What follows belongs to an exercise in optimizing a design on an open flow for small area; a production flow would make more cautious choices.
The RTL was checked by simulation tests, not by an equivalence proof against the original design.
Some runs may be left out. An edit can pass the tests and still lose a function that they never use.
No activity file was given, so power comes from the tool's default toggle rates.

==> flow/design.v <==
`timescale 1ns / 1ps
module ppu(
	input wire clk,
	input wire rst,
	input wire sync,
	input wire [2:0] mode,
	input wire [7:0] data_i,
	input wire stb_i,
	output reg ack_i,
	output reg [7:0] data_o,
	output reg stb_o,
	input wire ack_o
);
function [11:0] radd;
	input [11:0] a;
	input [11:0] b;
	input        c;
	integer i;
	reg cy;
	begin
		cy = c;
		for (i = 0; i < 12; i = i + 1) begin
			radd[i] = a[i] ^ b[i] ^ cy;
			cy = (a[i] & b[i]) | (cy & (a[i] ^ b[i]));
		end
	end
endfunction
function [5:0] mod63;
	input [11:0] x;
	reg [6:0] s;
	begin
		s = {1'b0, x[5:0]} + {1'b0, x[11:6]};
		mod63 = s[5:0] + {5'b0, s[6]};
	end
endfunction
function odd11;
	input [10:0] x;
	reg [6:0] t;
	begin
		t = {2'b0, x[4:0]} + {6'b0, x[10]} + {2'b0, ~x[9:5]} + 7'd2;  
		case (t)
			7'd2, 7'd4, 7'd6, 7'd8, 7'd10, 7'd11, 7'd13, 7'd15, 7'd17, 7'd19, 7'd21, 7'd22, 7'd24, 7'd26, 7'd28, 7'd30, 7'd32, 7'd33, 7'd35, 7'd37, 7'd39, 7'd41, 7'd43, 7'd44, 7'd46, 7'd48, 7'd50, 7'd52, 7'd54, 7'd55, 7'd57, 7'd59, 7'd61, 7'd63, 7'd65: odd11 = 1'b0;
			default: odd11 = 1'b1;
		endcase
	end
endfunction
reg [19:0] ring_line;
reg [9:0] sx;
reg [9:0] sy;
reg frame_alternate;
reg frame_rise;       
reg frame_counter;
reg [9:0] pattern_counter;
wire sx_end = sx[9] & sx[8] & (&sx[4:0]);    
wire sy_end = sy[9] & sy[3] & sy[2];         
always @(posedge clk or negedge rst) begin
	if (!rst) begin
		sx <= 0;
		sy <= 0;
		frame_alternate <= 0;
		frame_rise <= 0;
	end else begin
		frame_rise <= !sync & sx_end & sy_end & !frame_alternate;
		if (sync) begin
			sx <= 0;
			sy <= 0;
			frame_alternate <= 0;
		end else if (sx_end) begin
			sx <= 0;
			if (sy_end) begin
				sy <= 0;
				frame_alternate <= ~frame_alternate;
			end else begin
				sy <= sy + 1'b1;
			end
		end else begin
			sx <= sx + 1'b1;
		end
	end
end
always @(posedge clk or negedge rst) begin
	if (!rst) begin
		frame_counter <= 0;
		pattern_counter <= 0;
	end else begin
		if (frame_rise)
			frame_counter <= ~frame_counter;
		if (sync)
			pattern_counter <= ring_line[19:10];
		else if (frame_rise & frame_counter)
			pattern_counter <= pattern_counter + 1'b1;
	end
end
always @(posedge clk or negedge rst) begin
	if (!rst) begin
		ring_line <= 20'b0;
		ack_i <= 1'b0;
	end else begin
		ack_i <= stb_i;
		if (stb_i)
			ring_line <= {ring_line[11:0], data_i};
	end
end
wire [9:0] pc = pattern_counter;
wire m1 = (mode == 3'd1);
wire m3 = (mode == 3'd3);
wire m4 = (mode == 3'd4);
wire m5 = (mode == 3'd5);
reg [11:0] ysel, pca, xsel, pcb;
always @(*) begin
	case (mode[2:1])
		2'b00: ysel = {2'b0, sy};             
		2'b01: ysel = {3'b0, sy[9:1]};        
		default: ysel = mode[0] ? {5'b0, sy[9:3]} : {4'b0, sy[9:2]};  
	endcase
	pca  = m5 ? {4'b0, pc[9:2]} : {2'b0, pc};
	xsel = mode[2] ? {2'b0, sy} : (mode[1] ? {3'b0, sx[9:1]} : {2'b0, sx});
	pcb  = mode[2] ? {1'b0, pc, 1'b0} : {2'b0, pc};
end
wire [11:0] ay = radd(ysel, pca, 1'b0);
wire [11:0] ax = radd(xsel, pcb, 1'b0);
wire [11:0] kk = {10'b0, mode[1], 1'b1};    
wire [11:0] by = radd(ay, kk, 1'b0);
wire [11:0] bx = radd(ax, kk, 1'b0);
wire [11:0] sx2 = {4'b0, sx[9:2]};
wire [11:0] sx3 = {5'b0, sx[9:3]};
wire [11:0] op1 = ay ^ (mode[2] ? (mode[0] ? sx3 : sx2) : ax);
wire [11:0] op2 = m4 ? (ax ^ {2'b0, sx}) : (by ^ (mode[2] ? sx3 : bx));
wire [7:0]  op3 = sy[9:2] ^ sx[9:2];
wire [5:0] r1 = mod63(op1);
wire [5:0] r2 = mod63(op2);
wire [5:0] r3 = mod63({4'b0, op3});
function z7;    
	input [5:0] r;
	z7 = (r == 0) | (r == 7) | (r == 14) | (r == 21) | (r == 28) | (r == 35) |
	     (r == 42) | (r == 49) | (r == 56) | (r == 63);
endfunction
function z9;    
	input [5:0] r;
	z9 = (r == 0) | (r == 9) | (r == 18) | (r == 27) | (r == 36) | (r == 45) |
	     (r == 54) | (r == 63);
endfunction
function lo1;   
	input [5:0] r;
	lo1 = (r == 0) | (r == 63) | (r == 1) | (r == 28) | (r == 36);
endfunction
function odd7;  
	input [5:0] r;
	case (r)
		6'd1, 6'd3, 6'd5, 6'd8, 6'd10, 6'd12, 6'd15, 6'd17, 6'd19, 6'd22, 6'd24, 6'd26, 6'd29, 6'd31, 6'd33, 6'd36, 6'd38, 6'd40, 6'd43, 6'd45, 6'd47, 6'd50, 6'd52, 6'd54, 6'd57, 6'd59, 6'd61: odd7 = 1'b1;
		default: odd7 = 1'b0;
	endcase
endfunction
wire fu = odd7(r1) | odd11(op1[10:0]);
wire fv = odd7(r2) | odd11(op2[10:0]);
reg [2:0] random_pattern;   
reg pixel_pattern_r, pixel_pattern_g, pixel_pattern_b;
wire slot = ~stb_o;   
always @(posedge clk or negedge rst) begin
	if (!rst) begin
		data_o <= 0;
		stb_o <= 0;
		random_pattern <= 0;
		pixel_pattern_r <= 0;
		pixel_pattern_g <= 0;
		pixel_pattern_b <= 0;
	end else if (slot) begin
		stb_o <= 1'b1;
		case (mode)
			3'd0: data_o <= data_i;
			3'd1: data_o[7:2] <= {{2{lo1(r1)}}, {2{~lo1(r1)}}, {2{lo1(r2)}}};
			3'd2: data_o[7:1] <= {{2{sx[5]}}, {2{sx[6]}}, {2{sx[7]}}, 1'b0};
			3'd3: begin
				random_pattern <= {ring_line[4], ring_line[2], ring_line[0]};
				pixel_pattern_r <= fu ^ random_pattern[0];
				pixel_pattern_g <= fu ^ random_pattern[1];
				pixel_pattern_b <= fv ^ random_pattern[2];
				data_o <= {{2{pixel_pattern_r}}, {2{pixel_pattern_g}},
				           {2{pixel_pattern_b}}, 2'b00};
			end
			3'd4: data_o <= {{2{z7(r1)}}, {2{z7(r2)}}, {2{z7(r3)}}, 2'b00};
			3'd5: data_o <= z9(r2) ? 8'b01010100 : (z9(r1) ? 8'b11100100 : 8'b00000000);
			default: ;
		endcase
	end else if (ack_o) begin
		stb_o <= 1'b0;
	end
end
endmodule
==> flow/run.sh <==
#!/bin/bash
# synth_recipe.tcl (not shown) runs the flow's synth.tcl, then flattens the netlist and writes it again
# the make line also repeats each setting of config.mk as NAME=value (left out here)
make -C /OpenROAD-flow-scripts/flow DESIGN_CONFIG=/design/flow/config.mk WORK_HOME=/design/flow/orfs CLKGATE_MAP_FILE= SYNTH_SCRIPT=/design/flow/synth_recipe.tcl finish
==> flow/config.mk <==
export PLATFORM = sky130hd
export DESIGN_NAME = ppu
export DESIGN_NICKNAME = ppu
export VERILOG_FILES = /design/flow/design.v
export SDC_FILE = /design/flow/constraint.sdc
export NUM_CORES = 4
export LEC_CHECK = 0
export CAP_MARGIN = 20
export CORE_MARGIN = 2
export CORE_UTILIZATION = 40
export SLEW_MARGIN = 20
==> flow/constraint.sdc <==
create_clock -name core_clock -period 40.0 [get_ports {clk}]
set_input_delay 8.0000 -clock core_clock [delete_from_list [all_inputs] [get_ports {clk}]]
set_output_delay 8.0000 -clock core_clock [all_outputs]
set_load 0.01 [all_outputs]
==> impl_metrics.ini, run 1 <==
[die]
fp-row-count = 52
die_w_um = 147
design.core.area_um2 = 20100
floorplan.io_pins = 26
floorplan.die_area_um2 = 21600
die_h_um = 147
initial_utilization_pct = 40.6

[power_and_ir_drop]
internal-power_uw = 318
comb_power_share_pct = 72.0
p_per_area_nw_per_um2 = 68.8
clkPwrFrac_pct = 13.4
design_power_total_uw = 611
irDropWorstVdd_mv = 0.0353
power.static_leakage_nw = 3.91
netSwitchingFraction_pct = 48.0
seqPwrFrac_pct = 14.6
netSwitchingPower_uw = 293

[clock_network]
cts_tree = built
hold_buffers = 0
clock_latency_ps = 330
cts_resized = 0
maximum_clock_insertion_buffer_count = 2
numCtsBuffers = 9
cts_num_sinks = 69
clk_pin_slew_ps = 60
postCtsSetupBuffers = 0

[cells_and_area]
design.final.nets = 1039
post_route_cells_drive_above_1_share_pct = 8.79
postLayoutCoreUtil_pct = 44.2
flow.area_growth_from_synthesis_pct = 8.73
num_antenna_cells = 0

[timing]
postLayoutSetupSlackWorst_ps = 22950
fin_crit_sh_pct = 42.6
fin_hold_ws_ps = 447
slew_headroom_pct = 38.2
fin_setup_tns_ps = 0
setup_viol = 0
fmax_ghz = 0.0586
final-max-slew-violation-count = 0
finalHoldViolCount = 0
grt_setup_unrepaired = no
tightestPinTransition_ps = 921
final.setup_skew_ps = 5.69
timing.final.crit_period_ps = 17050

[grt]
global_route.usage.total_pct = 19.0
grt_max_degree = 73
gr-total-overflow = 0
busiest_layer = met2
grt_antenna_before_repair = 0
global_route.usage.met1_pct = 26.5
grt_util_met3_pct = 2.05
grt_pass1_vias = 6384
grt_met2_usage_pct = 31.5
grt_first_pass_wirelength_mm = 33.4

[synth]
yosysTopAreaCellShare_pct = 21.1
synth-edff-count = 0
netlist_instances = 929
synth.ff_latch_count = 69
synth_top_cell_by_area = sky130_fd_sc_hd__dfrtp_1
synth-seq-area-share_pct = 21.1
syn_area_um2 = 8170
synthDistinctLibCells = 78
yosys-top-cells-area = sky130_fd_sc_hd__dfrtp_1 21%, sky130_fd_sc_hd__ha_1 12%, sky130_fd_sc_hd__fa_1 6.9%
post_synth.cell_area_avg_um2 = 8.79
ys.warnings.count = 1
mappedNetlistNets = 1051
synth-main-ff-cell = sky130_fd_sc_hd__dfrtp_1
synth-async-reset-ratio_pct = 100

[run]
max_cap_viol_count = 0

[worst_setup_path]
critical_path.endpoint = data_o[2]
required_ps = 40220
r2r-end = data_o[2]
reg2regPathDepth = 35
crit_path_max_incr_delay_ps = 580
crit-reg2reg-launch = sx[0]
cpMostUsedCell = sky130_fd_sc_hd__fa_1
cp-startpoint = mode[2]
critical_path_arrival_ps = 17270
critical_path.slowest_cell = sky130_fd_sc_hd__mux4_2
r2r_slack_ps = 31330
maximum_fanout_encountered_on_the_critical_timing_path = 72
critical_path.endpoint_type = register
setup.worst_path.class = input pin to register
cp-start-kind = input pin

[routing]
via_count = 6673
initialDrtViolationCount = 466
drt_pre_antenna_iters = 5
detail_route.wl_per_cell_um = 16.7
finalWirelength_mm = 19.9
detail-route-antenna-nets = 0
vias_per_cell = 5.60
remaining_drc_errors = 0

[worst_hold_path]
worstHoldPathType = register to register

[placement]
place.gp.congestion = 0.855
post-place-ws_ps = 22680
number_of_buffer_cells_added_on_primary_ports = 25
hpwl_mm = 15.6

[run_status]
outcome = finished clean
run 1: cell usage after synthesis, drive strengths merged, types with 39 or more instances:
master   n
mux2    40
mux2i   39
xor2    45
inv     56
ha      78
nand2   76
o21ai   52
clkbuf  42
xnor2   58
nor2    65
dfrtp   69
a21oi   41
run 1: worst min path at each step:
stage | startpoint | to | slack (ps) | depth (start not counted)
finish | frame_alternate | frame_rise | 450 | 1
global route | frame_alternate | frame_rise | 480 | 1
CTS | frame_alternate | frame_rise | 450 | 1
detailed placement | frame_alternate | frame_rise | 440 | 1
global placement | frame_alternate | frame_rise | 440 | 1
floorplan | frame_alternate | frame_rise | 420 | 1
run 1: cell usage in the layout (no fill, tap or decap), drive strengths merged, types with 8 or more instances in the layout:
master         Yosys  final
a211oi            12     12
a21o               9      9
a21oi             41     41
a31oi              8      8
and2              12     12
and3              11     11
clkbuf            42     12
clkdlybuf4s50      0     23
dfrtp             69     69
fa                28     28
ha                78     78
inv               56     57
mux2              40     40
mux2i             39     39
nand2             76     76
nand3             22     22
nand4             13     13
nor2              65     65
nor2b             14     14
nor3              11     11
nor4               9      9
o211ai            16     16
o21ai             52     52
o22ai              8      8
xnor2             58     58
xor2              45     45
run 1: flip-flops by register name, indices dropped and copies added, names as in the netlist:
register / cells
pixel_pattern_b: 1
frame_counter: 1
stb_o: 1
random_pattern: 3
frame_rise: 1
pixel_pattern_g: 1
frame_alternate: 1
pixel_pattern_r: 1
ack_i: 1
sy: 10
sx: 10
pattern_counter: 10
data_o: 8
ring_line: 20
run 1: cell families after synthesis:
group           count (synthesis)  share of synthesized area (%)
buf+inv                       109                           5.19
xor+xnor                      104                           11.7
compound gates                199                           16.3
flops                          69                           21.1
simple gates                  260                           15.6
fa+ha+maj                     106                           18.8
mux                            82                           11.1
run 1: per-layer routing:
layer  vias up  wire [um]
li1       3262          -
met1      3248       9430
met2       149       9490
met3        14        738
met4         0        267
met5         -          0
run 1: critical path, delay by kind of cell:
kind,cells,cell delay (ps)
adders and majority gates,15,4650
buffers and inverters,8,1500
AOI/OAI and AO/OA,8,1240
and+or+nand+nor,7,720
muxes,1,580
xor gates and xnor gates,1,530
run 1: layout make-up:
type / count / area (um2)
multi-input combinational: 751 / 6020
fill: 1967 / 11200
sequential: 69 / 1730
clock buffer: 12 / 256
tap: 270 / 338
inverter: 56 / 210
clock inverter: 4 / 55.1
timing repair buffer: 30 / 278
run 1: power groups by stage:
stage          Combinational [mW]  Clock (mW)  Sequential [mW]
6_report                    0.440      0.0817           0.0892
5_1_grt                     0.490      0.0864           0.0906
4_1_cts                     0.438      0.0835           0.0892
3_5_place_dp                0.435           0           0.0901
3_3_place_gp                0.432           0           0.0901
2_1_floorplan               0.343           0           0.0878
run 1: stage by stage:
stage	instances	area, um2
2_1_floorplan	929	8170
3_3_place_gp	1175	8560
3_5_place_dp	1175	8560
4_1_cts	1191	8870
5_1_grt	1192	8880
6_report	1192	8880
Fig. 1: run 1, CTS result over the die
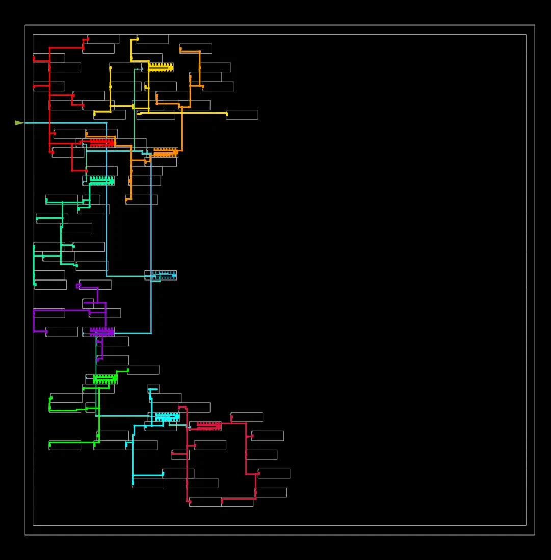
root buf cell: sky130_fd_sc_hd__clkbuf_16
final sequential cell count: 69
H-tree Lvls: 3

Fig. 2: run 1, where the registers sit
Other sequential cells in the stronger gray, the rest of the logic in the fainter gray.
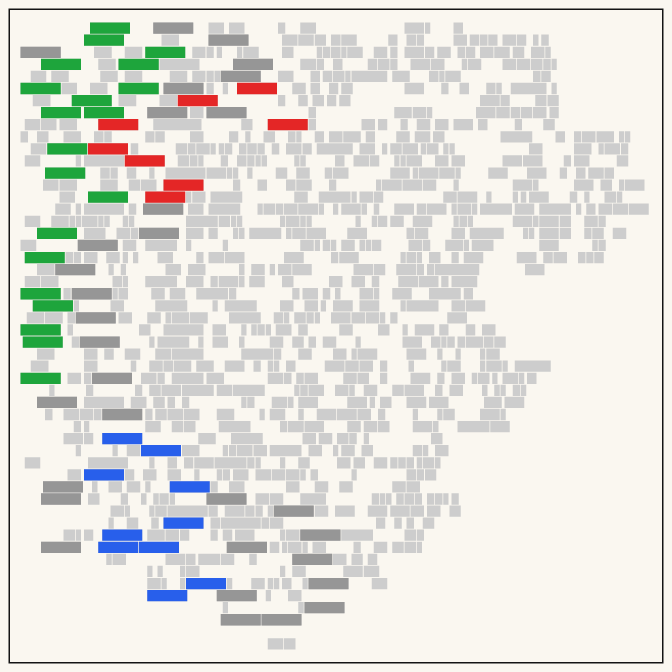
[red] data_o | flops: 8 | where: upper left
[blue] sy | flops: 10 | where: lower left
[green] ring_line | flops: 20 | where: upper left

Fig. 3: run 1, zoomed window
The bar under the picture is 10 um long. Window x 58 to 88, y 88 to 118 um. Cells in gray, sequential cells in the stronger gray; small squares are vias.
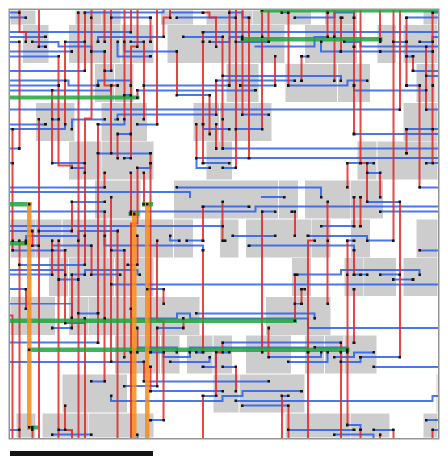
[red] met2
[orange] met4
[green] met3
[blue] met1
cells with their middle in the window: 65
sequential cells in the window: 0
most frequent: nand2_1 (10), ha_1 (10), xnor2_1 (8)

Fig. 4: run 1, port wiring
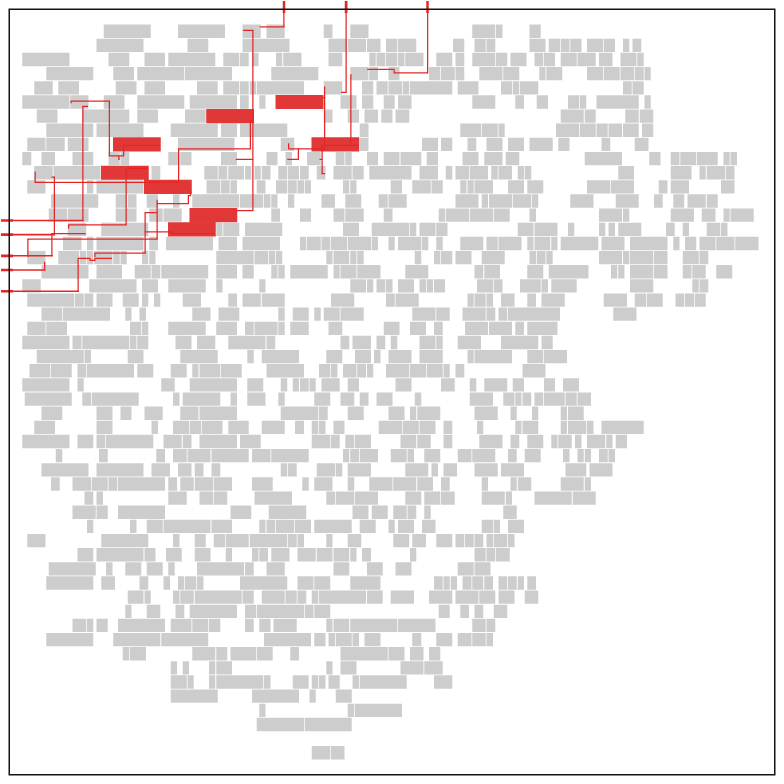

## Run 2: files that changed since run 1, shown whole
==> flow/design.v <==
`timescale 1ns / 1ps
module ppu(
	input wire clk,
	input wire rst,
	input wire sync,
	input wire [2:0] mode,
	input wire [7:0] data_i,
	input wire stb_i,
	output reg ack_i,
	output reg [7:0] data_o,
	output reg stb_o,
	input wire ack_o
);
function [11:0] radd;
	input [11:0] a;
	input [11:0] b;
	input        c;
	integer i;
	reg cy;
	begin
		cy = c;
		for (i = 0; i < 12; i = i + 1) begin
			radd[i] = a[i] ^ b[i] ^ cy;
			cy = (a[i] & b[i]) | (cy & (a[i] ^ b[i]));
		end
	end
endfunction
function [7:0] res79;
	input [11:0] x;
	reg [11:0] s, p, q;
	begin
		s = radd({6'b0, x[5:0]}, {6'b0, x[11:6]}, 1'b0);
		p = radd({9'b0, s[2:0]}, {9'b0, s[5:3]}, s[6]);
		q = radd({9'b0, s[2:0]}, {9'b0, ~s[5:3]}, s[6]);
		res79 = {q[3:0], p[3:0]};
	end
endfunction
function odd11;
	input [10:0] x;
	reg [11:0] e;
	reg k;
	begin
		e = radd({7'b0, x[4:0]}, {7'b0, ~x[9:5]}, x[10]);
		k = (e[5:0] >= 6'd9 && e[5:0] <= 6'd19) || (e[5:0] >= 6'd31 && e[5:0] <= 6'd41) || (e[5:0] >= 6'd53);
		odd11 = e[0] ^ k;
	end
endfunction
reg [19:0] ring_line;
reg [9:0] sx;
reg [9:0] sy;
reg frame_alternate;
reg frame_rise;       
reg frame_counter;
reg [9:0] pattern_counter;
wire sx_end = sx[9] & sx[8] & (&sx[4:0]);    
wire sy_end = sy[9] & sy[3] & sy[2];         
always @(posedge clk or negedge rst) begin
	if (!rst) begin
		sx <= 0;
		sy <= 0;
		frame_alternate <= 0;
		frame_rise <= 0;
	end else begin
		frame_rise <= !sync & sx_end & sy_end & !frame_alternate;
		if (sync) begin
			sx <= 0;
			sy <= 0;
			frame_alternate <= 0;
		end else if (sx_end) begin
			sx <= 0;
			if (sy_end) begin
				sy <= 0;
				frame_alternate <= ~frame_alternate;
			end else begin
				sy <= radd({2'b0, sy}, 12'b0, 1'b1);
			end
		end else begin
			sx <= radd({2'b0, sx}, 12'b0, 1'b1);
		end
	end
end
always @(posedge clk or negedge rst) begin
	if (!rst) begin
		frame_counter <= 0;
		pattern_counter <= 0;
	end else begin
		if (frame_rise)
			frame_counter <= ~frame_counter;
		if (sync)
			pattern_counter <= ring_line[19:10];
		else if (frame_rise & frame_counter)
			pattern_counter <= radd({2'b0, pattern_counter}, 12'b0, 1'b1);
	end
end
always @(posedge clk or negedge rst) begin
	if (!rst) begin
		ring_line <= 20'b0;
		ack_i <= 1'b0;
	end else begin
		ack_i <= stb_i;
		if (stb_i)
			ring_line <= {ring_line[11:0], data_i};
	end
end
wire [9:0] pc = pattern_counter;
wire m1 = (mode == 3'd1);
wire m3 = (mode == 3'd3);
wire m4 = (mode == 3'd4);
wire m5 = (mode == 3'd5);
reg [11:0] ysel, pca, xsel;
always @(*) begin
	case (mode[2:1])
		2'b00: ysel = {2'b0, sy};             
		2'b01: ysel = {3'b0, sy[9:1]};        
		default: ysel = mode[0] ? {5'b0, sy[9:3]} : {4'b0, sy[9:2]};  
	endcase
	pca  = m5 ? {4'b0, pc[9:2]} : {2'b0, pc};
	case (mode[2:1])
		2'b00: xsel = {2'b0, sx};             
		2'b01: xsel = {3'b0, sx[9:1]};        
		default: xsel = mode[0] ? {5'b0, sx[9:3]} : {3'b0, sy[9:1]};  
	endcase
end
wire [11:0] ay_f = radd(ysel, pca, 1'b0);
wire [11:0] ax_f = radd(xsel, {2'b0, pc & {10{~m5}}}, 1'b0);
wire [11:0] ky = {10'b0, mode[1], 1'b1};              
wire [11:0] kx = {10'b0, mode[1], ~m5};               
wire [11:0] ay = {1'b0, ay_f[10:0]};
wire [11:0] ax = {1'b0, ax_f[10:0]};
wire [11:0] by_f = radd(ay, ky, 1'b0);
wire [11:0] bx_f = radd(ax, kx, 1'b0);
wire [11:0] by = {1'b0, by_f[10:0]};
wire [11:0] bx = {1'b0, bx_f[10:0]};
wire [11:0] sx2 = {4'b0, sx[9:2]};
wire [11:0] op1 = ay ^ (m4 ? sx2 : ax);
wire [11:0] op2 = m4 ? ({ax[10:0], sy[0]} ^ {2'b0, sx}) : (by ^ bx);
wire [7:0]  op3 = sy[9:2] ^ sx[9:2];
wire [7:0] q1 = res79(op1);
wire [7:0] q2 = res79(op2);
wire [7:0] q3 = res79({4'b0, op3});
function z7;    
	input [3:0] t;
	z7 = (t == 0) | (t == 7) | (t == 14);
endfunction
function lo7;   
	input [3:0] t;
	lo7 = (t == 0) | (t == 7) | (t == 14) | (t == 1) | (t == 8) | (t == 15);
endfunction
function odd7;  
	input [3:0] t;
	odd7 = (t == 1) | (t == 3) | (t == 5) | (t == 8) | (t == 10) | (t == 12) | (t == 15);
endfunction
function z9;    
	input [3:0] t;
	z9 = (t == 7);
endfunction
function lo9;   
	input [3:0] t;
	lo9 = (t == 7) | (t == 8);
endfunction
wire lo1_1 = lo7(q1[3:0]) & lo9(q1[7:4]);
wire lo1_2 = lo7(q2[3:0]) & lo9(q2[7:4]);
wire fu = odd7(q1[3:0]) | odd11(op1[10:0]);
wire fv = odd7(q2[3:0]) | odd11(op2[10:0]);
reg [2:0] random_pattern;   
reg pixel_pattern_r, pixel_pattern_g, pixel_pattern_b;
wire slot = ~stb_o;   
always @(posedge clk or negedge rst) begin
	if (!rst) begin
		data_o <= 0;
		stb_o <= 0;
		random_pattern <= 0;
		pixel_pattern_r <= 0;
		pixel_pattern_g <= 0;
		pixel_pattern_b <= 0;
	end else if (slot) begin
		stb_o <= 1'b1;
		case (mode)
			3'd0: data_o <= data_i;
			3'd1: data_o[7:2] <= {{2{lo1_1}}, {2{~lo1_1}}, {2{lo1_2}}};
			3'd2: data_o[7:1] <= {{2{sx[5]}}, {2{sx[6]}}, {2{sx[7]}}, 1'b0};
			3'd3: begin
				random_pattern <= {ring_line[4], ring_line[2], ring_line[0]};
				pixel_pattern_r <= fu ^ random_pattern[0];
				pixel_pattern_g <= fu ^ random_pattern[1];
				pixel_pattern_b <= fv ^ random_pattern[2];
				data_o <= {{2{pixel_pattern_r}}, {2{pixel_pattern_g}},
				           {2{pixel_pattern_b}}, 2'b00};
			end
			3'd4: data_o <= {{2{z7(q1[3:0])}}, {2{z7(q2[3:0])}}, {2{z7(q3[3:0])}}, 2'b00};
			3'd5: data_o <= z9(q2[7:4]) ? 8'b01010100 : (z9(q1[7:4]) ? 8'b11100100 : 8'b00000000);
			default: ;
		endcase
	end else if (ack_o) begin
		stb_o <= 1'b0;
	end
end
endmodule
==> flow/config.mk <==
export PLATFORM = sky130hd
export DESIGN_NAME = ppu
export DESIGN_NICKNAME = ppu
export VERILOG_FILES = /design/flow/design.v
export SDC_FILE = /design/flow/constraint.sdc
export NUM_CORES = 4
export LEC_CHECK = 0
export CAP_MARGIN = 20
export CORE_MARGIN = 2
export CORE_UTILIZATION = 40
export CTS_BUF_LIST = sky130_fd_sc_hd__clkbuf_8
export SLEW_MARGIN = 20
Fig. 5: run 2, port wiring
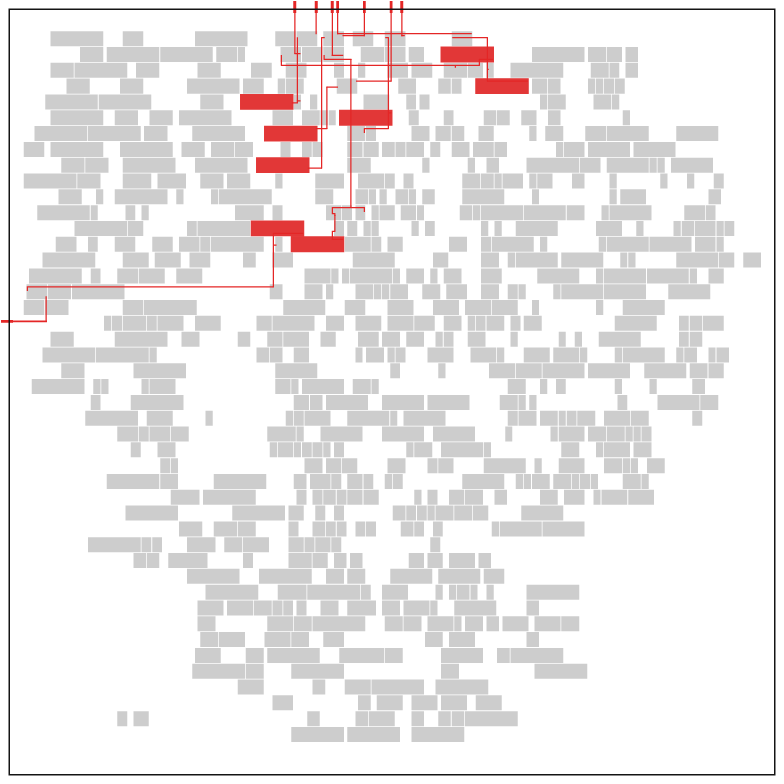
[red] data_o | bits: 8 | direction: output | end cells: 8 | wire: 322 um

Fig. 6: run 2, zoomed window
The bar under the picture is 10 um long. Window x 51 to 81, y 77 to 107 um. Cells in gray, sequential cells in the stronger gray; small squares are vias.
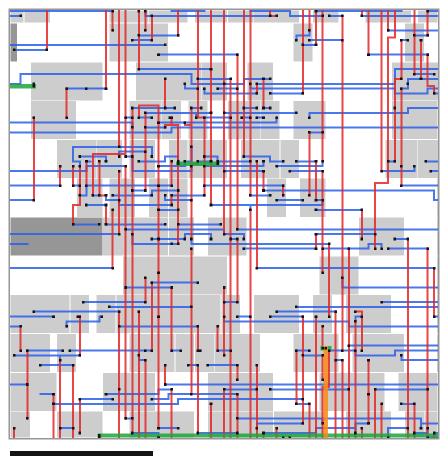
[red] met2
[green] met3
[blue] met1
[orange] met4
sequential cells in the window: 1
netlist names of flops here include: data_o (1)
most frequent: inv_1 (8), xnor2_1 (8), ha_1 (8)
cells with their middle in the window: 64

==> run 2 against run 1 <==
Net effect: still clean on timing, DRC and antenna; final cell count decreased by 26%; flip-flop and latch count unchanged; worst setup slack got worse by 550 ps; synthesized cell count decreased by 30%; sequential power about the same; non-clock buffer count decreased by 2; clock-buffer cell count decreased by 3; worst hold slack improved by 6.7 ps; fmax decreased by 3.1%; combinational power decreased by 11%; critical path depth decreased by 4; via count decreased by 31%; critical endpoint unchanged; largest cell class unchanged.
==> impl_metrics.ini, run 2 <==
[timing]
grt_setup_unrepaired = no
fin_hold_ws_ps = 454
tightestPinTransition_ps = 943
final.setup_skew_ps = 8.23
final-max-slew-violation-count = 0
setup_viol = 0
finalHoldViolCount = 0
fmax_ghz = 0.0568
timing.final.crit_period_ps = 17600
slew_headroom_pct = 37.0
fin_setup_tns_ps = 0
fin_crit_sh_pct = 44.0

[synth]
post_synth.cell_area_avg_um2 = 9.93
yosysTopAreaCellShare_pct = 26.6
synth-async-reset-ratio_pct = 100
synthMostInstantiatedCell = sky130_fd_sc_hd__dfrtp_1
syn_area_um2 = 6490
synth-main-ff-cell = sky130_fd_sc_hd__dfrtp_1
synth_top_cell_by_area = sky130_fd_sc_hd__dfrtp_1
yosys-top-cells-area = sky130_fd_sc_hd__dfrtp_1 27%, sky130_fd_sc_hd__fa_1 17%, sky130_fd_sc_hd__ha_1 11%
mappedNetlistNets = 780
synth.ff_latch_count = 69
synth-seq-area-share_pct = 26.6
netlist_instances = 654
synth-edff-count = 0
ys.warnings.count = 1
synthDistinctLibCells = 55
netlist_top_cells_count = 69 x sky130_fd_sc_hd__dfrtp_1, 60 x sky130_fd_sc_hd__inv_1, 55 x sky130_fd_sc_hd__fa_1, 55 x sky130_fd_sc_hd__ha_1, 45 x sky130_fd_sc_hd__o21ai_0

[die]
die_h_um = 131
fp-row-count = 46
floorplan.io_pins = 26
initial_utilization_pct = 40.9
die_w_um = 131
design.core.area_um2 = 15900
floorplan.die_area_um2 = 17300

[clock_network]
clk_pin_slew_ps = 80
htreeDepth = 3
clock_latency_ps = 350
postCtsSetupBuffers = 0
maximum_clock_insertion_buffer_count = 2
numCtsBuffers = 9
cts_resized = 0
cts_root_buffer = sky130_fd_sc_hd__clkbuf_8
hold_buffers = 0
cts_tree = built
cts_num_sinks = 69

[run_status]
outcome = finished clean

[cells_and_area]
flow.area_growth_from_synthesis_pct = 8.88
postLayoutCoreUtil_pct = 44.5
max_flop_register = ring_line
layout.cells.most_common = sky130_fd_sc_hd__dfrtp_1
num_antenna_cells = 0
instances_no_fill = 878
design.final.nets = 783
flip_flop_count_of_the_largest_register_after_layout = 20
post_route_cells_drive_above_1_share_pct = 8.16
most-common-layout-cells = 69 x sky130_fd_sc_hd__dfrtp_1, 60 x sky130_fd_sc_hd__inv_1, 55 x sky130_fd_sc_hd__fa_1, 55 x sky130_fd_sc_hd__ha_1, 45 x sky130_fd_sc_hd__o21ai_0

[worst_hold_path]
worstHoldPathType = register to register

[worst_setup_path]
required_ps = 40280
maximum_fanout_encountered_on_the_critical_timing_path = 14
cpMostUsedCell = sky130_fd_sc_hd__fa_1
setup.worst_path.class = input pin to register
path_delay_family = adder cells
r2r_slack_ps = 31430
critical_path.slowest_cell = sky130_fd_sc_hd__clkdlybuf4s50_1
crit_path_max_incr_delay_ps = 760
critPathBufInv = 8
cp-start-kind = input pin
critical_path.endpoint_type = register
critical_path_arrival_ps = 17880

[run]
max_cap_viol_count = 0

[grt]
gr-total-overflow = 0
grt_antenna_before_repair = 0
grt_first_pass_wirelength_mm = 25.7
global_route.usage.total_pct = 18.6
grt_max_degree = 70
grt_pass1_vias = 4885

[routing]
drt_pre_antenna_iters = 5
via_count = 4627
detail_route.wl_per_cell_um = 17.4
finalWirelength_mm = 15.3
detail-route-antenna-nets = 0
vias_per_cell = 5.27
remaining_drc_errors = 0
initialDrtViolationCount = 291

[power_and_ir_drop]
power.static_leakage_nw = 3.31
design_power_total_uw = 537
irDropWorstVdd_mv = 0.0480
p_per_area_nw_per_um2 = 76.0

[placement]
place.gp.congestion = 0.883
place.detailed.instances = 861
number_of_buffer_cells_added_on_primary_ports = 25
hpwl_mm = 12.5
Fig. 7: run 2, where the registers sit
Other sequential cells in the stronger gray, the rest of the logic in the fainter gray.
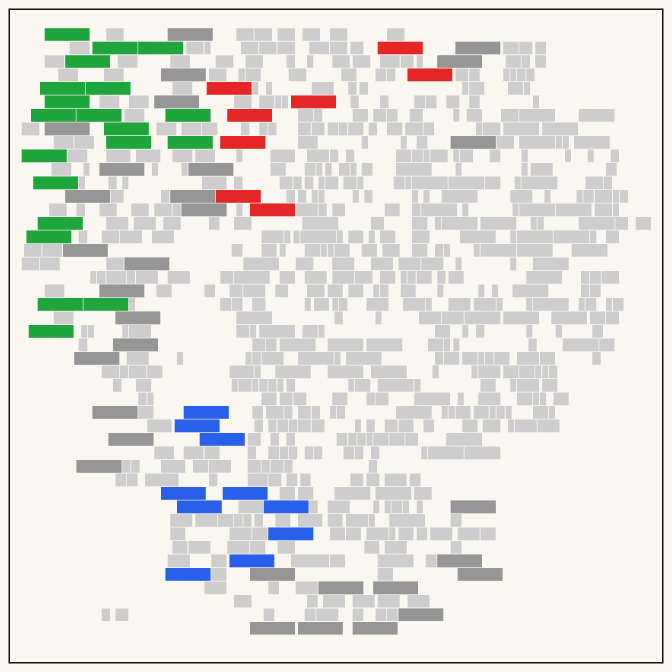
[blue] sy | flops: 10
[green] ring_line | flops: 20 | where: upper left
[red] data_o | flops: 8

run 2: cell types whose count changed after synthesis, moves of 19 or more:
cell,before,now
sky130_fd_sc_hd__clkbuf_1,41,22
sky130_fd_sc_hd__fa_1,28,55
sky130_fd_sc_hd__ha_1,78,55
sky130_fd_sc_hd__mux2i_1,39,18
sky130_fd_sc_hd__nand2_1,76,41
sky130_fd_sc_hd__nor2_1,65,25
sky130_fd_sc_hd__xnor2_1,56,27
sky130_fd_sc_hd__xor2_1,44,23
run 2: where the power goes:
part,switching (mW),internal (mW),total (mW)
sequential,0.00924,0.0799,0.0891
clock,0.0307,0.0241,0.0548
combinational,0.218,0.176,0.393
run 2: path summary, 6_finish.rpt:
check,endpoint,start,depth (start not counted)
worst max register to register,data_o[2],sy[2],33
worst min-delay path,frame_rise,frame_alternate,1
max in group asynchronous,data_o[0],rst,2
min in group asynchronous,sy[5],rst,2
worst min register to register,frame_rise,frame_alternate,1
worst max-delay path,data_o[2],mode[2],36
run 2: metal layers:
| metal | wire length [um] | track usage, % | part of all wire (%) |
|---|---|---|---|
| met1 | 7250 | 25.8 | 47 |
| met2 | 7390 | 30.7 | 48 |
| met3 | 384 | 2.16 | 2.5 |
| met4 | 247 | 5.37 | 1.6 |
| met5 | 0 | 0 | 0 |
run 2: cells by family after synthesis:
group           count (synthesis)  synth area share (%)
xor+xnor                       50                  6.74
buf+inv                        97                  5.84
simple gates                  149                  12.5
fa+ha+maj                     110                  27.6
compound gates                136                  13.7
flops                          69                  26.6
mux                            43                  7.11
run 2: per-stage QoR:
step | cell area (um2) | setup WS, ps
3_3_place_gp | 6870 | 22200
3_5_place_dp | 6870 | 22000
2_1_floorplan | 6490 | 23570
4_1_cts | 7060 | 22410
5_1_grt | 7070 | 21740
6_report | 7070 | 22400
run 2: cell type report:
| class | count | area [um2] |
|---|---|---|
| Clock buffer | 9 | 124 |
| Clock inverter | 7 | 65.1 |
| Fill cell | 1565 | 8810 |
| Inverter | 61 | 229 |
| Multi-Input combinational cell | 488 | 4390 |
| Sequential cell | 69 | 1730 |
| Tap cell | 216 | 270 |
| Timing Repair Buffer | 28 | 268 |
Fig. 8: run 2, cell classes on the final placement
Fill, decap, tap and diode cells in gray.
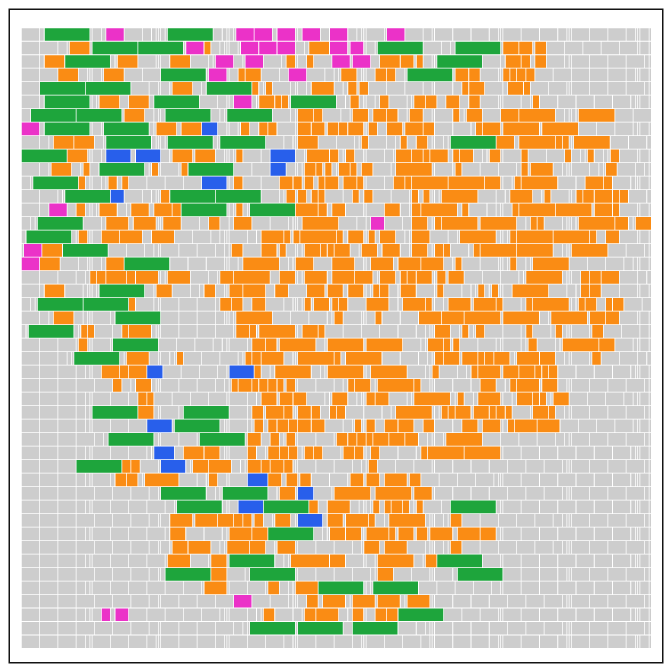

==> inputs of run 3 (changes only) <==
--- a/flow/config.mk
+++ b/flow/config.mk
@@ -8,5 +8,4 @@
 export CAP_MARGIN = 20
 export CORE_MARGIN = 2
 export CORE_UTILIZATION = 40
-export CTS_BUF_LIST = sky130_fd_sc_hd__clkbuf_8
 export SLEW_MARGIN = 20
Fig. 9: run 3, cell classes on the final placement
Fill, decap, tap and diode cells in gray.
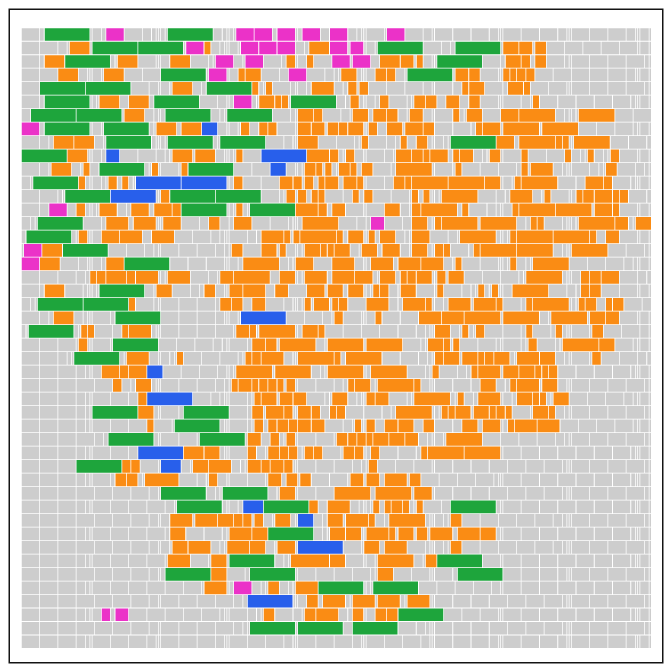
[orange] all other logic | cells: 549 | share of their area: 67%
[green] flip-flops | cells: 69 | share of their area: 25%
[blue] clock drivers and dummy loads | cells: 16 | share of their area: 4.2%
[magenta] other buffers and delay cells | cells: 28 | share of their area: 3.9%

Fig. 10: run 3, CTS result over the die
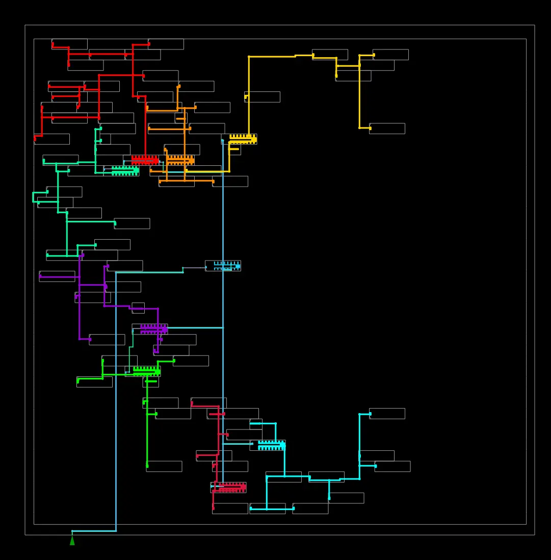
Sink Count: 69
number of buffers inserted during clock tree synthesis: 9

Fig. 11: run 3, where the registers sit
Other sequential cells in the stronger gray, the rest of the logic in the fainter gray.
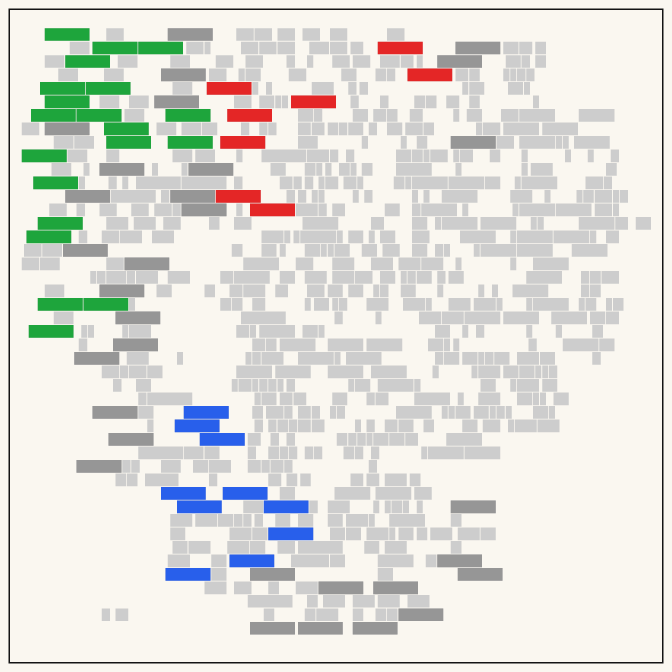
[red] data_o | flops: 8
[green] ring_line | flops: 20 | where: upper left
[blue] sy | flops: 10

==> run 3 against run 2 <==
Net effect: sequential power about the same; critical path depth unchanged; largest cell class unchanged; final cell count unchanged; utilization up 0.64 points; register-to-register slack about the same.
==> impl_metrics.ini, run 3 <==
[timing]
fmax_ghz = 0.0566
fin_crit_sh_pct = 44.1
fin_setup_tns_ps = 0
slew_headroom_pct = 37.8
timing.final.crit_period_ps = 17660
final.setup_skew_ps = 7.83

[grt]
grt_antenna_before_repair = 0
grt_first_pass_wirelength_mm = 25.9
gr-total-overflow = 0
global_route.usage.total_pct = 18.8
grt_max_degree = 70

[synth]
synthMostInstantiatedCell = sky130_fd_sc_hd__dfrtp_1
syn_area_um2 = 6490
synth_top_cell_by_area = sky130_fd_sc_hd__dfrtp_1
synth-simple-area-share_pct = 12.5
post_synth_mux_area_share_pct = 7.11
post_synth.cell_area_avg_um2 = 9.93
synth_top_family_by_area = adder cells
synth-edff-count = 0
ys.warnings.count = 1
post_synth_xor_area_fraction_pct = 6.74
netlist_instances = 654
post_synthesis_adder_cell_area_fraction_pct = 27.6
mappedNetlistNets = 780
synth-compound-area-share_pct = 13.7
yosys-top-cells-area = sky130_fd_sc_hd__dfrtp_1 27%, sky130_fd_sc_hd__fa_1 17%, sky130_fd_sc_hd__ha_1 11%
synth.ff_latch_count = 69

[worst_setup_path]
cpMostUsedCell = sky130_fd_sc_hd__fa_1
setup.worst_path.class = input pin to register
crit-reg2reg-launch = sy[2]
r2r-end = data_o[2]
cp-startpoint = mode[2]
reg2regPathDepth = 33
path_delay_family = adder cells
crit_path_max_incr_delay_ps = 760
cp-start-kind = input pin
r2r_slack_ps = 31420
critical_path.endpoint_type = register
required_ps = 40260
critical_path_arrival_ps = 17920

[clock_network]
htreeDepth = 3
cts_resized = 0
clk_pin_slew_ps = 60
cts_root_buffer = sky130_fd_sc_hd__clkbuf_16
maximum_clock_insertion_buffer_count = 2

[routing]
detail-route-antenna-nets = 0
remaining_drc_errors = 0
drt_pre_antenna_iters = 4
initialDrtViolationCount = 326
detail_route.wl_per_cell_um = 17.6
via_count = 4633
vias_per_cell = 5.28

[die]
die_h_um = 131
die_w_um = 131
floorplan.die_area_um2 = 17300
initial_utilization_pct = 40.9
fp-row-count = 46

[power_and_ir_drop]
power.static_leakage_nw = 3.36
p_per_area_nw_per_um2 = 78.1

[cells_and_area]
flow.area_growth_from_synthesis_pct = 10.4
num_antenna_cells = 0
postLayoutCoreUtil_pct = 45.1
layout.cells.most_common = sky130_fd_sc_hd__dfrtp_1
max_flop_register = ring_line

[worst_hold_path]
worst_hold_path.endpoint = frame_rise
min-delay-start = frame_alternate

[run]
max_cap_viol_count = 0

[run_status]
outcome = finished clean

[placement]
place.gp.congestion = 0.883
run 3: per-stage QoR:
| step | power [mW] | instances | hold WS (ps) | worst slack [ps] |
|---|---|---|---|---|
| 4_1_cts | 0.562 | 877 | 454 | 22360 |
| 6_report | 0.560 | 878 | 451 | 22340 |
| 3_5_place_dp | 0.481 | 861 | 443 | 22000 |
| 5_1_grt | 0.617 | 878 | 459 | 21680 |
| 2_1_floorplan | 0.387 | 654 | 420 | 23570 |
| 3_3_place_gp | 0.462 | 861 | 438 | 22200 |
run 3: worst max-delay path by stage:
stage	end	depth (start not counted)
CTS	data_o[2]	36
global route	data_o[2]	36
global placement	data_o[3]	36
detailed placement	data_o[2]	36
floorplan	data_o[3]	38
finish	data_o[2]	36
run 3: where the power goes:
part	switching (mW)	internal (mW)	leakage, nW
logic	0.218	0.176	2.35
registers	0.00939	0.0800	0.867
clock network	0.0335	0.0436	0.141
run 3: worst register-to-register path, delay by kind of cell, from the launching register on:
| family | cells | cell delay (ps) |
|---|---|---|
| AOI/OAI and AO/OA | 6 | 910 |
| xor gates and xnor gates | 1 | 130 |
| adders and majority gates | 17 | 5860 |
| buffers and inverters | 6 | 420 |
| DFF | 1 | 480 |
| and+or+nand+nor | 3 | 710 |
run 3: layout make-up:
cell class,count,area [um2]
Clock buffer,9,225
Multi-Input combinational cell,488,4390
Clock inverter,7,65.1
Fill cell,1558,8710
Timing Repair Buffer,28,268
Sequential cell,69,1730
Tap cell,216,270
Inverter,61,229
run 3: routing by layer:
layer,routed length (um),share of wire [%],vias to the layer above,global-route usage (%)
li1,-,-,2243,-
met1,7440,48,2300,25.7
met2,7410,48,71,30.9
met3,319,2.1,19,2.28
met4,297,1.9,0,6.04
met5,0,0,-,0
run 3: cell families (layout without fill, tap and decap cells):
kind of cell / count (synthesis) / in the layout
compound gates: 136 / 136
buf+inv: 97 / 105
simple gates: 149 / 149
flops: 69 / 69
xor+xnor: 50 / 50
mux: 43 / 43
fa+ha+maj: 110 / 110
Fig. 12: run 3, zoomed window
The bar under the picture is 10 um long. Window x 51 to 81, y 77 to 107 um. Cells in gray, sequential cells in the stronger gray; small squares are vias.
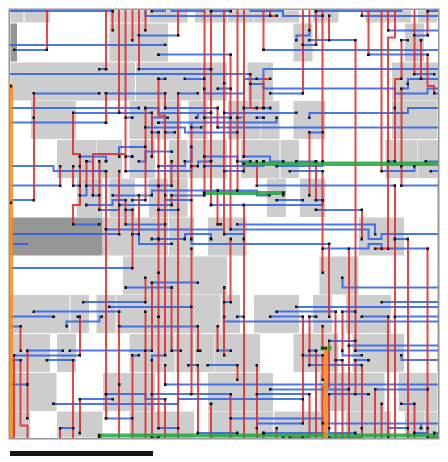

==> inputs of run 4 (changes only) <==
==> flow/flow/run.sh (new file) <==
#!/bin/bash
# Standard ORFS layout, with two changes: port buffers use the smallest
# buffer cell, and clock tree synthesis adds no dummy loads.
set -euo pipefail
export BUFFER_PORTS_ARGS="-buffer_cell sky130_fd_sc_hd__buf_1"
export CTS_ARGS="-sink_clustering_enable -repair_clock_nets -dont_use_dummy_load -buf_list sky130_fd_sc_hd__clkbuf_8"
bash standard.sh > standard.log 2>&1
==> flow/standard.sh (new file) <==
#!/bin/bash
# synth_recipe.tcl (not shown) runs the flow's synth.tcl, then flattens the netlist and writes it again
# the make line also repeats each setting of config.mk as NAME=value (left out here)
make -C /OpenROAD-flow-scripts/flow DESIGN_CONFIG=/design/flow/config.mk WORK_HOME=/design/flow/orfs CLKGATE_MAP_FILE= SYNTH_SCRIPT=/design/flow/synth_recipe.tcl "${@:-finish}"
--- a/flow/config.mk
+++ b/flow/config.mk
@@ -5,6 +5,7 @@
 export SDC_FILE = /design/flow/constraint.sdc
 export NUM_CORES = 4
 export LEC_CHECK = 0
+export ABC_AREA = 1
 export CAP_MARGIN = 20
 export CORE_MARGIN = 2
 export CORE_UTILIZATION = 40
removed: flow/run.sh
Fig. 13: run 4, zoomed window
The bar under the picture is 10 um long. Window x 50 to 80, y 76 to 106 um. Cells in gray, sequential cells in the stronger gray; small squares are vias.
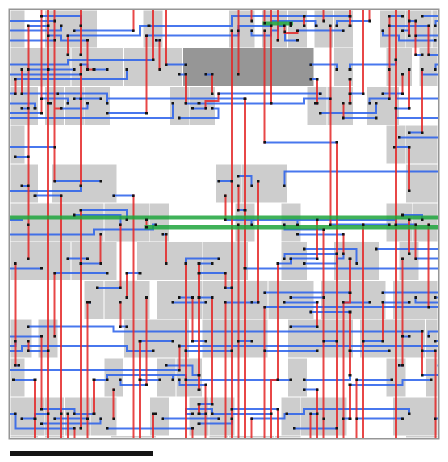
[blue] met1
[red] met2
[green] met3
cells with their middle in the window: 74
sequential cells in the window: 1
netlist names of flops here include: random_pattern (1)
most frequent: nand2_1 (14), inv_1 (11), o21ai_0 (10)

Fig. 14: run 4, CTS result over the die
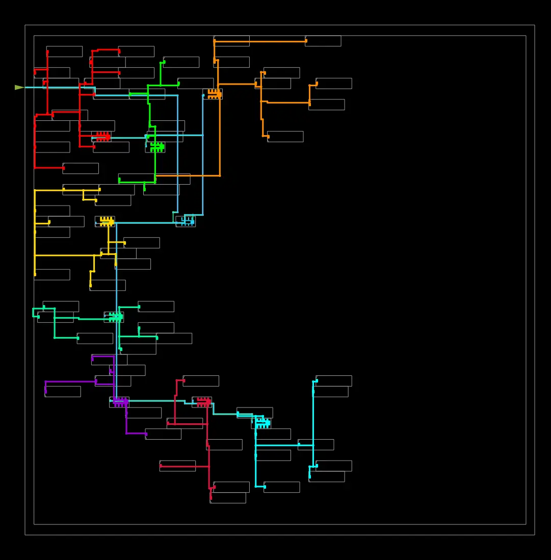
root buf cell: sky130_fd_sc_hd__clkbuf_8

Fig. 15: run 4, cell classes on the final placement
Fill, decap, tap and diode cells in gray.
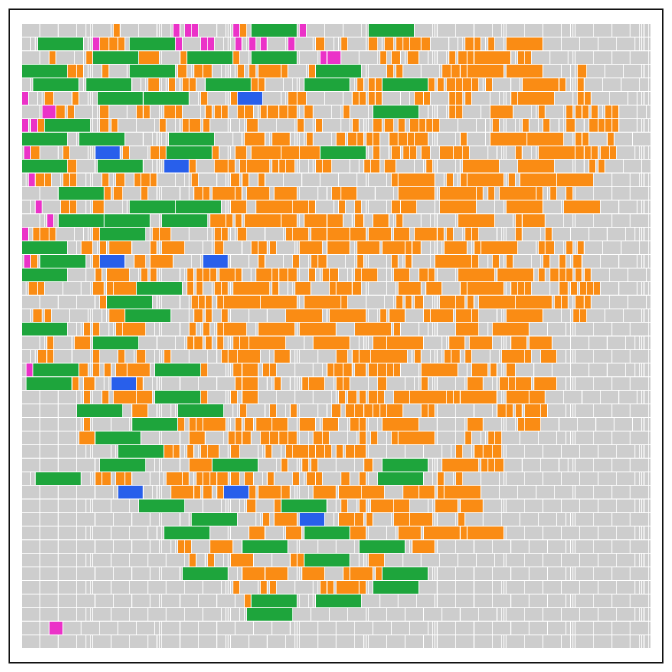
[green] flip-flops | cells: 69 | share of their area: 26%
[magenta] other buffers and delay cells | cells: 27 | share of their area: 1.7%
[blue] cells driving clock nets | cells: 9 | share of their area: 1.9%
[orange] all other logic | cells: 700 | share of their area: 70%

==> run 4 against run 3 <==
Net effect: still clean on timing, DRC and antenna; combinational power is 14% higher; first-iteration DRC count shrank 1.5%; worst setup slack better by 750 ps; critical path type unchanged; largest cell class unchanged.
==> impl_metrics.ini, run 4 <==
[synth]
synth-main-ff-cell = sky130_fd_sc_hd__dfrtp_1
yosys-top-cells-area = sky130_fd_sc_hd__dfrtp_1 27%, sky130_fd_sc_hd__fa_1 17%, sky130_fd_sc_hd__ha_1 11%
netlist_top_cells_count = 161 x sky130_fd_sc_hd__nand2_1, 136 x sky130_fd_sc_hd__inv_1, 69 x sky130_fd_sc_hd__dfrtp_1, 64 x sky130_fd_sc_hd__nor2_1, 62 x sky130_fd_sc_hd__o21ai_0
ys.warnings.count = 1
yosysTopAreaCellShare_pct = 26.9
mappedNetlistNets = 914
synth.ff_latch_count = 69
synthMostInstantiatedCell = sky130_fd_sc_hd__nand2_1
synth-edff-count = 0
syn_area_um2 = 6410
netlist_instances = 788
synth-async-reset-ratio_pct = 100
synth-seq-area-share_pct = 26.9
post_synth.cell_area_avg_um2 = 8.13
synthDistinctLibCells = 33
synth_top_cell_by_area = sky130_fd_sc_hd__dfrtp_1

[timing]
fin_hold_ws_ps = 461
fin_setup_tns_ps = 0
final-max-slew-violation-count = 0
postLayoutSetupSlackWorst_ps = 23090
fin_crit_sh_pct = 42.3
setup_viol = 0
tightestPinTransition_ps = 943
slew_headroom_pct = 37.1
timing.final.crit_period_ps = 16910
grt_setup_unrepaired = no
fmax_ghz = 0.0591
finalHoldViolCount = 0
final.setup_skew_ps = 30.9

[worst_setup_path]
cpMostUsedCell = sky130_fd_sc_hd__fa_1
critical_path.endpoint_type = register
setup.worst_path.class = input pin to register
cp-start-kind = input pin
reg2regPathDepth = 37
maximum_fanout_encountered_on_the_critical_timing_path = 12
r2r-end = data_o[5]
critical_path.slowest_cell = sky130_fd_sc_hd__ha_1
required_ps = 40190
critical_path_arrival_ps = 17100
r2r_slack_ps = 31480
crit_path_max_incr_delay_ps = 520
crit-reg2reg-launch = sy[2]

[routing]
drt_pre_antenna_iters = 5
remaining_drc_errors = 0
detail-route-antenna-nets = 0
via_count = 4980
finalWirelength_mm = 14.7
detail_route.wl_per_cell_um = 14.4
initialDrtViolationCount = 321
vias_per_cell = 4.88

[cells_and_area]
post_route_cells_drive_above_1_share_pct = 3.23
instances_no_fill = 1021
layout.cells.most_common = sky130_fd_sc_hd__nand2_1
max_flop_register = ring_line
design.final.nets = 933
most-common-layout-cells = 161 x sky130_fd_sc_hd__nand2_1, 136 x sky130_fd_sc_hd__inv_1, 69 x sky130_fd_sc_hd__dfrtp_1
flow.area_growth_from_synthesis_pct = 6.39
final_cell_area_um2 = 6820
flip_flop_count_of_the_largest_register_after_layout = 20
num_antenna_cells = 0
postLayoutCoreUtil_pct = 43.2

[clock_network]
maximum_clock_insertion_buffer_count = 2
postCtsSetupBuffers = 0
cts_resized = 0
hold_buffers = 0
clock_latency_ps = 360
clk_pin_slew_ps = 50
htreeDepth = 3
cts_tree = built
numCtsBuffers = 9
cts_num_sinks = 69

[power_and_ir_drop]
irDropWorstVdd_mv = 0.0564
design_power_total_uw = 578
power.static_leakage_nw = 3.47
p_per_area_nw_per_um2 = 84.8

[die]
initial_utilization_pct = 40.6
fp-row-count = 46
floorplan.die_area_um2 = 17000
design.core.area_um2 = 15800
die_w_um = 131
floorplan.io_pins = 26
die_h_um = 131

[worst_hold_path]
min-delay-start = frame_rise
worstHoldPathType = register to register
worst_hold_path.endpoint = frame_counter
number_of_cells_on_the_worst_hold_path = 1

[placement]
place.detailed.instances = 1012
hpwl_mm = 12.0
placed_cell_area_um2 = 6690
number_of_buffer_cells_added_on_primary_ports = 25
post-place-ws_ps = 22860
place.gp.congestion = 0.899

[grt]
gr-total-overflow = 0
grt_pass1_vias = 4800
grt_antenna_before_repair = 0
grt_first_pass_wirelength_mm = 24.6
grt_max_degree = 70
global_route.usage.total_pct = 18.7

[run_status]
outcome = finished clean

[run]
max_cap_viol_count = 0
-- run 4: changes by cell type after synthesis, moves of 11 or more --
cell	change
sky130_fd_sc_hd__nand2_1	+120
sky130_fd_sc_hd__clkbuf_1	-12
sky130_fd_sc_hd__mux2i_1	-18
sky130_fd_sc_hd__and2_1	-15
sky130_fd_sc_hd__nor2_1	+39
sky130_fd_sc_hd__nor2b_1	-13
sky130_fd_sc_hd__mux2_2	-24
sky130_fd_sc_hd__o21ai_0	+17
sky130_fd_sc_hd__a22oi_1	-15
sky130_fd_sc_hd__nand3_1	+18
sky130_fd_sc_hd__inv_1	+76
sky130_fd_sc_hd__nand2b_1	-11
sky130_fd_sc_hd__xnor2_1	-15
-- run 4: worst max path at each step --
| stage | start | to | cells after the start | slack, ps |
|---|---|---|---|---|
| final | mode[1] | data_o[5] | 39 | 23090 |
| after global routing | mode[1] | data_o[5] | 39 | 22610 |
| after CTS | mode[1] | data_o[5] | 39 | 23230 |
| after detailed placement | mode[1] | data_o[5] | 39 | 22860 |
| after global placement | mode[1] | data_o[5] | 39 | 23110 |
| after floorplan | mode[1] | data_o[5] | 39 | 24060 |
-- run 4: report_power, final --
group	switching, mW	internal, mW
registers	0.00704	0.0796
clock network	0.0228	0.0200
logic	0.277	0.172
total	0.307	0.272
-- run 4: logic make-up after synthesis --
group,after synthesis,share of synthesized area [%]
flip-flops,69,26.9
XOR/XNOR,44,6.01
multiplexers,1,0.176
AND/OR/NAND/NOR,266,17.0
buffers and inverters,163,9.96
AO/OA/AOI/OAI,135,12.0
adder cells (fa/ha/maj),110,27.9
-- run 4: routing by layer --
metal,global-route usage [%],up-vias,wire [um]
met2,29.8,104,6720
met5,0,-,0
met3,3.14,18,617
li1,-,2530,-
met4,4.01,0,197
met1,26.9,2328,7140
-- run 4: cell type report --
class                      count  area, um2
sequential                    69       1730
inverter                     144        541
multi-input combinational    556       4040
clock buffer                   9        124
tap                          216        270
timing repair buffer          27        113
fill                        1638       8950
-- run 4: critical path: cells and delay by family --
| kind | cells | cell delay (ps) |
|---|---|---|
| buf+inv | 9 | 1190 |
| fa+ha+maj | 18 | 6420 |
| xor+xnor | 1 | 130 |
| compound gates | 4 | 600 |
| simple gates | 7 | 730 |
Fig. 16: run 4, where the registers sit
Other sequential cells in the stronger gray, the rest of the logic in the fainter gray.
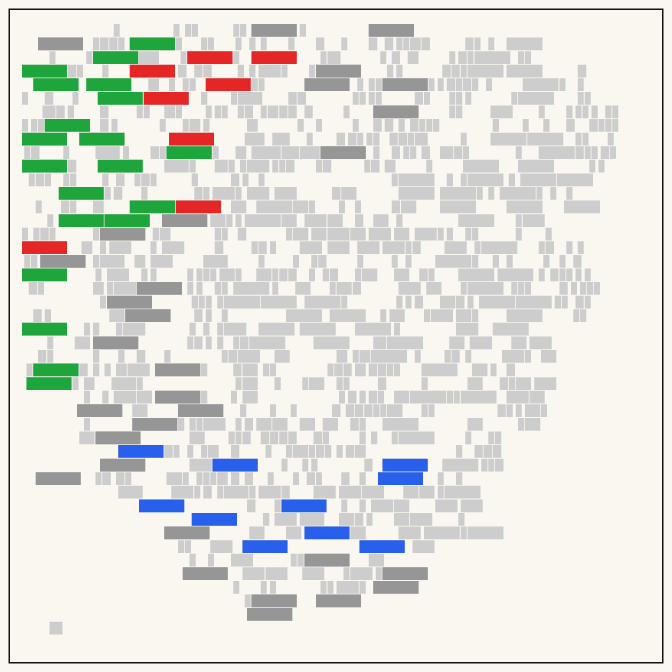

==> inputs of run 5 (changes only) <==
==> flow/flow/run.sh (replaced) <==
#!/bin/bash
# Standard ORFS layout, with two changes: port buffers use the smallest
# buffer cell, and clock tree synthesis adds no dummy loads.
set -euo pipefail
export BUFFER_PORTS_ARGS="-buffer_cell sky130_fd_sc_hd__buf_1"
export CTS_ARGS="-sink_clustering_enable -repair_clock_nets -dont_use_dummy_load -buf_list sky130_fd_sc_hd__clkbuf_16 -sink_clustering_size 70 -sink_clustering_max_diameter 500"
bash standard.sh > standard.log 2>&1
Fig. 17: run 5, where the registers sit
Other sequential cells in the stronger gray, the rest of the logic in the fainter gray.
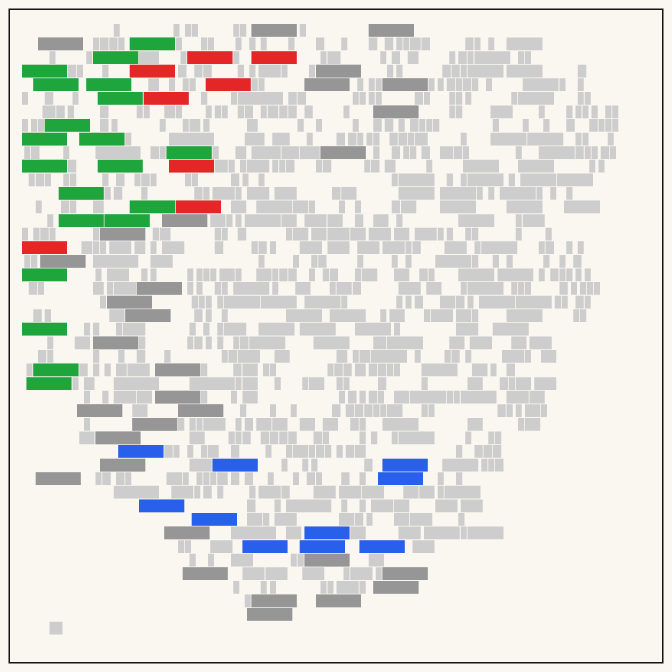
[blue] sy | flops: 10
[green] ring_line | flops: 20
[red] data_o | flops: 8
not colored: 31

Fig. 18: run 5, CTS result over the die
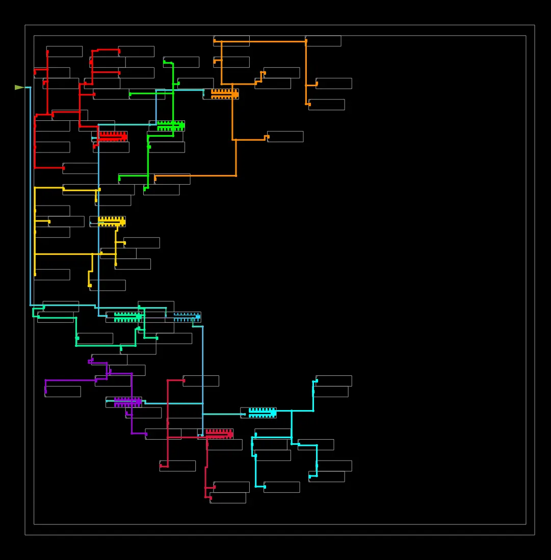
root buf cell: sky130_fd_sc_hd__clkbuf_16

==> run 5 against run 4 <==
Net effect: flip-flop and latch count unchanged; worst setup slack better by 23 ps; synthesized cell count stayed put; combinational power is essentially flat.
==> impl_metrics.ini, run 5 <==
[timing]
fin_setup_tns_ps = 0
timing.final.crit_period_ps = 16880
tightestPinTransition_ps = 952
setup_viol = 0
final.setup_skew_ps = 22.2
final-max-slew-violation-count = 0
fin_crit_sh_pct = 42.2
slew_headroom_pct = 36.6
fmax_ghz = 0.0592
fin_hold_ws_ps = 458
finalHoldViolCount = 0
grt_setup_unrepaired = no

[power_and_ir_drop]
irDropWorstVdd_mv = 0.0568
design_power_total_uw = 600
p_per_area_nw_per_um2 = 86.8
power.static_leakage_nw = 3.52

[grt]
grt_util_met3_pct = 3.01
grt_max_degree = 70
busiest_layer = met2
grt_pass1_vias = 4846
gr-total-overflow = 0
grt_antenna_before_repair = 0
grt_first_pass_wirelength_mm = 24.7
global_route.usage.met1_pct = 27.0
global_route.usage.total_pct = 18.8
grt_met2_usage_pct = 30.0

[die]
die_w_um = 131
initial_utilization_pct = 40.6
die_h_um = 131
design.core.area_um2 = 15800
floorplan.die_area_um2 = 17000
floorplan.io_pins = 26
fp-row-count = 46

[routing]
via_count = 4975
drt_pre_antenna_iters = 5
finalWirelength_mm = 14.7
detail-route-antenna-nets = 0
detail_route.wl_per_cell_um = 14.4
vias_per_cell = 4.87
remaining_drc_errors = 0
initialDrtViolationCount = 315

[clock_network]
cts_resized = 0
cts_num_sinks = 69
htreeDepth = 3
clk_pin_slew_ps = 40
cts_tree = built
hold_buffers = 0
clock_latency_ps = 340
numCtsBuffers = 9
postCtsSetupBuffers = 0
maximum_clock_insertion_buffer_count = 2

[cells_and_area]
flip_flop_count_of_the_largest_register_after_layout = 20
postLayoutCoreUtil_pct = 43.9
multi_input_logic_area_um2 = 4040
num_antenna_cells = 0
max_flop_register = ring_line
flow.area_growth_from_synthesis_pct = 7.97
layout.cells.most_common = sky130_fd_sc_hd__nand2_1
instances_no_fill = 1021
ff_latch_area_um2 = 1730
fillCellCount = 1615
design.final.nets = 933
most-common-layout-cells = 161 x sky130_fd_sc_hd__nand2_1, 136 x sky130_fd_sc_hd__inv_1, 69 x sky130_fd_sc_hd__dfrtp_1
post_route_cells_drive_above_1_share_pct = 3.23

[worst_setup_path]
path_delay_family = adder cells
cp-start-kind = input pin
critPathBufInv = 9
maximum_fanout_encountered_on_the_critical_timing_path = 12
critical_path.endpoint_type = register
critical_path.slowest_cell = sky130_fd_sc_hd__ha_1
crit_path_max_incr_delay_ps = 490
setup.worst_path.class = input pin to register
cpMostUsedCell = sky130_fd_sc_hd__fa_1
required_ps = 40180
critical_path_arrival_ps = 17060

[synth]
synthMostInstantiatedCell = sky130_fd_sc_hd__nand2_1
ys.warnings.count = 1
netlist_instances = 788
synth.ff_latch_count = 69
synthDistinctLibCells = 33
synth-seq-area-share_pct = 26.9
synth-edff-count = 0
synth-main-ff-cell = sky130_fd_sc_hd__dfrtp_1
mappedNetlistNets = 914
post_synth.cell_area_avg_um2 = 8.13
synth-async-reset-ratio_pct = 100
yosysTopAreaCellShare_pct = 26.9
synth_top_cell_by_area = sky130_fd_sc_hd__dfrtp_1
netlist_top_cells_count = 161 x sky130_fd_sc_hd__nand2_1, 136 x sky130_fd_sc_hd__inv_1, 69 x sky130_fd_sc_hd__dfrtp_1, 64 x sky130_fd_sc_hd__nor2_1, 62 x sky130_fd_sc_hd__o21ai_0
yosys-top-cells-area = sky130_fd_sc_hd__dfrtp_1 27%, sky130_fd_sc_hd__fa_1 17%, sky130_fd_sc_hd__ha_1 11%
syn_area_um2 = 6410

[placement]
number_of_buffer_cells_added_on_primary_ports = 25
place.detailed.instances = 1012
hpwl_mm = 12.0
place.gp.congestion = 0.899

[run]
max_cap_viol_count = 0

[run_status]
outcome = finished clean

[worst_hold_path]
worstHoldPathType = register to register
Fig. 19: run 5, cell classes on the final placement
Fill, decap, tap and diode cells in gray.
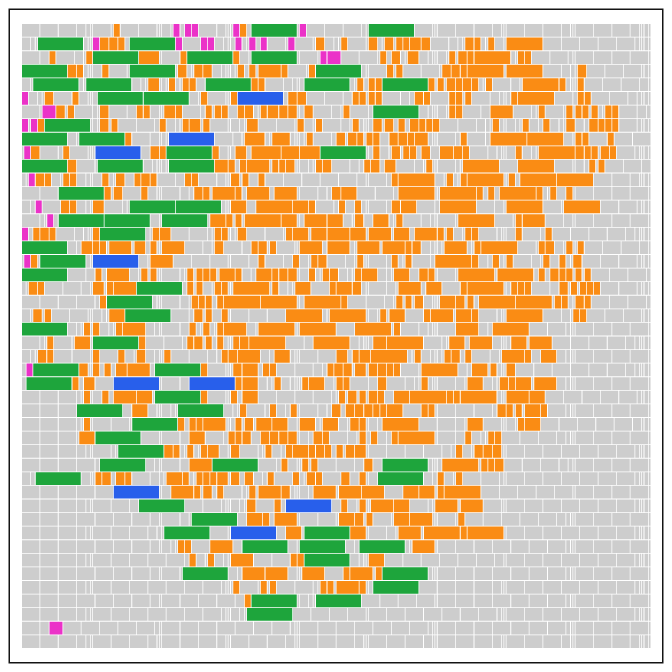
[blue] cells driving clock nets | cells: 9 | share of their area: 3.4%
[orange] all other logic | cells: 700 | share of their area: 69%
[green] flip-flops | cells: 69 | share of their area: 26%
[magenta] other buffers and delay cells | cells: 27 | share of their area: 1.7%

[run 5: kinds of logic (layout without fill, tap and decap cells)]
kind of cell | count (synthesis) | in the layout | synth area share, %
AOI/OAI and AO/OA | 135 | 135 | 12.0
xor gates and xnor gates | 44 | 44 | 6.01
adders and majority gates | 110 | 110 | 27.9
buffers and inverters | 163 | 180 | 9.96
DFF | 69 | 69 | 26.9
muxes | 1 | 1 | 0.176
and+or+nand+nor | 266 | 266 | 17.0
[run 5: layout make-up]
class | count | share of cell area (%)
clock buffer | 9 | 3.26
sequential | 69 | 25.0
tap | 216 | 3.91
timing repair buffer | 27 | 1.63
inverter | 144 | 7.81
multi-input combinational | 556 | 58.4
[run 5: worst reg2reg max path, delay by kind of cell, from the launching register on]
kind	cells	cell delay, ps
adders and majority gates	17	5910
AOI/OAI and AO/OA	5	690
buffers and inverters	7	630
and+or+nand+nor	7	590
DFF	1	410
xor gates and xnor gates	1	130
[run 5: power breakdown]
group | switching (mW) | leakage (nW) | internal (mW)
Clock | 0.0254 | 0.111 | 0.0392
Sequential | 0.00707 | 0.858 | 0.0797
Combinational | 0.277 | 2.55 | 0.172
[run 5: worst paths after layout]
check                      startpoint            end  slack (ps)  cells after the start
hold / removal             frame_rise  frame_counter         460                      1
setup reg to reg                sy[2]      data_o[5]       31480                     37
setup / recovery              mode[1]      data_o[5]       23120                     39
min in group asynchronous         rst     frame_rise        7860                      1
max in group asynchronous         rst      data_o[3]       31540                      1
hold reg to reg            frame_rise  frame_counter         460                      1
[run 5: metal layers]
layer,up-vias,share of wire [%]
met1,2338,49
met4,0,1.5
met5,-,0
li1,2534,-
met2,82,46
met3,21,3.3
[run 5: stage by stage]
step           setup slack [ps]  area, um2
2_1_floorplan             24060       6410
3_3_place_gp              23110       6690
3_5_place_dp              22860       6690
4_1_cts                   23190       6920
5_1_grt                   22590       6920
6_report                  23120       6920
Fig. 20: run 5, port wiring
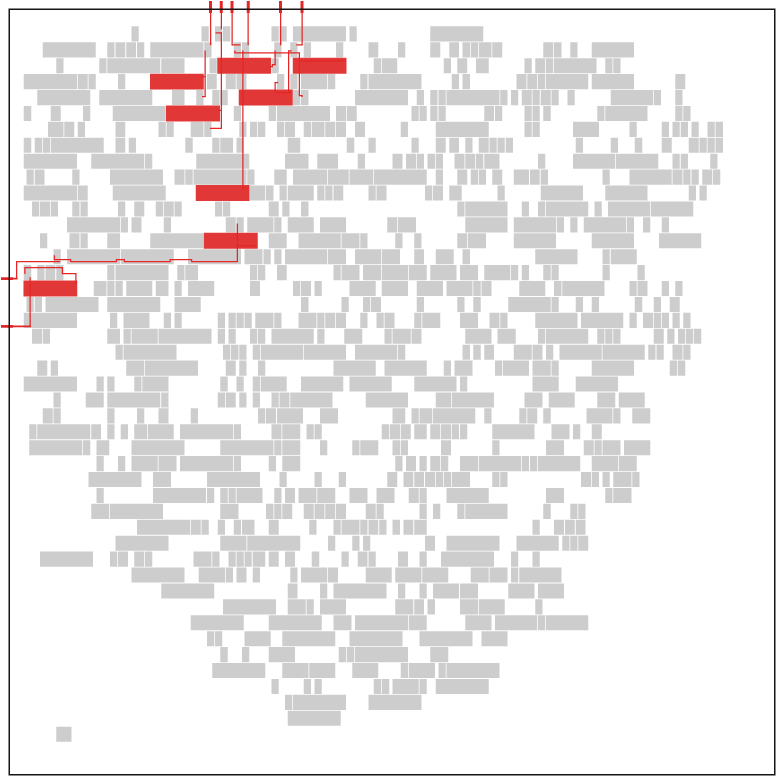

==> inputs of run 6 (changes only) <==
==> flow/flow/run.sh (replaced) <==
#!/bin/bash
# Standard ORFS layout, with two changes: port buffers use the smallest
# buffer cell, and clock tree synthesis adds no dummy loads.
set -euo pipefail
export BUFFER_PORTS_ARGS="-buffer_cell sky130_fd_sc_hd__buf_1"
export CTS_ARGS="-sink_clustering_enable -repair_clock_nets -dont_use_dummy_load -buf_list sky130_fd_sc_hd__clkbuf_8 -sink_clustering_size 35 -sink_clustering_max_diameter 200"
bash standard.sh > standard.log 2>&1
Fig. 21: run 6, port wiring
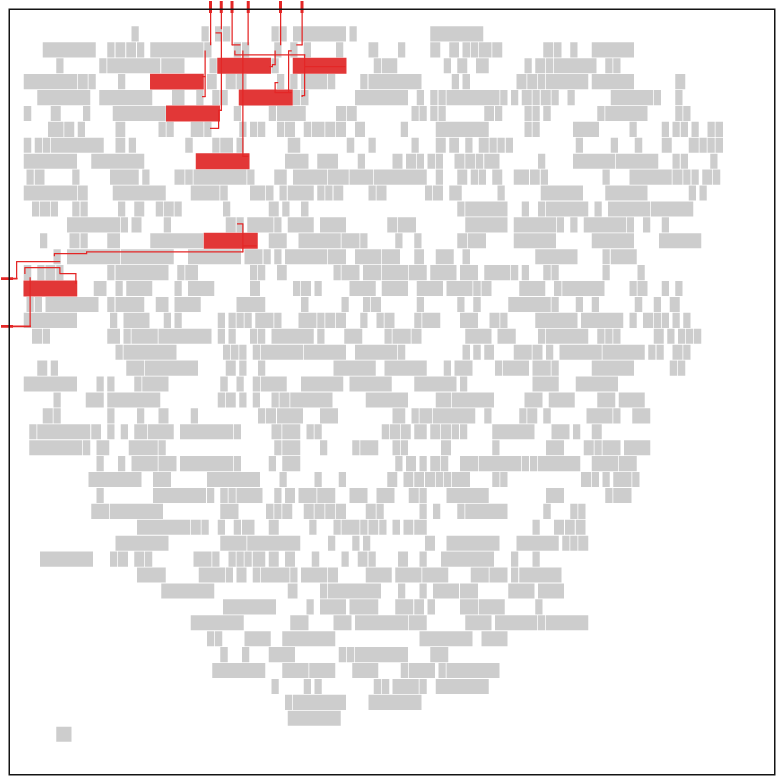
[red] data_o | bits: 8 | direction: output | end cells: 8 | wire: 199 um

==> run 6 against run 5 <==
Net effect: worst hold slack gained 3.8 ps; synthesized cell count unchanged; sequential share of layout area rose by 0.37 points; fmax down 0.13%; largest power group unchanged; register-to-register slack about the same; non-clock buffer count stayed put; clock power is 34% lower; first-iteration DRC count increased by 1.9%; power shrank 3.7%; combinational power about the same; largest cell class unchanged; highest routed layer unchanged; clock skew rose by 8.7 ps; still clean; wire length down 0.29%.
==> impl_metrics.ini, run 6 <==
[die]
initial_utilization_pct = 40.6
die_h_um = 131
floorplan.die_area_um2 = 17000
fp-row-count = 46
floorplan.io_pins = 26
die_w_um = 131
design.core.area_um2 = 15800

[clock_network]
maximum_clock_insertion_buffer_count = 2
htreeDepth = 3
hold_buffers = 0
clk_pin_slew_ps = 50
numCtsBuffers = 9
cts_num_sinks = 69
clock_latency_ps = 360
cts_resized = 0
cts_tree = built
postCtsSetupBuffers = 0
cts_root_buffer = sky130_fd_sc_hd__clkbuf_8

[timing]
final-max-slew-violation-count = 0
fin_crit_sh_pct = 42.3
setup_viol = 0
finalHoldViolCount = 0
grt_setup_unrepaired = no
tightestPinTransition_ps = 943
fmax_ghz = 0.0591
fin_hold_ws_ps = 461
fin_setup_tns_ps = 0
final.setup_skew_ps = 30.9
slew_headroom_pct = 37.1
timing.final.crit_period_ps = 16910

[power_and_ir_drop]
power.static_leakage_nw = 3.47
design_power_total_uw = 578
irDropWorstVdd_mv = 0.0564
p_per_area_nw_per_um2 = 84.8

[grt]
grt_first_pass_wirelength_mm = 24.6
global_route.usage.total_pct = 18.7
grt_max_degree = 70
gr-total-overflow = 0
grt_antenna_before_repair = 0
grt_pass1_vias = 4800

[placement]
number_of_buffer_cells_added_on_primary_ports = 25
place.gp.congestion = 0.899
hpwl_mm = 12.0
place.detailed.instances = 1012

[synth]
netlist_instances = 788
synth-main-ff-cell = sky130_fd_sc_hd__dfrtp_1
synth_top_cell_by_area = sky130_fd_sc_hd__dfrtp_1
synth-async-reset-ratio_pct = 100
synthDistinctLibCells = 33
synth-edff-count = 0
syn_area_um2 = 6410
mappedNetlistNets = 914
synth-seq-area-share_pct = 26.9
netlist_top_cells_count = 161 x sky130_fd_sc_hd__nand2_1, 136 x sky130_fd_sc_hd__inv_1, 69 x sky130_fd_sc_hd__dfrtp_1, 64 x sky130_fd_sc_hd__nor2_1, 62 x sky130_fd_sc_hd__o21ai_0
ys.warnings.count = 1
synth.ff_latch_count = 69
post_synth.cell_area_avg_um2 = 8.13
yosysTopAreaCellShare_pct = 26.9
synthMostInstantiatedCell = sky130_fd_sc_hd__nand2_1
yosys-top-cells-area = sky130_fd_sc_hd__dfrtp_1 27%, sky130_fd_sc_hd__fa_1 17%, sky130_fd_sc_hd__ha_1 11%

[cells_and_area]
post_route_cells_drive_above_1_share_pct = 3.23
most-common-layout-cells = 161 x sky130_fd_sc_hd__nand2_1, 136 x sky130_fd_sc_hd__inv_1, 69 x sky130_fd_sc_hd__dfrtp_1
flip_flop_count_of_the_largest_register_after_layout = 20
max_flop_register = ring_line
instances_no_fill = 1021
fillCellCount = 1638
flow.area_growth_from_synthesis_pct = 6.39
num_antenna_cells = 0
design.final.nets = 933
layout.cells.most_common = sky130_fd_sc_hd__nand2_1

[worst_setup_path]
cp-start-kind = input pin
r2r-end = data_o[5]
critical_path_arrival_ps = 17100
setup.worst_path.class = input pin to register
required_ps = 40190
cp-startpoint = mode[1]
maximum_fanout_encountered_on_the_critical_timing_path = 12
critical_path.endpoint_type = register
cpMostUsedCell = sky130_fd_sc_hd__fa_1
r2r_slack_ps = 31480
crit_path_max_incr_delay_ps = 520
critical_path.endpoint = data_o[5]
critical_path.slowest_cell = sky130_fd_sc_hd__ha_1
reg2regPathDepth = 37
crit-reg2reg-launch = sy[2]

[run]
max_cap_viol_count = 0

[worst_hold_path]
worstHoldPathType = register to register

[routing]
detail_route.wl_per_cell_um = 14.4
remaining_drc_errors = 0
drt_pre_antenna_iters = 5
detail-route-antenna-nets = 0
finalWirelength_mm = 14.7
initialDrtViolationCount = 321
via_count = 4980
vias_per_cell = 4.88

[run_status]
outcome = finished clean
-- run 6: cells by family (layout without fill, tap and decap cells) --
group	Yosys count	count (layout)	share of synthesized area [%]
compound gates	135	135	12.0
xor+xnor	44	44	6.01
fa+ha+maj	110	110	27.9
buf+inv	163	180	9.96
flops	69	69	26.9
mux	1	1	0.176
simple gates	266	266	17.0
-- run 6: layer usage --
layer	global-route usage, %	wire, um	up-vias
met4	4.01	197	0
met1	26.9	7140	2328
li1	-	-	2530
met5	0	0	-
met2	29.8	6720	104
met3	3.14	617	18
-- run 6: worst min-delay path by stage --
stage | cells past startpoint | slack [ps] | start | end
6_report | 1 | 460 | frame_rise | frame_counter
3_3_place_gp | 1 | 450 | frame_rise | frame_counter
3_5_place_dp | 1 | 460 | frame_counter | frame_counter
4_1_cts | 1 | 470 | frame_rise | frame_counter
5_1_grt | 1 | 480 | frame_counter | frame_counter
2_1_floorplan | 1 | 440 | frame_rise | frame_counter
-- run 6: critical path, delay by kind of cell --
family	cells	cell delay, ps
AOI/OAI and AO/OA	4	600
and+or+nand+nor	7	730
adders and majority gates	18	6420
xor gates and xnor gates	1	130
buffers and inverters	9	1190
-- run 6: cell type report --
class                           count  area (um2)  share of cell area, %
Timing Repair Buffer               27         113                   1.65
Clock buffer                        9         124                   1.82
Inverter                          144         541                   7.93
Sequential cell                    69        1730                   25.3
Tap cell                          216         270                   3.96
Multi-Input combinational cell    556        4040                   59.3
-- run 6: report_power, final --
group          internal, mW  leakage (nW)  total [mW]  switching, mW
clock network        0.0200        0.0647      0.0428         0.0228
registers            0.0796         0.858      0.0866        0.00704
logic                 0.172          2.55       0.449          0.277
-- run 6: through the flow --
| step | cell area, um2 | utilization [%] | setup WS, ps |
|---|---|---|---|
| after CTS | 6820 | 43.2 | 23230 |
| after detailed placement | 6690 | 42.4 | 22860 |
| after floorplan | 6410 | - | 24060 |
| after global placement | 6690 | 42.4 | 23110 |
| after global routing | 6820 | 43.2 | 22610 |
| final | 6820 | 43.2 | 23090 |
==> inputs of run 7 (changes only) <==
==> flow/flow/run.sh (replaced) <==
#!/bin/bash
# Standard ORFS layout with three changes:
#  - after the standard synthesis, the combinational logic is mapped again with
#    a stronger ABC area script (flow/reopt.sh); flip-flops and full adders are
#    kept as they are, and the result is proven equivalent with yosys (equiv_*)
#    before it replaces the standard netlist;
#  - port buffers use the smallest buffer cell (buf_1);
#  - clock tree synthesis uses clkbuf_8 and adds no dummy loads.
set -euo pipefail
export BUFFER_PORTS_ARGS="-buffer_cell sky130_fd_sc_hd__buf_1"
export CTS_ARGS="-sink_clustering_enable -repair_clock_nets -dont_use_dummy_load -buf_list sky130_fd_sc_hd__clkbuf_8"
R=orfs/results/${FLOW_PLATFORM}/ppu/base
bash standard.sh synth > standard_synth.log 2>&1
cp $R/1_2_yosys.v standard_1_2_yosys.v
if bash flow/reopt.sh standard_1_2_yosys.v reopt_1_2_yosys.v reopt; then
  cp reopt_1_2_yosys.v $R/1_2_yosys.v
  echo "reopt: using re-mapped netlist" > reopt_status.log
else
  echo "reopt: failed, keeping the standard netlist" > reopt_status.log
fi
bash standard.sh > standard.log 2>&1
==> flow/flow/dont_use.txt (new file) <==
sky130_fd_sc_hd__lpflow_bleeder_1
sky130_fd_sc_hd__lpflow_clkbufkapwr_1
sky130_fd_sc_hd__lpflow_clkbufkapwr_16
sky130_fd_sc_hd__lpflow_clkbufkapwr_2
sky130_fd_sc_hd__lpflow_clkbufkapwr_4
sky130_fd_sc_hd__lpflow_clkbufkapwr_8
sky130_fd_sc_hd__lpflow_clkinvkapwr_1
sky130_fd_sc_hd__lpflow_clkinvkapwr_16
sky130_fd_sc_hd__lpflow_clkinvkapwr_2
sky130_fd_sc_hd__lpflow_clkinvkapwr_4
sky130_fd_sc_hd__lpflow_clkinvkapwr_8
sky130_fd_sc_hd__lpflow_decapkapwr_12
sky130_fd_sc_hd__lpflow_decapkapwr_3
sky130_fd_sc_hd__lpflow_decapkapwr_4
sky130_fd_sc_hd__lpflow_decapkapwr_6
sky130_fd_sc_hd__lpflow_decapkapwr_8
sky130_fd_sc_hd__lpflow_inputiso0n_1
sky130_fd_sc_hd__lpflow_inputiso0p_1
sky130_fd_sc_hd__lpflow_inputiso1n_1
sky130_fd_sc_hd__lpflow_inputiso1p_1
sky130_fd_sc_hd__lpflow_inputisolatch_1
sky130_fd_sc_hd__lpflow_isobufsrc_1
sky130_fd_sc_hd__lpflow_isobufsrc_16
sky130_fd_sc_hd__lpflow_isobufsrc_2
sky130_fd_sc_hd__lpflow_isobufsrc_4
sky130_fd_sc_hd__lpflow_isobufsrc_8
sky130_fd_sc_hd__lpflow_isobufsrckapwr_16
sky130_fd_sc_hd__lpflow_lsbuf_lh_hl_isowell_tap_1
sky130_fd_sc_hd__lpflow_lsbuf_lh_hl_isowell_tap_2
sky130_fd_sc_hd__lpflow_lsbuf_lh_hl_isowell_tap_4
sky130_fd_sc_hd__lpflow_lsbuf_lh_isowell_4
sky130_fd_sc_hd__lpflow_lsbuf_lh_isowell_tap_1
sky130_fd_sc_hd__lpflow_lsbuf_lh_isowell_tap_2
sky130_fd_sc_hd__lpflow_lsbuf_lh_isowell_tap_4
sky130_fd_sc_hd__probe_p_8
sky130_fd_sc_hd__probec_p_8
==> flow/flow/reopt.abc (new file) <==
strash
dch -f
map -a
mfs2
strash
dch -f
map -a
mfs2
strash
dch -f
map -a
mfs2
strash
dch -f
map -a
mfs2
strash
dch -f
map -a
topo
==> flow/flow/reopt.sh (new file) <==
#!/bin/bash
# reopt.sh IN OUT LOGPREFIX : re-map the combinational logic of netlist IN into OUT,
# keeping flip-flops and full adders; then prove OUT equivalent to IN.
set -uo pipefail
IN=$1; OUT=$2; LOGP=$3
HERE=$(cd "$(dirname "$0")" && pwd)
LIB=$FLOW_HOME/platforms/sky130hd/lib/sky130_fd_sc_hd__tt_025C_1v80.lib
YOSYS=yosys
[ -x "$FLOW_HOME/../tools/install/yosys/bin/yosys" ] && YOSYS=$FLOW_HOME/../tools/install/yosys/bin/yosys
TOP=${FLOW_TOP:-ppu}
KEEP=$(grep -o 'sky130_fd_sc_hd__[a-z0-9_]*' "$IN" | sort -u | grep -E '__(df|sdf|edf|dl|fa_)' | tr '\n' ' ')
DU=$(sed 's/^/-dont_use /' "$HERE/dont_use.txt" | tr '\n' ' ')
cat > reopt.ys <<EOY
read_liberty -ignore_miss_func $LIB
read_verilog $IN
hierarchy -top $TOP
setattr -mod -set keep_hierarchy 1 $KEEP
flatten
opt_clean -purge
abc -liberty $LIB $DU -script $HERE/reopt.abc
opt_clean -purge
hilomap -singleton -hicell sky130_fd_sc_hd__conb_1 HI -locell sky130_fd_sc_hd__conb_1 LO
insbuf -buf sky130_fd_sc_hd__buf_1 A X
splitnets
opt_clean -purge
rename -enumerate -pattern ro_%
select $TOP
stat -liberty $LIB
write_verilog -noattr -noexpr -nohex -nodec -selected $OUT
EOY
$YOSYS -s reopt.ys > ${LOGP}_yosys.log 2>&1 || return 1 2>/dev/null || exit 1
cat > equiv.ys <<EOY
read_liberty -ignore_miss_func $LIB
blackbox $KEEP
read_verilog $IN
rename $TOP gold
read_verilog $OUT
rename $TOP gate
flatten
rename -hide w:_*
opt_clean -purge
equiv_make gold gate equiv
hierarchy -top equiv
equiv_simple
equiv_status -assert
EOY
$YOSYS -s equiv.ys > ${LOGP}_equiv.log 2>&1
Fig. 22: run 7, zoomed window
The bar under the picture is 10 um long. Window x 48 to 78, y 73 to 103 um. Cells in gray, sequential cells in the stronger gray; small squares are vias.
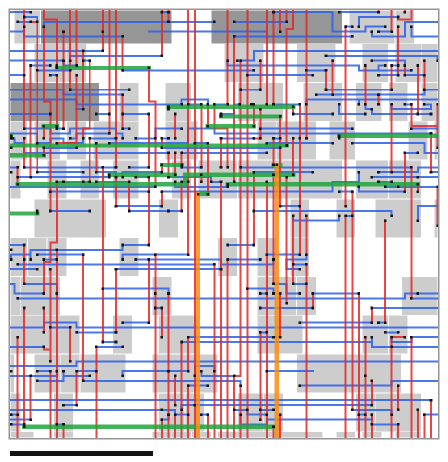
[red] met2
[blue] met1
[orange] met4
[green] met3
most frequent: nor2_1 (14), nand2_1 (11), clkinv_1 (11)
sequential cells in the window: 3
cells with their middle in the window: 75
netlist names of flops here include: data_o (2), random_pattern (1)

Fig. 23: run 7, cell classes on the final placement
Fill, decap, tap and diode cells in gray.
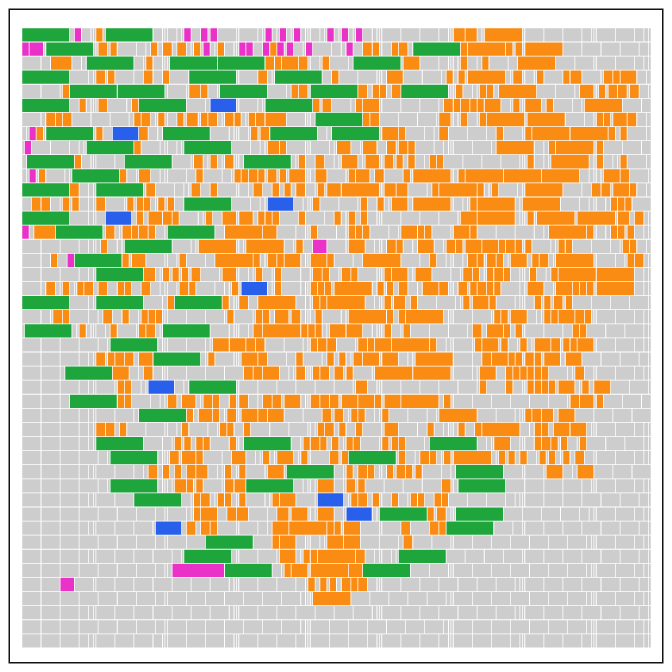
[green] flip-flops | cells: 69 | share of their area: 28%
[blue] cells driving clock nets | cells: 9 | share of their area: 2.0%
[magenta] other buffers and delay cells | cells: 28 | share of their area: 2.3%
[orange] all other logic | cells: 681 | share of their area: 68%

==> run 7 against run 6 <==
Net effect: power fell by 9.4%; highest routed layer unchanged; clock power rose by 2%; die area fell by 7.1%; critical path depth did not move; wire length rose by 4.8%; combinational power fell by 12%; final cell count fell by 4.9%; sequential power fell by 1%.
==> impl_metrics.ini, run 7 <==
[die]
fp-row-count = 44
initial_utilization_pct = 40.9
design.core.area_um2 = 14500
die_h_um = 126
floorplan.io_pins = 26
floorplan.die_area_um2 = 15800
die_w_um = 126

[cells_and_area]
flip_flop_count_of_the_largest_register_after_layout = 20
postLayoutCoreUtil_pct = 44.1
post_route_cells_drive_above_1_share_pct = 2.54
layout.cells.most_common = sky130_fd_sc_hd__clkinv_1
final_cell_area_um2 = 6400
flow.area_growth_from_synthesis_pct = 7.82
num_antenna_cells = 0
most-common-layout-cells = 145 x sky130_fd_sc_hd__clkinv_1, 105 x sky130_fd_sc_hd__nand2_1, 102 x sky130_fd_sc_hd__nor2_1
instances_no_fill = 971
design.final.nets = 860
max_flop_register = ring_line

[placement]
place.gp.congestion = 0.920
place.detailed.instances = 961
post-place-ws_ps = 22050
placed_cell_area_um2 = 6250
number_of_buffer_cells_added_on_primary_ports = 25
hpwl_mm = 12.3

[grt]
grt_pass1_vias = 4917
grt_first_pass_wirelength_mm = 25.7
global_route.usage.total_pct = 20.6
grt_antenna_before_repair = 0
grt_max_degree = 70
gr-total-overflow = 0

[routing]
finalWirelength_mm = 15.4
detail_route.wl_per_cell_um = 15.8
detail-route-antenna-nets = 0
remaining_drc_errors = 0
via_count = 5073
initialDrtViolationCount = 409
drt_pre_antenna_iters = 5
vias_per_cell = 5.22

[timing]
final-max-slew-violation-count = 0
fmax_ghz = 0.0565
postLayoutSetupSlackWorst_ps = 22290
timing.final.crit_period_ps = 17710
fin_setup_tns_ps = 0
fin_crit_sh_pct = 44.3
fin_hold_ws_ps = 462
finalHoldViolCount = 0
tightestPinTransition_ps = 917
final.setup_skew_ps = 31.6
slew_headroom_pct = 38.6
grt_setup_unrepaired = no
setup_viol = 0

[worst_setup_path]
cp-start-kind = input pin
critical_path_arrival_ps = 17970
crit_path_max_incr_delay_ps = 730
cpMostUsedCell = sky130_fd_sc_hd__fa_1
critical_path.slowest_cell = sky130_fd_sc_hd__nor2_1
setup.worst_path.class = input pin to register
critical_path.endpoint_type = register
maximum_fanout_encountered_on_the_critical_timing_path = 24
required_ps = 40260

[synth]
syn_area_um2 = 5940
ys.warnings.count = 1
mappedNetlistNets = 829
post_synth.cell_area_avg_um2 = 7.84
netlist_instances = 758

[clock_network]
clock_latency_ps = 370
cts_num_sinks = 69
clk_pin_slew_ps = 90
cts_root_buffer = sky130_fd_sc_hd__clkbuf_8
postCtsSetupBuffers = 0
numCtsBuffers = 9
htreeDepth = 3
hold_buffers = 0
cts_tree = built
cts_resized = 0
maximum_clock_insertion_buffer_count = 2

[run_status]
outcome = finished clean

[power_and_ir_drop]
p_per_area_nw_per_um2 = 81.8
power.static_leakage_nw = 2.48
irDropWorstVdd_mv = 0.0528
design_power_total_uw = 524

[worst_hold_path]
worstHoldPathType = register to register

[run]
max_cap_viol_count = 0
Fig. 24: run 7, where the registers sit
Other sequential cells in the stronger gray, the rest of the logic in the fainter gray.
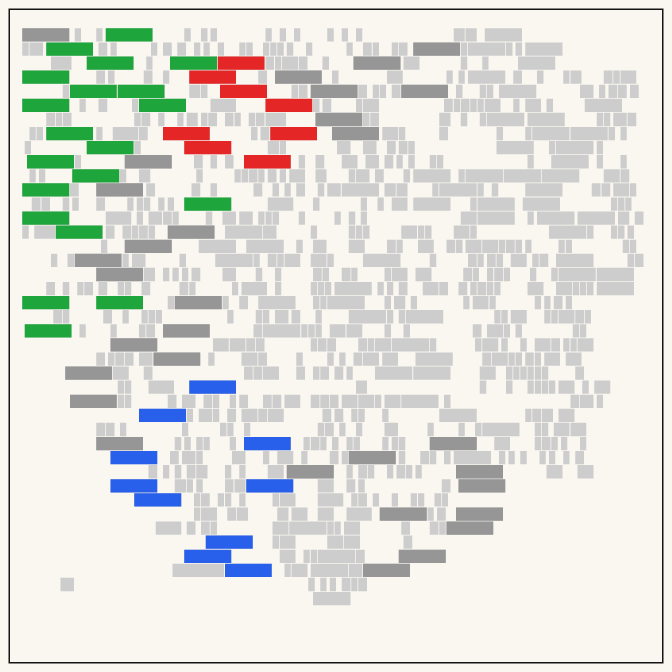
[red] data_o | flops: 8
[blue] sy | flops: 10
[green] ring_line | flops: 20 | where: upper left
not colored: 31

==> run 7: path summary, 6_finish.rpt <==
| check | endpoint | cells past startpoint | from | slack (ps) |
|---|---|---|---|---|
| max in group asynchronous | data_o[6] | 2 | rst | 31890 |
| max | data_o[2] | 39 | mode[0] | 22290 |
| min in group asynchronous | sy[5] | 1 | rst | 7550 |
| max reg2reg | data_o[2] | 37 | sy[2] | 31210 |
| min reg2reg | ring_line[17] | 2 | ring_line[9] | 460 |
| min | ring_line[17] | 2 | ring_line[9] | 460 |
==> run 7: layout make-up <==
type	count	area, um2
inverters	145	544
flip-flops and latches	69	1730
repair buffers	28	140
clock buffers	9	124
multi-input cells	536	3640
fillers	1527	8130
well taps	184	230
==> run 7: worst max-delay path: cells and delay by family <==
| family | cells | cell delay (ps) |
|---|---|---|
| AO/OA/AOI/OAI | 3 | 640 |
| AND/OR/NAND/NOR | 9 | 2000 |
| XOR/XNOR | 1 | 130 |
| adder cells (fa/ha/maj) | 15 | 4950 |
| buffers and inverters | 11 | 2250 |
==> run 7: per-layer routing <==
layer	GRT usage [%]	up-vias	share of wire [%]
met4	6.92	0	2.6
met5	0	-	0
met1	29.2	2394	48
met2	31.8	142	44
met3	4.04	28	5.6
li1	-	2509	-
==> run 7: where the power goes <==
group          internal [mW]  switching, mW  total (mW)  leakage [nW]
Clock                 0.0200         0.0235      0.0435        0.0647
Sequential            0.0795        0.00617      0.0856         0.864
Combinational          0.151          0.244       0.395          1.55
Fig. 25: run 7, port wiring
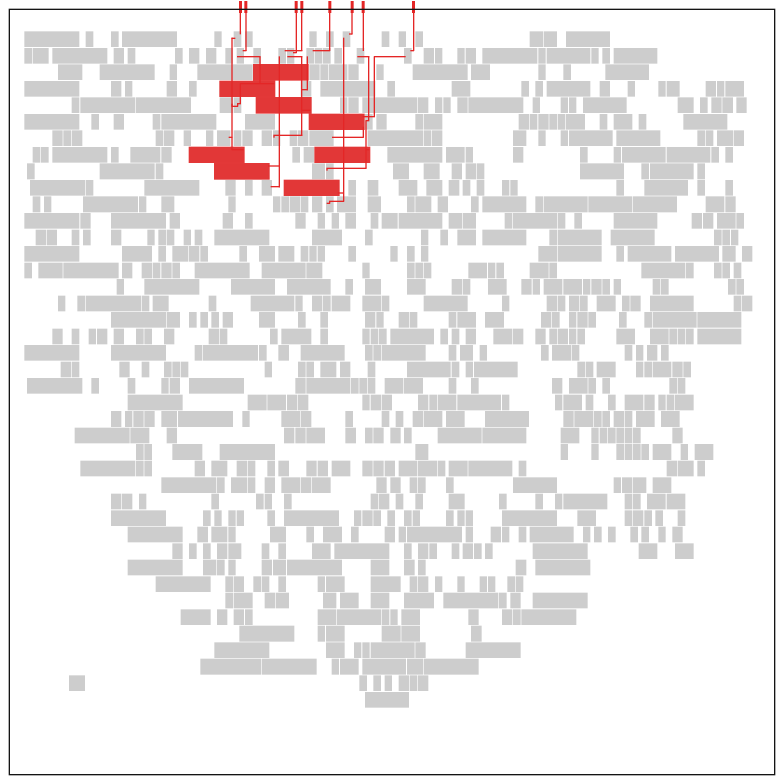

==> inputs of run 8 (changes only) <==
--- a/flow/design.v
+++ b/flow/design.v
@@ -133,7 +133,24 @@
 wire [11:0] bx = {1'b0, bx_f[10:0]};
 wire [11:0] sx2 = {4'b0, sx[9:2]};
 wire [11:0] op1 = ay ^ (m4 ? sx2 : ax);
-wire [11:0] op2 = m4 ? ({ax[10:0], sy[0]} ^ {2'b0, sx}) : (by ^ bx);
+function [10:0] flips;
+	input [10:0] a;
+	input [1:0]  k;
+	integer i;
+	reg c;
+	begin
+		flips[0] = k[0];
+		c = a[0] & k[0];
+		flips[1] = k[1] ^ c;
+		c = (a[1] & k[1]) | (c & (a[1] ^ k[1]));
+		for (i = 2; i < 11; i = i + 1) begin
+			flips[i] = c;
+			c = c & a[i];
+		end
+	end
+endfunction
+wire [10:0] op2f = op1[10:0] ^ flips(ay[10:0], ky[1:0]) ^ flips(ax[10:0], kx[1:0]);
+wire [11:0] op2 = m4 ? ({ax[10:0], sy[0]} ^ {2'b0, sx}) : {1'b0, op2f};
 wire [7:0]  op3 = sy[9:2] ^ sx[9:2];
 wire [7:0] q1 = res79(op1);
 wire [7:0] q2 = res79(op2);
--- a/flow/flow/run.sh
+++ b/flow/flow/run.sh
@@ -8,7 +8,7 @@
 #  - clock tree synthesis uses clkbuf_8 and adds no dummy loads.
 set -euo pipefail
 export BUFFER_PORTS_ARGS="-buffer_cell sky130_fd_sc_hd__buf_1"
-export CTS_ARGS="-sink_clustering_enable -repair_clock_nets -dont_use_dummy_load -buf_list sky130_fd_sc_hd__clkbuf_8"
+export CTS_ARGS="-repair_clock_nets -dont_use_dummy_load -buf_list sky130_fd_sc_hd__clkbuf_8"
 R=orfs/results/${FLOW_PLATFORM}/ppu/base
 bash standard.sh synth > standard_synth.log 2>&1
 cp $R/1_2_yosys.v standard_1_2_yosys.v
--- a/flow/flow/reopt.sh
+++ b/flow/flow/reopt.sh
@@ -10,7 +10,7 @@
 TOP=${FLOW_TOP:-ppu}
 KEEP=$(grep -o 'sky130_fd_sc_hd__[a-z0-9_]*' "$IN" | sort -u | grep -E '__(df|sdf|edf|dl|fa_)' | tr '\n' ' ')
 DU=$(sed 's/^/-dont_use /' "$HERE/dont_use.txt" | tr '\n' ' ')
-cat > reopt.ys <<EOY
+cat > ${LOGP}_reopt.ys <<EOY
 read_liberty -ignore_miss_func $LIB
 read_verilog $IN
 hierarchy -top $TOP
@@ -28,8 +28,8 @@
 stat -liberty $LIB
 write_verilog -noattr -noexpr -nohex -nodec -selected $OUT
 EOY
-$YOSYS -s reopt.ys > ${LOGP}_yosys.log 2>&1 || return 1 2>/dev/null || exit 1
-cat > equiv.ys <<EOY
+$YOSYS -s ${LOGP}_reopt.ys > ${LOGP}_yosys.log 2>&1 || return 1 2>/dev/null || exit 1
+cat > ${LOGP}_equiv.ys <<EOY
 read_liberty -ignore_miss_func $LIB
 blackbox $KEEP
 read_verilog $IN
@@ -37,11 +37,12 @@
 read_verilog $OUT
 rename $TOP gate
 flatten
-rename -hide w:_*
+rename -hide w:_* w:ro_* w:flip*
+rename -hide c:ro_* c:flip*
 opt_clean -purge
 equiv_make gold gate equiv
 hierarchy -top equiv
 equiv_simple
 equiv_status -assert
 EOY
-$YOSYS -s equiv.ys > ${LOGP}_equiv.log 2>&1
+$YOSYS -s ${LOGP}_equiv.ys > ${LOGP}_equiv.log 2>&1
Fig. 26: run 8, port wiring
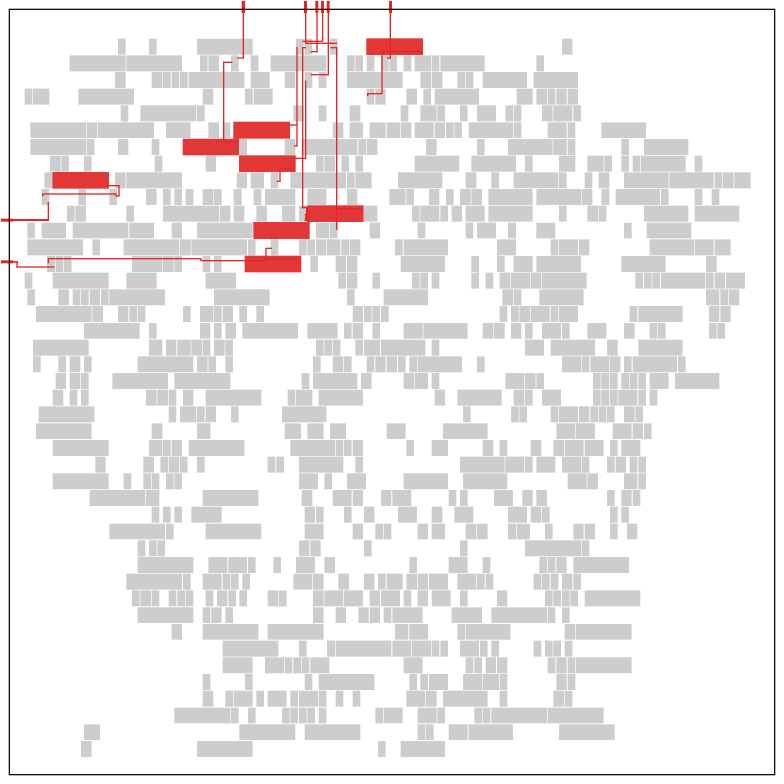
[red] data_o | bits: 8 | direction: output | end cells: 8 | wire: 270 um

Fig. 27: run 8, cell classes on the final placement
Fill, decap, tap and diode cells in gray.
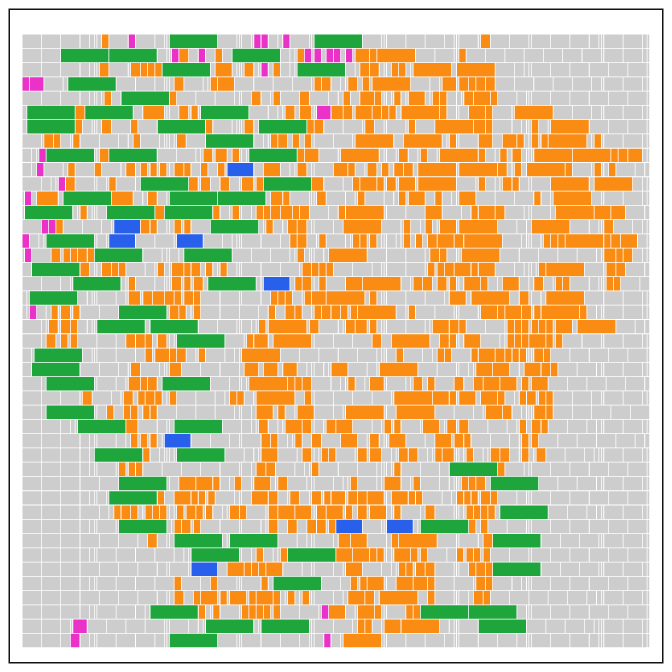
[green] flip-flops | cells: 69 | share of their area: 29%
[blue] cells driving clock nets | cells: 9 | share of their area: 2.1%
[orange] all other logic | cells: 649 | share of their area: 67%
[magenta] other buffers and delay cells | cells: 28 | share of their area: 2.0%

Fig. 28: run 8, CTS result over the die
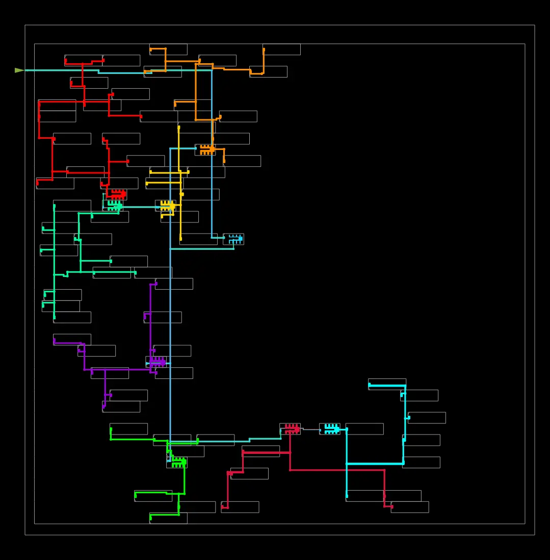
root buf cell: sky130_fd_sc_hd__clkbuf_8

==> run 8 against run 7 <==
Net effect: clock power down 0.9%; clock skew up 0.80 ps; wire length up 2.6%; design area down 2.8%; fmax down 2.5%; still clean on timing, DRC and antenna; register-to-register slack worse by 690 ps; first-iteration DRC count down 14%; highest routed layer unchanged; clock-buffer cell count unchanged; global-route usage up 0.55 points.
==> impl_metrics.ini, run 8 <==
[worst_setup_path]
setup.worst_path.class = input pin to register
cp-start-kind = input pin
maximum_fanout_encountered_on_the_critical_timing_path = 15
reg2regPathDepth = 40
critical_path.endpoint_type = register
r2r_slack_ps = 30520
critical_path_arrival_ps = 18360
required_ps = 40200
cpMostUsedCell = sky130_fd_sc_hd__fa_1
critical_path.slowest_cell = sky130_fd_sc_hd__nor2_1
crit_path_max_incr_delay_ps = 760

[grt]
grt_first_pass_wirelength_mm = 26.0
grt_max_degree = 70
grt_antenna_before_repair = 0
global_route.usage.total_pct = 21.1
gr-total-overflow = 0
grt_pass1_vias = 4933

[routing]
vias_per_cell = 5.39
via_count = 5043
initialDrtViolationCount = 353
detail-route-antenna-nets = 0
drt_pre_antenna_iters = 5
detail_route.wl_per_cell_um = 16.9
remaining_drc_errors = 0
finalWirelength_mm = 15.8

[cells_and_area]
flip_flop_count_of_the_largest_register_after_layout = 20
design.final.nets = 826
fillCellCount = 1430
num_antenna_cells = 0
most-common-layout-cells = 129 x sky130_fd_sc_hd__clkinv_1, 108 x sky130_fd_sc_hd__nor2_1, 84 x sky130_fd_sc_hd__o21ai_0
max_flop_register = ring_line
post_route_cells_drive_above_1_share_pct = 2.65
layout.cells.most_common = sky130_fd_sc_hd__clkinv_1
flow.area_growth_from_synthesis_pct = 7.59

[timing]
slew_headroom_pct = 35.7
setup_viol = 0
fin_setup_tns_ps = 0
final.setup_skew_ps = 32.4
timing.final.crit_period_ps = 18160
postLayoutSetupSlackWorst_ps = 21840
grt_setup_unrepaired = no
final-max-slew-violation-count = 0
tightestPinTransition_ps = 961
fin_crit_sh_pct = 45.4
fmax_ghz = 0.0551
finalHoldViolCount = 0

[run_status]
outcome = finished clean

[synth]
mappedNetlistNets = 795
netlist_instances = 726
ys.warnings.count = 1
syn_area_um2 = 5790
post_synth.cell_area_avg_um2 = 7.97

[die]
die_w_um = 124
initial_utilization_pct = 41.4
die_h_um = 124
design.core.area_um2 = 14000
floorplan.io_pins = 26
fp-row-count = 43
floorplan.die_area_um2 = 15400

[clock_network]
clk_pin_slew_ps = 60
clock_latency_ps = 350
cts_tree = built
htreeDepth = 3
cts_num_sinks = 69
maximum_clock_insertion_buffer_count = 2
numCtsBuffers = 9
postCtsSetupBuffers = 0
hold_buffers = 0
cts_resized = 0

[placement]
place.gp.congestion = 1.02
number_of_buffer_cells_added_on_primary_ports = 25
post-place-ws_ps = 21600
hpwl_mm = 12.9

[run]
max_cap_viol_count = 0

[power_and_ir_drop]
p_per_area_nw_per_um2 = 91.7
irDropWorstVdd_mv = 0.0794
power.static_leakage_nw = 2.33

[worst_hold_path]
worstHoldPathType = register to register
number_of_cells_on_the_worst_hold_path = 1
## run 8: layout make-up
type	count	area (um2)	area share (%)
Multi-Input combinational cell	520	3550	57.0
Sequential cell	69	1730	27.7
Tap cell	180	225	3.62
Clock buffer	9	124	1.99
Inverter	129	484	7.78
Timing Repair Buffer	28	118	1.89
## run 8: critical path: cells and delay by family
kind	cells	cell delay, ps
fa+ha+maj	14	5140
simple gates	8	1680
compound gates	8	1610
buf+inv	8	1130
xor+xnor	3	760
## run 8: routing by layer
layer	GRT usage, %	vias to the layer above	wire length (um)
li1	-	2454	-
met1	28.7	2421	7230
met2	34.9	140	7450
met3	3.48	28	733
met4	6.21	0	369
met5	0	-	0
## run 8: through the flow
stage | cells | power [mW] | hold slack [ps] | utilization (%) | instance area, um2
floorplan | 726 | 0.422 | 448 | - | 5790
global placement | 926 | 0.507 | 472 | 43.6 | 6100
detailed placement | 926 | 0.525 | 481 | 43.6 | 6100
CTS | 935 | 0.572 | 491 | 44.5 | 6220
global route | 935 | 0.641 | 514 | 44.5 | 6220
finish | 935 | 0.571 | 489 | 44.5 | 6220
## run 8: path summary, 6_finish.rpt
kind,start,end
min in group asynchronous,rst,sy[1]
hold reg to reg,pattern_counter[5],pattern_counter[5]
hold / removal,pattern_counter[5],pattern_counter[5]
max in group asynchronous,rst,pattern_counter[9]
setup reg to reg,sx[3],data_o[4]
setup / recovery,mode[2],data_o[4]
## run 8: power by group
part           internal, mW  leakage (nW)  switching [mW]  total, mW
combinational         0.170          1.41           0.274      0.443
clock                0.0201        0.0647          0.0231     0.0431
sequential           0.0789         0.863         0.00559     0.0845
==> inputs of run 9 (changes only) <==
--- a/flow/flow/run.sh
+++ b/flow/flow/run.sh
@@ -8,7 +8,7 @@
 #  - clock tree synthesis uses clkbuf_8 and adds no dummy loads.
 set -euo pipefail
 export BUFFER_PORTS_ARGS="-buffer_cell sky130_fd_sc_hd__buf_1"
-export CTS_ARGS="-repair_clock_nets -dont_use_dummy_load -buf_list sky130_fd_sc_hd__clkbuf_8"
+export CTS_ARGS="-sink_clustering_enable -repair_clock_nets -dont_use_dummy_load -buf_list {sky130_fd_sc_hd__clkbuf_2 sky130_fd_sc_hd__clkbuf_4 sky130_fd_sc_hd__clkbuf_8}"
 R=orfs/results/${FLOW_PLATFORM}/ppu/base
 bash standard.sh synth > standard_synth.log 2>&1
 cp $R/1_2_yosys.v standard_1_2_yosys.v
Fig. 29: run 9, where the registers sit
Other sequential cells in the stronger gray, the rest of the logic in the fainter gray.
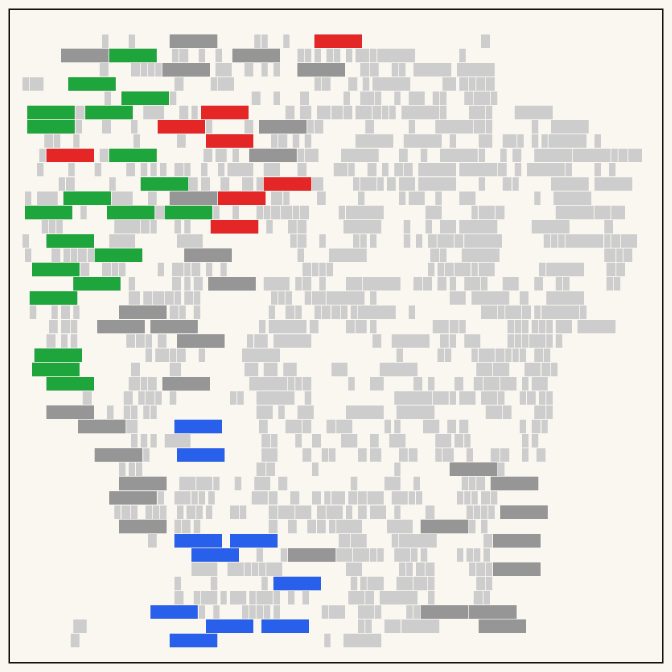
[blue] sy | flops: 10
[red] data_o | flops: 8
[green] ring_line | flops: 20

Fig. 30: run 9, zoomed window
The bar under the picture is 10 um long. Window x 47 to 77, y 72 to 102 um. Cells in gray, sequential cells in the stronger gray; small squares are vias.
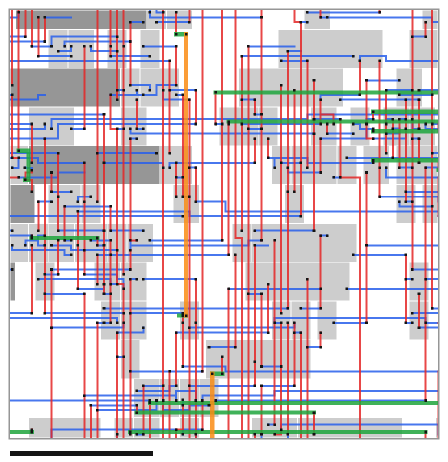
[green] met3
[orange] met4
[red] met2
[blue] met1
cells with their middle in the window: 63
netlist names of flops here include: data_o (1), pixel_pattern_g (1)
most frequent: nor2_1 (13), clkinv_1 (12)
sequential cells in the window: 2

==> run 9 against run 8 <==
Net effect: critical path depth unchanged; final cell count unchanged; power unchanged; die area unchanged; first-iteration DRC count unchanged; utilization unchanged; register-to-register slack about the same; sequential share of layout area unchanged; flip-flop and latch count unchanged; non-clock buffer count unchanged; design area unchanged; via count unchanged.
==> impl_metrics.ini, run 9 <==
[routing]
initialDrtViolationCount = 353
finalWirelength_mm = 15.8
detail-route-antenna-nets = 0
vias_per_cell = 5.39
detail_route.wl_per_cell_um = 16.9
remaining_drc_errors = 0
drt_pre_antenna_iters = 5
via_count = 5043

[grt]
grt_pass1_vias = 4933
grt_max_degree = 70
gr-total-overflow = 0
global_route.usage.total_pct = 21.1
grt_first_pass_wirelength_mm = 26.0
grt_antenna_before_repair = 0

[worst_setup_path]
cpMostUsedCell = sky130_fd_sc_hd__fa_1
cp-start-kind = input pin
maximum_fanout_encountered_on_the_critical_timing_path = 15
crit_path_max_incr_delay_ps = 760
required_ps = 40200
critical_path.slowest_cell = sky130_fd_sc_hd__nor2_1
setup.worst_path.class = input pin to register
critical_path_arrival_ps = 18360
critical_path.endpoint_type = register

[die]
design.core.area_um2 = 14000
die_h_um = 124
fp-row-count = 43
floorplan.io_pins = 26
floorplan.die_area_um2 = 15400
die_w_um = 124
initial_utilization_pct = 41.4

[clock_network]
numCtsBuffers = 9
clock_latency_ps = 350
cts_num_sinks = 69
cts_root_buffer = sky130_fd_sc_hd__clkbuf_8
clk_pin_slew_ps = 60
hold_buffers = 0
cts_tree = built
cts_resized = 0
maximum_clock_insertion_buffer_count = 2
postCtsSetupBuffers = 0
htreeDepth = 3

[synth]
post_synth.cell_area_avg_um2 = 7.97
ys.warnings.count = 1
netlist_instances = 726
syn_area_um2 = 5790
mappedNetlistNets = 795

[cells_and_area]
max_flop_register = ring_line
flow.area_growth_from_synthesis_pct = 7.59
design.final.nets = 826
post_route_cells_drive_above_1_share_pct = 2.65
postLayoutCoreUtil_pct = 44.5
num_antenna_cells = 0
flip_flop_count_of_the_largest_register_after_layout = 20
instances_no_fill = 935
final_cell_area_um2 = 6220
most-common-layout-cells = 129 x sky130_fd_sc_hd__clkinv_1, 108 x sky130_fd_sc_hd__nor2_1, 84 x sky130_fd_sc_hd__o21ai_0
layout.cells.most_common = sky130_fd_sc_hd__clkinv_1

[placement]
place.detailed.instances = 926
place.gp.congestion = 1.02
number_of_buffer_cells_added_on_primary_ports = 25
placed_cell_area_um2 = 6100
hpwl_mm = 12.9

[timing]
grt_setup_unrepaired = no
fin_setup_tns_ps = 0
fmax_ghz = 0.0551
timing.final.crit_period_ps = 18160
tightestPinTransition_ps = 961
slew_headroom_pct = 35.7
finalHoldViolCount = 0
final-max-slew-violation-count = 0
final.setup_skew_ps = 32.4
setup_viol = 0
fin_crit_sh_pct = 45.4

[run_status]
outcome = finished clean

[worst_hold_path]
worstHoldPathType = register to register

[power_and_ir_drop]
power.static_leakage_nw = 2.33
irDropWorstVdd_mv = 0.0794
p_per_area_nw_per_um2 = 91.7

[run]
max_cap_viol_count = 0
run 9: critical path, delay by kind of cell:
kind | cells | cell delay (ps)
buffers and inverters | 8 | 1130
XOR/XNOR | 3 | 760
AO/OA/AOI/OAI | 8 | 1610
adder cells (fa/ha/maj) | 14 | 5140
AND/OR/NAND/NOR | 8 | 1680
run 9: area by class of cell:
cell class	instances	area, um2
clock buffer	9	124
multi-input combinational	520	3550
timing repair buffer	28	118
tap	180	225
inverter	129	484
fill	1430	7760
sequential	69	1730
run 9: routing by layer:
layer | track usage, % | wire length (um) | up-vias
met3 | 3.48 | 733 | 28
met1 | 28.7 | 7230 | 2421
met5 | 0 | 0 | -
met2 | 34.9 | 7450 | 140
met4 | 6.21 | 369 | 0
li1 | - | - | 2454
run 9: report_power, final:
group	internal [mW]	total, mW	switching [mW]
registers	0.0789	0.0845	0.00559
clock network	0.0201	0.0431	0.0231
logic	0.170	0.443	0.274
total	0.269	0.571	0.302
run 9: path summary, 6_finish.rpt:
| kind | start | end | slack (ps) | cells past startpoint |
|---|---|---|---|---|
| max in group asynchronous | rst | pattern_counter[9] | 31540 | 2 |
| min | pattern_counter[5] | pattern_counter[5] | 490 | 1 |
| max reg2reg | sx[3] | data_o[4] | 30520 | 40 |
| min reg2reg | pattern_counter[5] | pattern_counter[5] | 490 | 1 |
| max | mode[2] | data_o[4] | 21840 | 41 |
| min in group asynchronous | rst | sy[1] | 7870 | 2 |
run 9: per-stage QoR:
step,hold WS [ps],setup WS (ps),power (mW)
after floorplan,448,23190,0.422
after global placement,472,21970,0.507
after detailed placement,481,21600,0.525
after CTS,491,21950,0.572
after global routing,514,21040,0.641
final,489,21840,0.571
==> inputs of run 10 (changes only) <==
--- a/flow/flow/run.sh
+++ b/flow/flow/run.sh
@@ -8,7 +8,7 @@
 #  - clock tree synthesis uses clkbuf_8 and adds no dummy loads.
 set -euo pipefail
 export BUFFER_PORTS_ARGS="-buffer_cell sky130_fd_sc_hd__buf_1"
-export CTS_ARGS="-sink_clustering_enable -repair_clock_nets -dont_use_dummy_load -buf_list {sky130_fd_sc_hd__clkbuf_2 sky130_fd_sc_hd__clkbuf_4 sky130_fd_sc_hd__clkbuf_8}"
+export CTS_ARGS="-sink_clustering_enable -repair_clock_nets -dont_use_dummy_load -buf_list sky130_fd_sc_hd__clkbuf_16 -sink_clustering_size 80 -sink_clustering_max_diameter 1000 -sink_buffer_max_cap_derate 1.0"
 R=orfs/results/${FLOW_PLATFORM}/ppu/base
 bash standard.sh synth > standard_synth.log 2>&1
 cp $R/1_2_yosys.v standard_1_2_yosys.v
Fig. 31: run 10, where the registers sit
Other sequential cells in the stronger gray, the rest of the logic in the fainter gray.
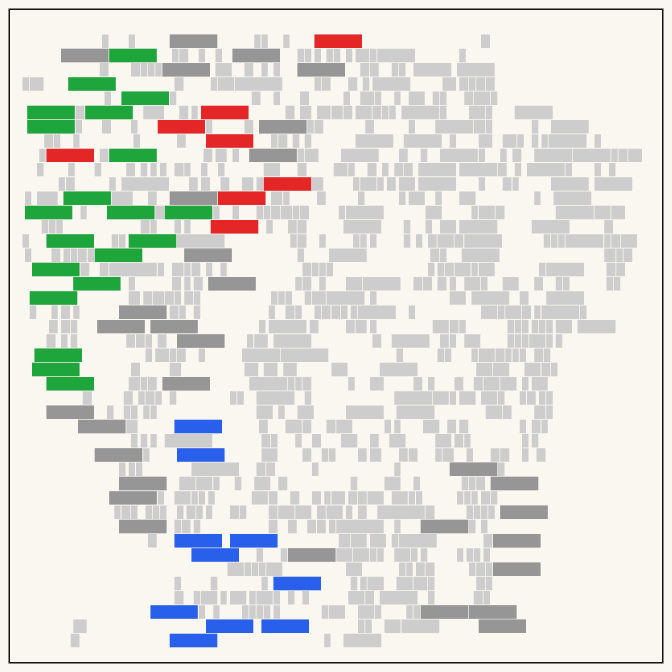
[blue] sy | flops: 10
[red] data_o | flops: 8
[green] ring_line | flops: 20

Fig. 32: run 10, port wiring
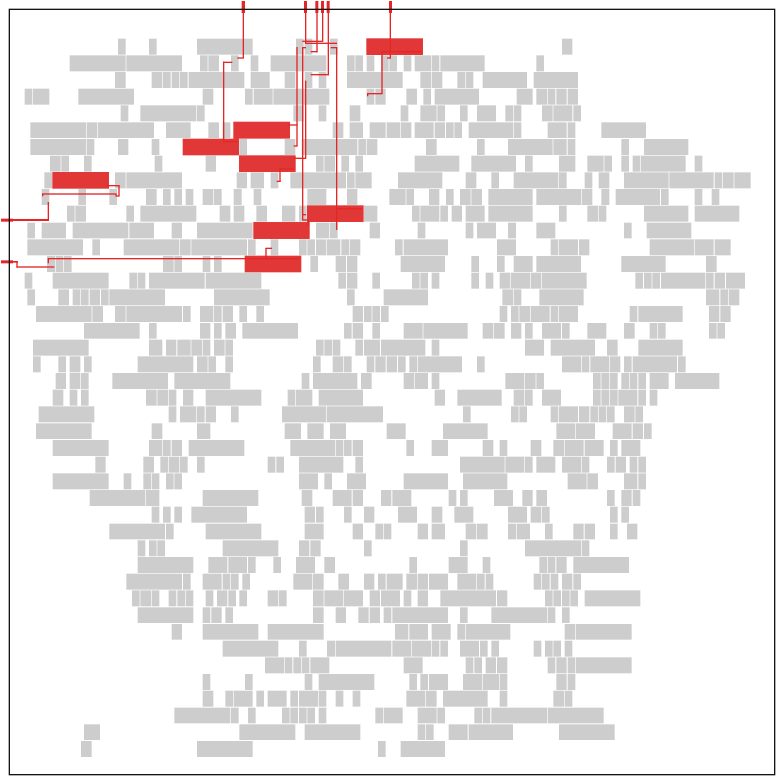
[red] data_o | bits: 8 | direction: output | end cells: 8 | wire: 268 um

Fig. 33: run 10, zoomed window
The bar under the picture is 10 um long. Window x 47 to 77, y 72 to 102 um. Cells in gray, sequential cells in the stronger gray; small squares are vias.
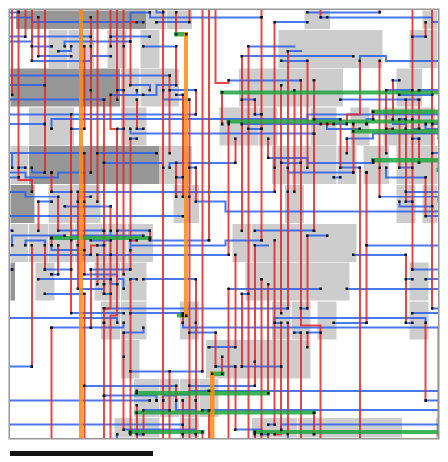
[orange] met4
[green] met3
[red] met2
[blue] met1
most frequent: nor2_1 (13), clkinv_1 (12)
sequential cells in the window: 2
netlist names of flops here include: data_o (1), pixel_pattern_g (1)
cells with their middle in the window: 62

==> run 10 against run 9 <==
Net effect: design area rose by 1.6%; synthesized cell count did not move; sequential share of layout area fell by 0.44 points; clock skew fell by 12 ps; first-iteration DRC count rose by 31%; non-clock buffer count did not move; sequential power barely moved; worst setup slack got worse by 37 ps; global-route usage rose by 0.23 points; worst hold slack got worse by 3.7 ps; register-to-register slack barely moved; largest cell class unchanged; highest routed layer unchanged.
==> impl_metrics.ini, run 10 <==
[run_status]
outcome = finished clean

[clock_network]
cts_resized = 0
cts_root_buffer = sky130_fd_sc_hd__clkbuf_16
cts_tree = built
postCtsSetupBuffers = 0
cts_num_sinks = 69
numCtsBuffers = 9
hold_buffers = 0
htreeDepth = 3
clk_pin_slew_ps = 50
maximum_clock_insertion_buffer_count = 2
clock_latency_ps = 340

[cells_and_area]
flow.area_growth_from_synthesis_pct = 9.34
flip_flop_count_of_the_largest_register_after_layout = 20
most-common-layout-cells = 129 x sky130_fd_sc_hd__clkinv_1, 108 x sky130_fd_sc_hd__nor2_1, 84 x sky130_fd_sc_hd__o21ai_0
final_cell_area_um2 = 6330
layout.cells.most_common = sky130_fd_sc_hd__clkinv_1
num_antenna_cells = 0
max_flop_register = ring_line
post_route_cells_drive_above_1_share_pct = 2.65
design.final.nets = 826

[run]
max_cap_viol_count = 0

[power_and_ir_drop]
design_power_total_uw = 593
irDropWorstVdd_mv = 0.0791
power.static_leakage_nw = 2.38
p_per_area_nw_per_um2 = 93.8

[worst_setup_path]
critical_path_arrival_ps = 18390
critical_path.endpoint_type = register
critical_path.slowest_cell = sky130_fd_sc_hd__nor2_1
cp-start-kind = input pin
required_ps = 40200
cpMostUsedCell = sky130_fd_sc_hd__fa_1
setup.worst_path.class = input pin to register
maximum_fanout_encountered_on_the_critical_timing_path = 15
crit_path_max_incr_delay_ps = 770

[timing]
finalHoldViolCount = 0
fmax_ghz = 0.0550
grt_setup_unrepaired = no
timing.final.crit_period_ps = 18200
tightestPinTransition_ps = 973
final-max-slew-violation-count = 0
slew_headroom_pct = 34.9
setup_viol = 0
fin_crit_sh_pct = 45.5
fin_setup_tns_ps = 0
final.setup_skew_ps = 19.9
postLayoutSetupSlackWorst_ps = 21800

[synth]
syn_area_um2 = 5790
mappedNetlistNets = 795
post_synth.cell_area_avg_um2 = 7.97
netlist_instances = 726
ys.warnings.count = 1

[placement]
hpwl_mm = 12.9
placed_cell_area_um2 = 6100
place.gp.congestion = 1.02
post-place-ws_ps = 21600
number_of_buffer_cells_added_on_primary_ports = 25

[grt]
grt_first_pass_wirelength_mm = 26.1
grt_max_degree = 70
gr-total-overflow = 0
grt_pass1_vias = 4973
global_route.usage.total_pct = 21.3
grt_antenna_before_repair = 0

[die]
die_h_um = 124
design.core.area_um2 = 14000
floorplan.die_area_um2 = 15400
die_w_um = 124
fp-row-count = 43
floorplan.io_pins = 26
initial_utilization_pct = 41.4

[routing]
detail-route-antenna-nets = 0
detail_route.wl_per_cell_um = 17.0
drt_pre_antenna_iters = 6
finalWirelength_mm = 15.9
remaining_drc_errors = 0
vias_per_cell = 5.41
via_count = 5059
initialDrtViolationCount = 461

[worst_hold_path]
worstHoldPathType = register to register
## run 10: through the flow
| step | instances | util (%) | hold WS, ps |
|---|---|---|---|
| after floorplan | 726 | - | 448 |
| after global placement | 926 | 43.6 | 472 |
| after detailed placement | 926 | 43.6 | 481 |
| after CTS | 935 | 45.2 | 488 |
| after global routing | 935 | 45.2 | 512 |
| final | 935 | 45.2 | 486 |
## run 10: path summary, 6_finish.rpt
check	startpoint	end	slack, ps	cells past startpoint
max	mode[2]	data_o[4]	21800	41
max in group asynchronous	rst	data_o[6]	31530	2
min in group asynchronous	rst	sy[0]	7860	2
max reg2reg	sx[3]	data_o[4]	30530	40
min	pattern_counter[5]	pattern_counter[5]	490	1
min reg2reg	pattern_counter[5]	pattern_counter[5]	490	1
## run 10: report_power, final
part	internal, mW	switching, mW	total [mW]
combinational	0.170	0.273	0.443
clock	0.0393	0.0261	0.0654
sequential	0.0791	0.00560	0.0847
total	0.288	0.305	0.593
## run 10: critical path: cells and delay by family
| family | cells | cell delay (ps) |
|---|---|---|
| compound gates | 8 | 1620 |
| xor+xnor | 3 | 760 |
| fa+ha+maj | 14 | 5160 |
| buf+inv | 8 | 1150 |
| simple gates | 8 | 1680 |
## run 10: area by class of cell
cell class | instances | area [um2]
sequential | 69 | 1730
tap | 180 | 225
fill | 1411 | 7660
multi-input combinational | 520 | 3550
clock buffer | 9 | 225
inverter | 129 | 484
timing repair buffer | 28 | 118
## run 10: layer usage
layer	part of all wire (%)	GRT usage, %	up-vias
met2	47	35.2	141
li1	-	-	2452
met4	2.4	7.20	0
met5	0	0	-
met3	5.0	3.61	28
met1	45	28.6	2438

==> re-timing with driven ports <==
Ports are ideal in the flow. The routed layouts listed here were re-timed in OpenROAD.
Step 1, drivers: a clkbuf_16 drives clk and a buf_2 each remaining input, both assumed.
Step 2 also shifts input and output timing later by t, the mid clock arrival at the registers, as if the neighbouring blocks saw the same clock.
a / b / c = no drivers / after step 1 / after step 2; a / b = the first two.
run	t, ns	setup WS [ns]	hold WS [ns]	worst slew at a driven data input, ns
run 1	0.365	22.949 / 22.966 / 22.601	0.447 / 0.447 / 0.447	0.04
run 2	0.376	22.396 / 22.397 / 22.022	0.454 / 0.454 / 0.454	0.04
run 3	0.369	22.344 / 22.352 / 21.983	0.451 / 0.451 / 0.451	0.04
run 4	0.370	23.093 / 23.100 / 22.730	0.461 / 0.461 / 0.461	0.04
run 5	0.362	23.115 / 23.129 / 22.767	0.458 / 0.458 / 0.458	0.03
run 6	0.370	23.093 / 23.100 / 22.730	0.461 / 0.461 / 0.461	0.04
run 7	0.383	22.292 / 22.302 / 21.919	0.462 / 0.462 / 0.462	0.03
run 8	0.371	21.842 / 21.854 / 21.483	0.489 / 0.489 / 0.489	0.03
run 9	0.371	21.842 / 21.854 / 21.483	0.489 / 0.489 / 0.489	0.03
run 10	0.373	21.805 / 21.824 / 21.451	0.486 / 0.486 / 0.486	0.03
After both steps setup and hold are still met in every run listed. The setup slack of run 2, which loses most, moves by +0.001 ns with the drivers and by -0.374 ns with both steps.
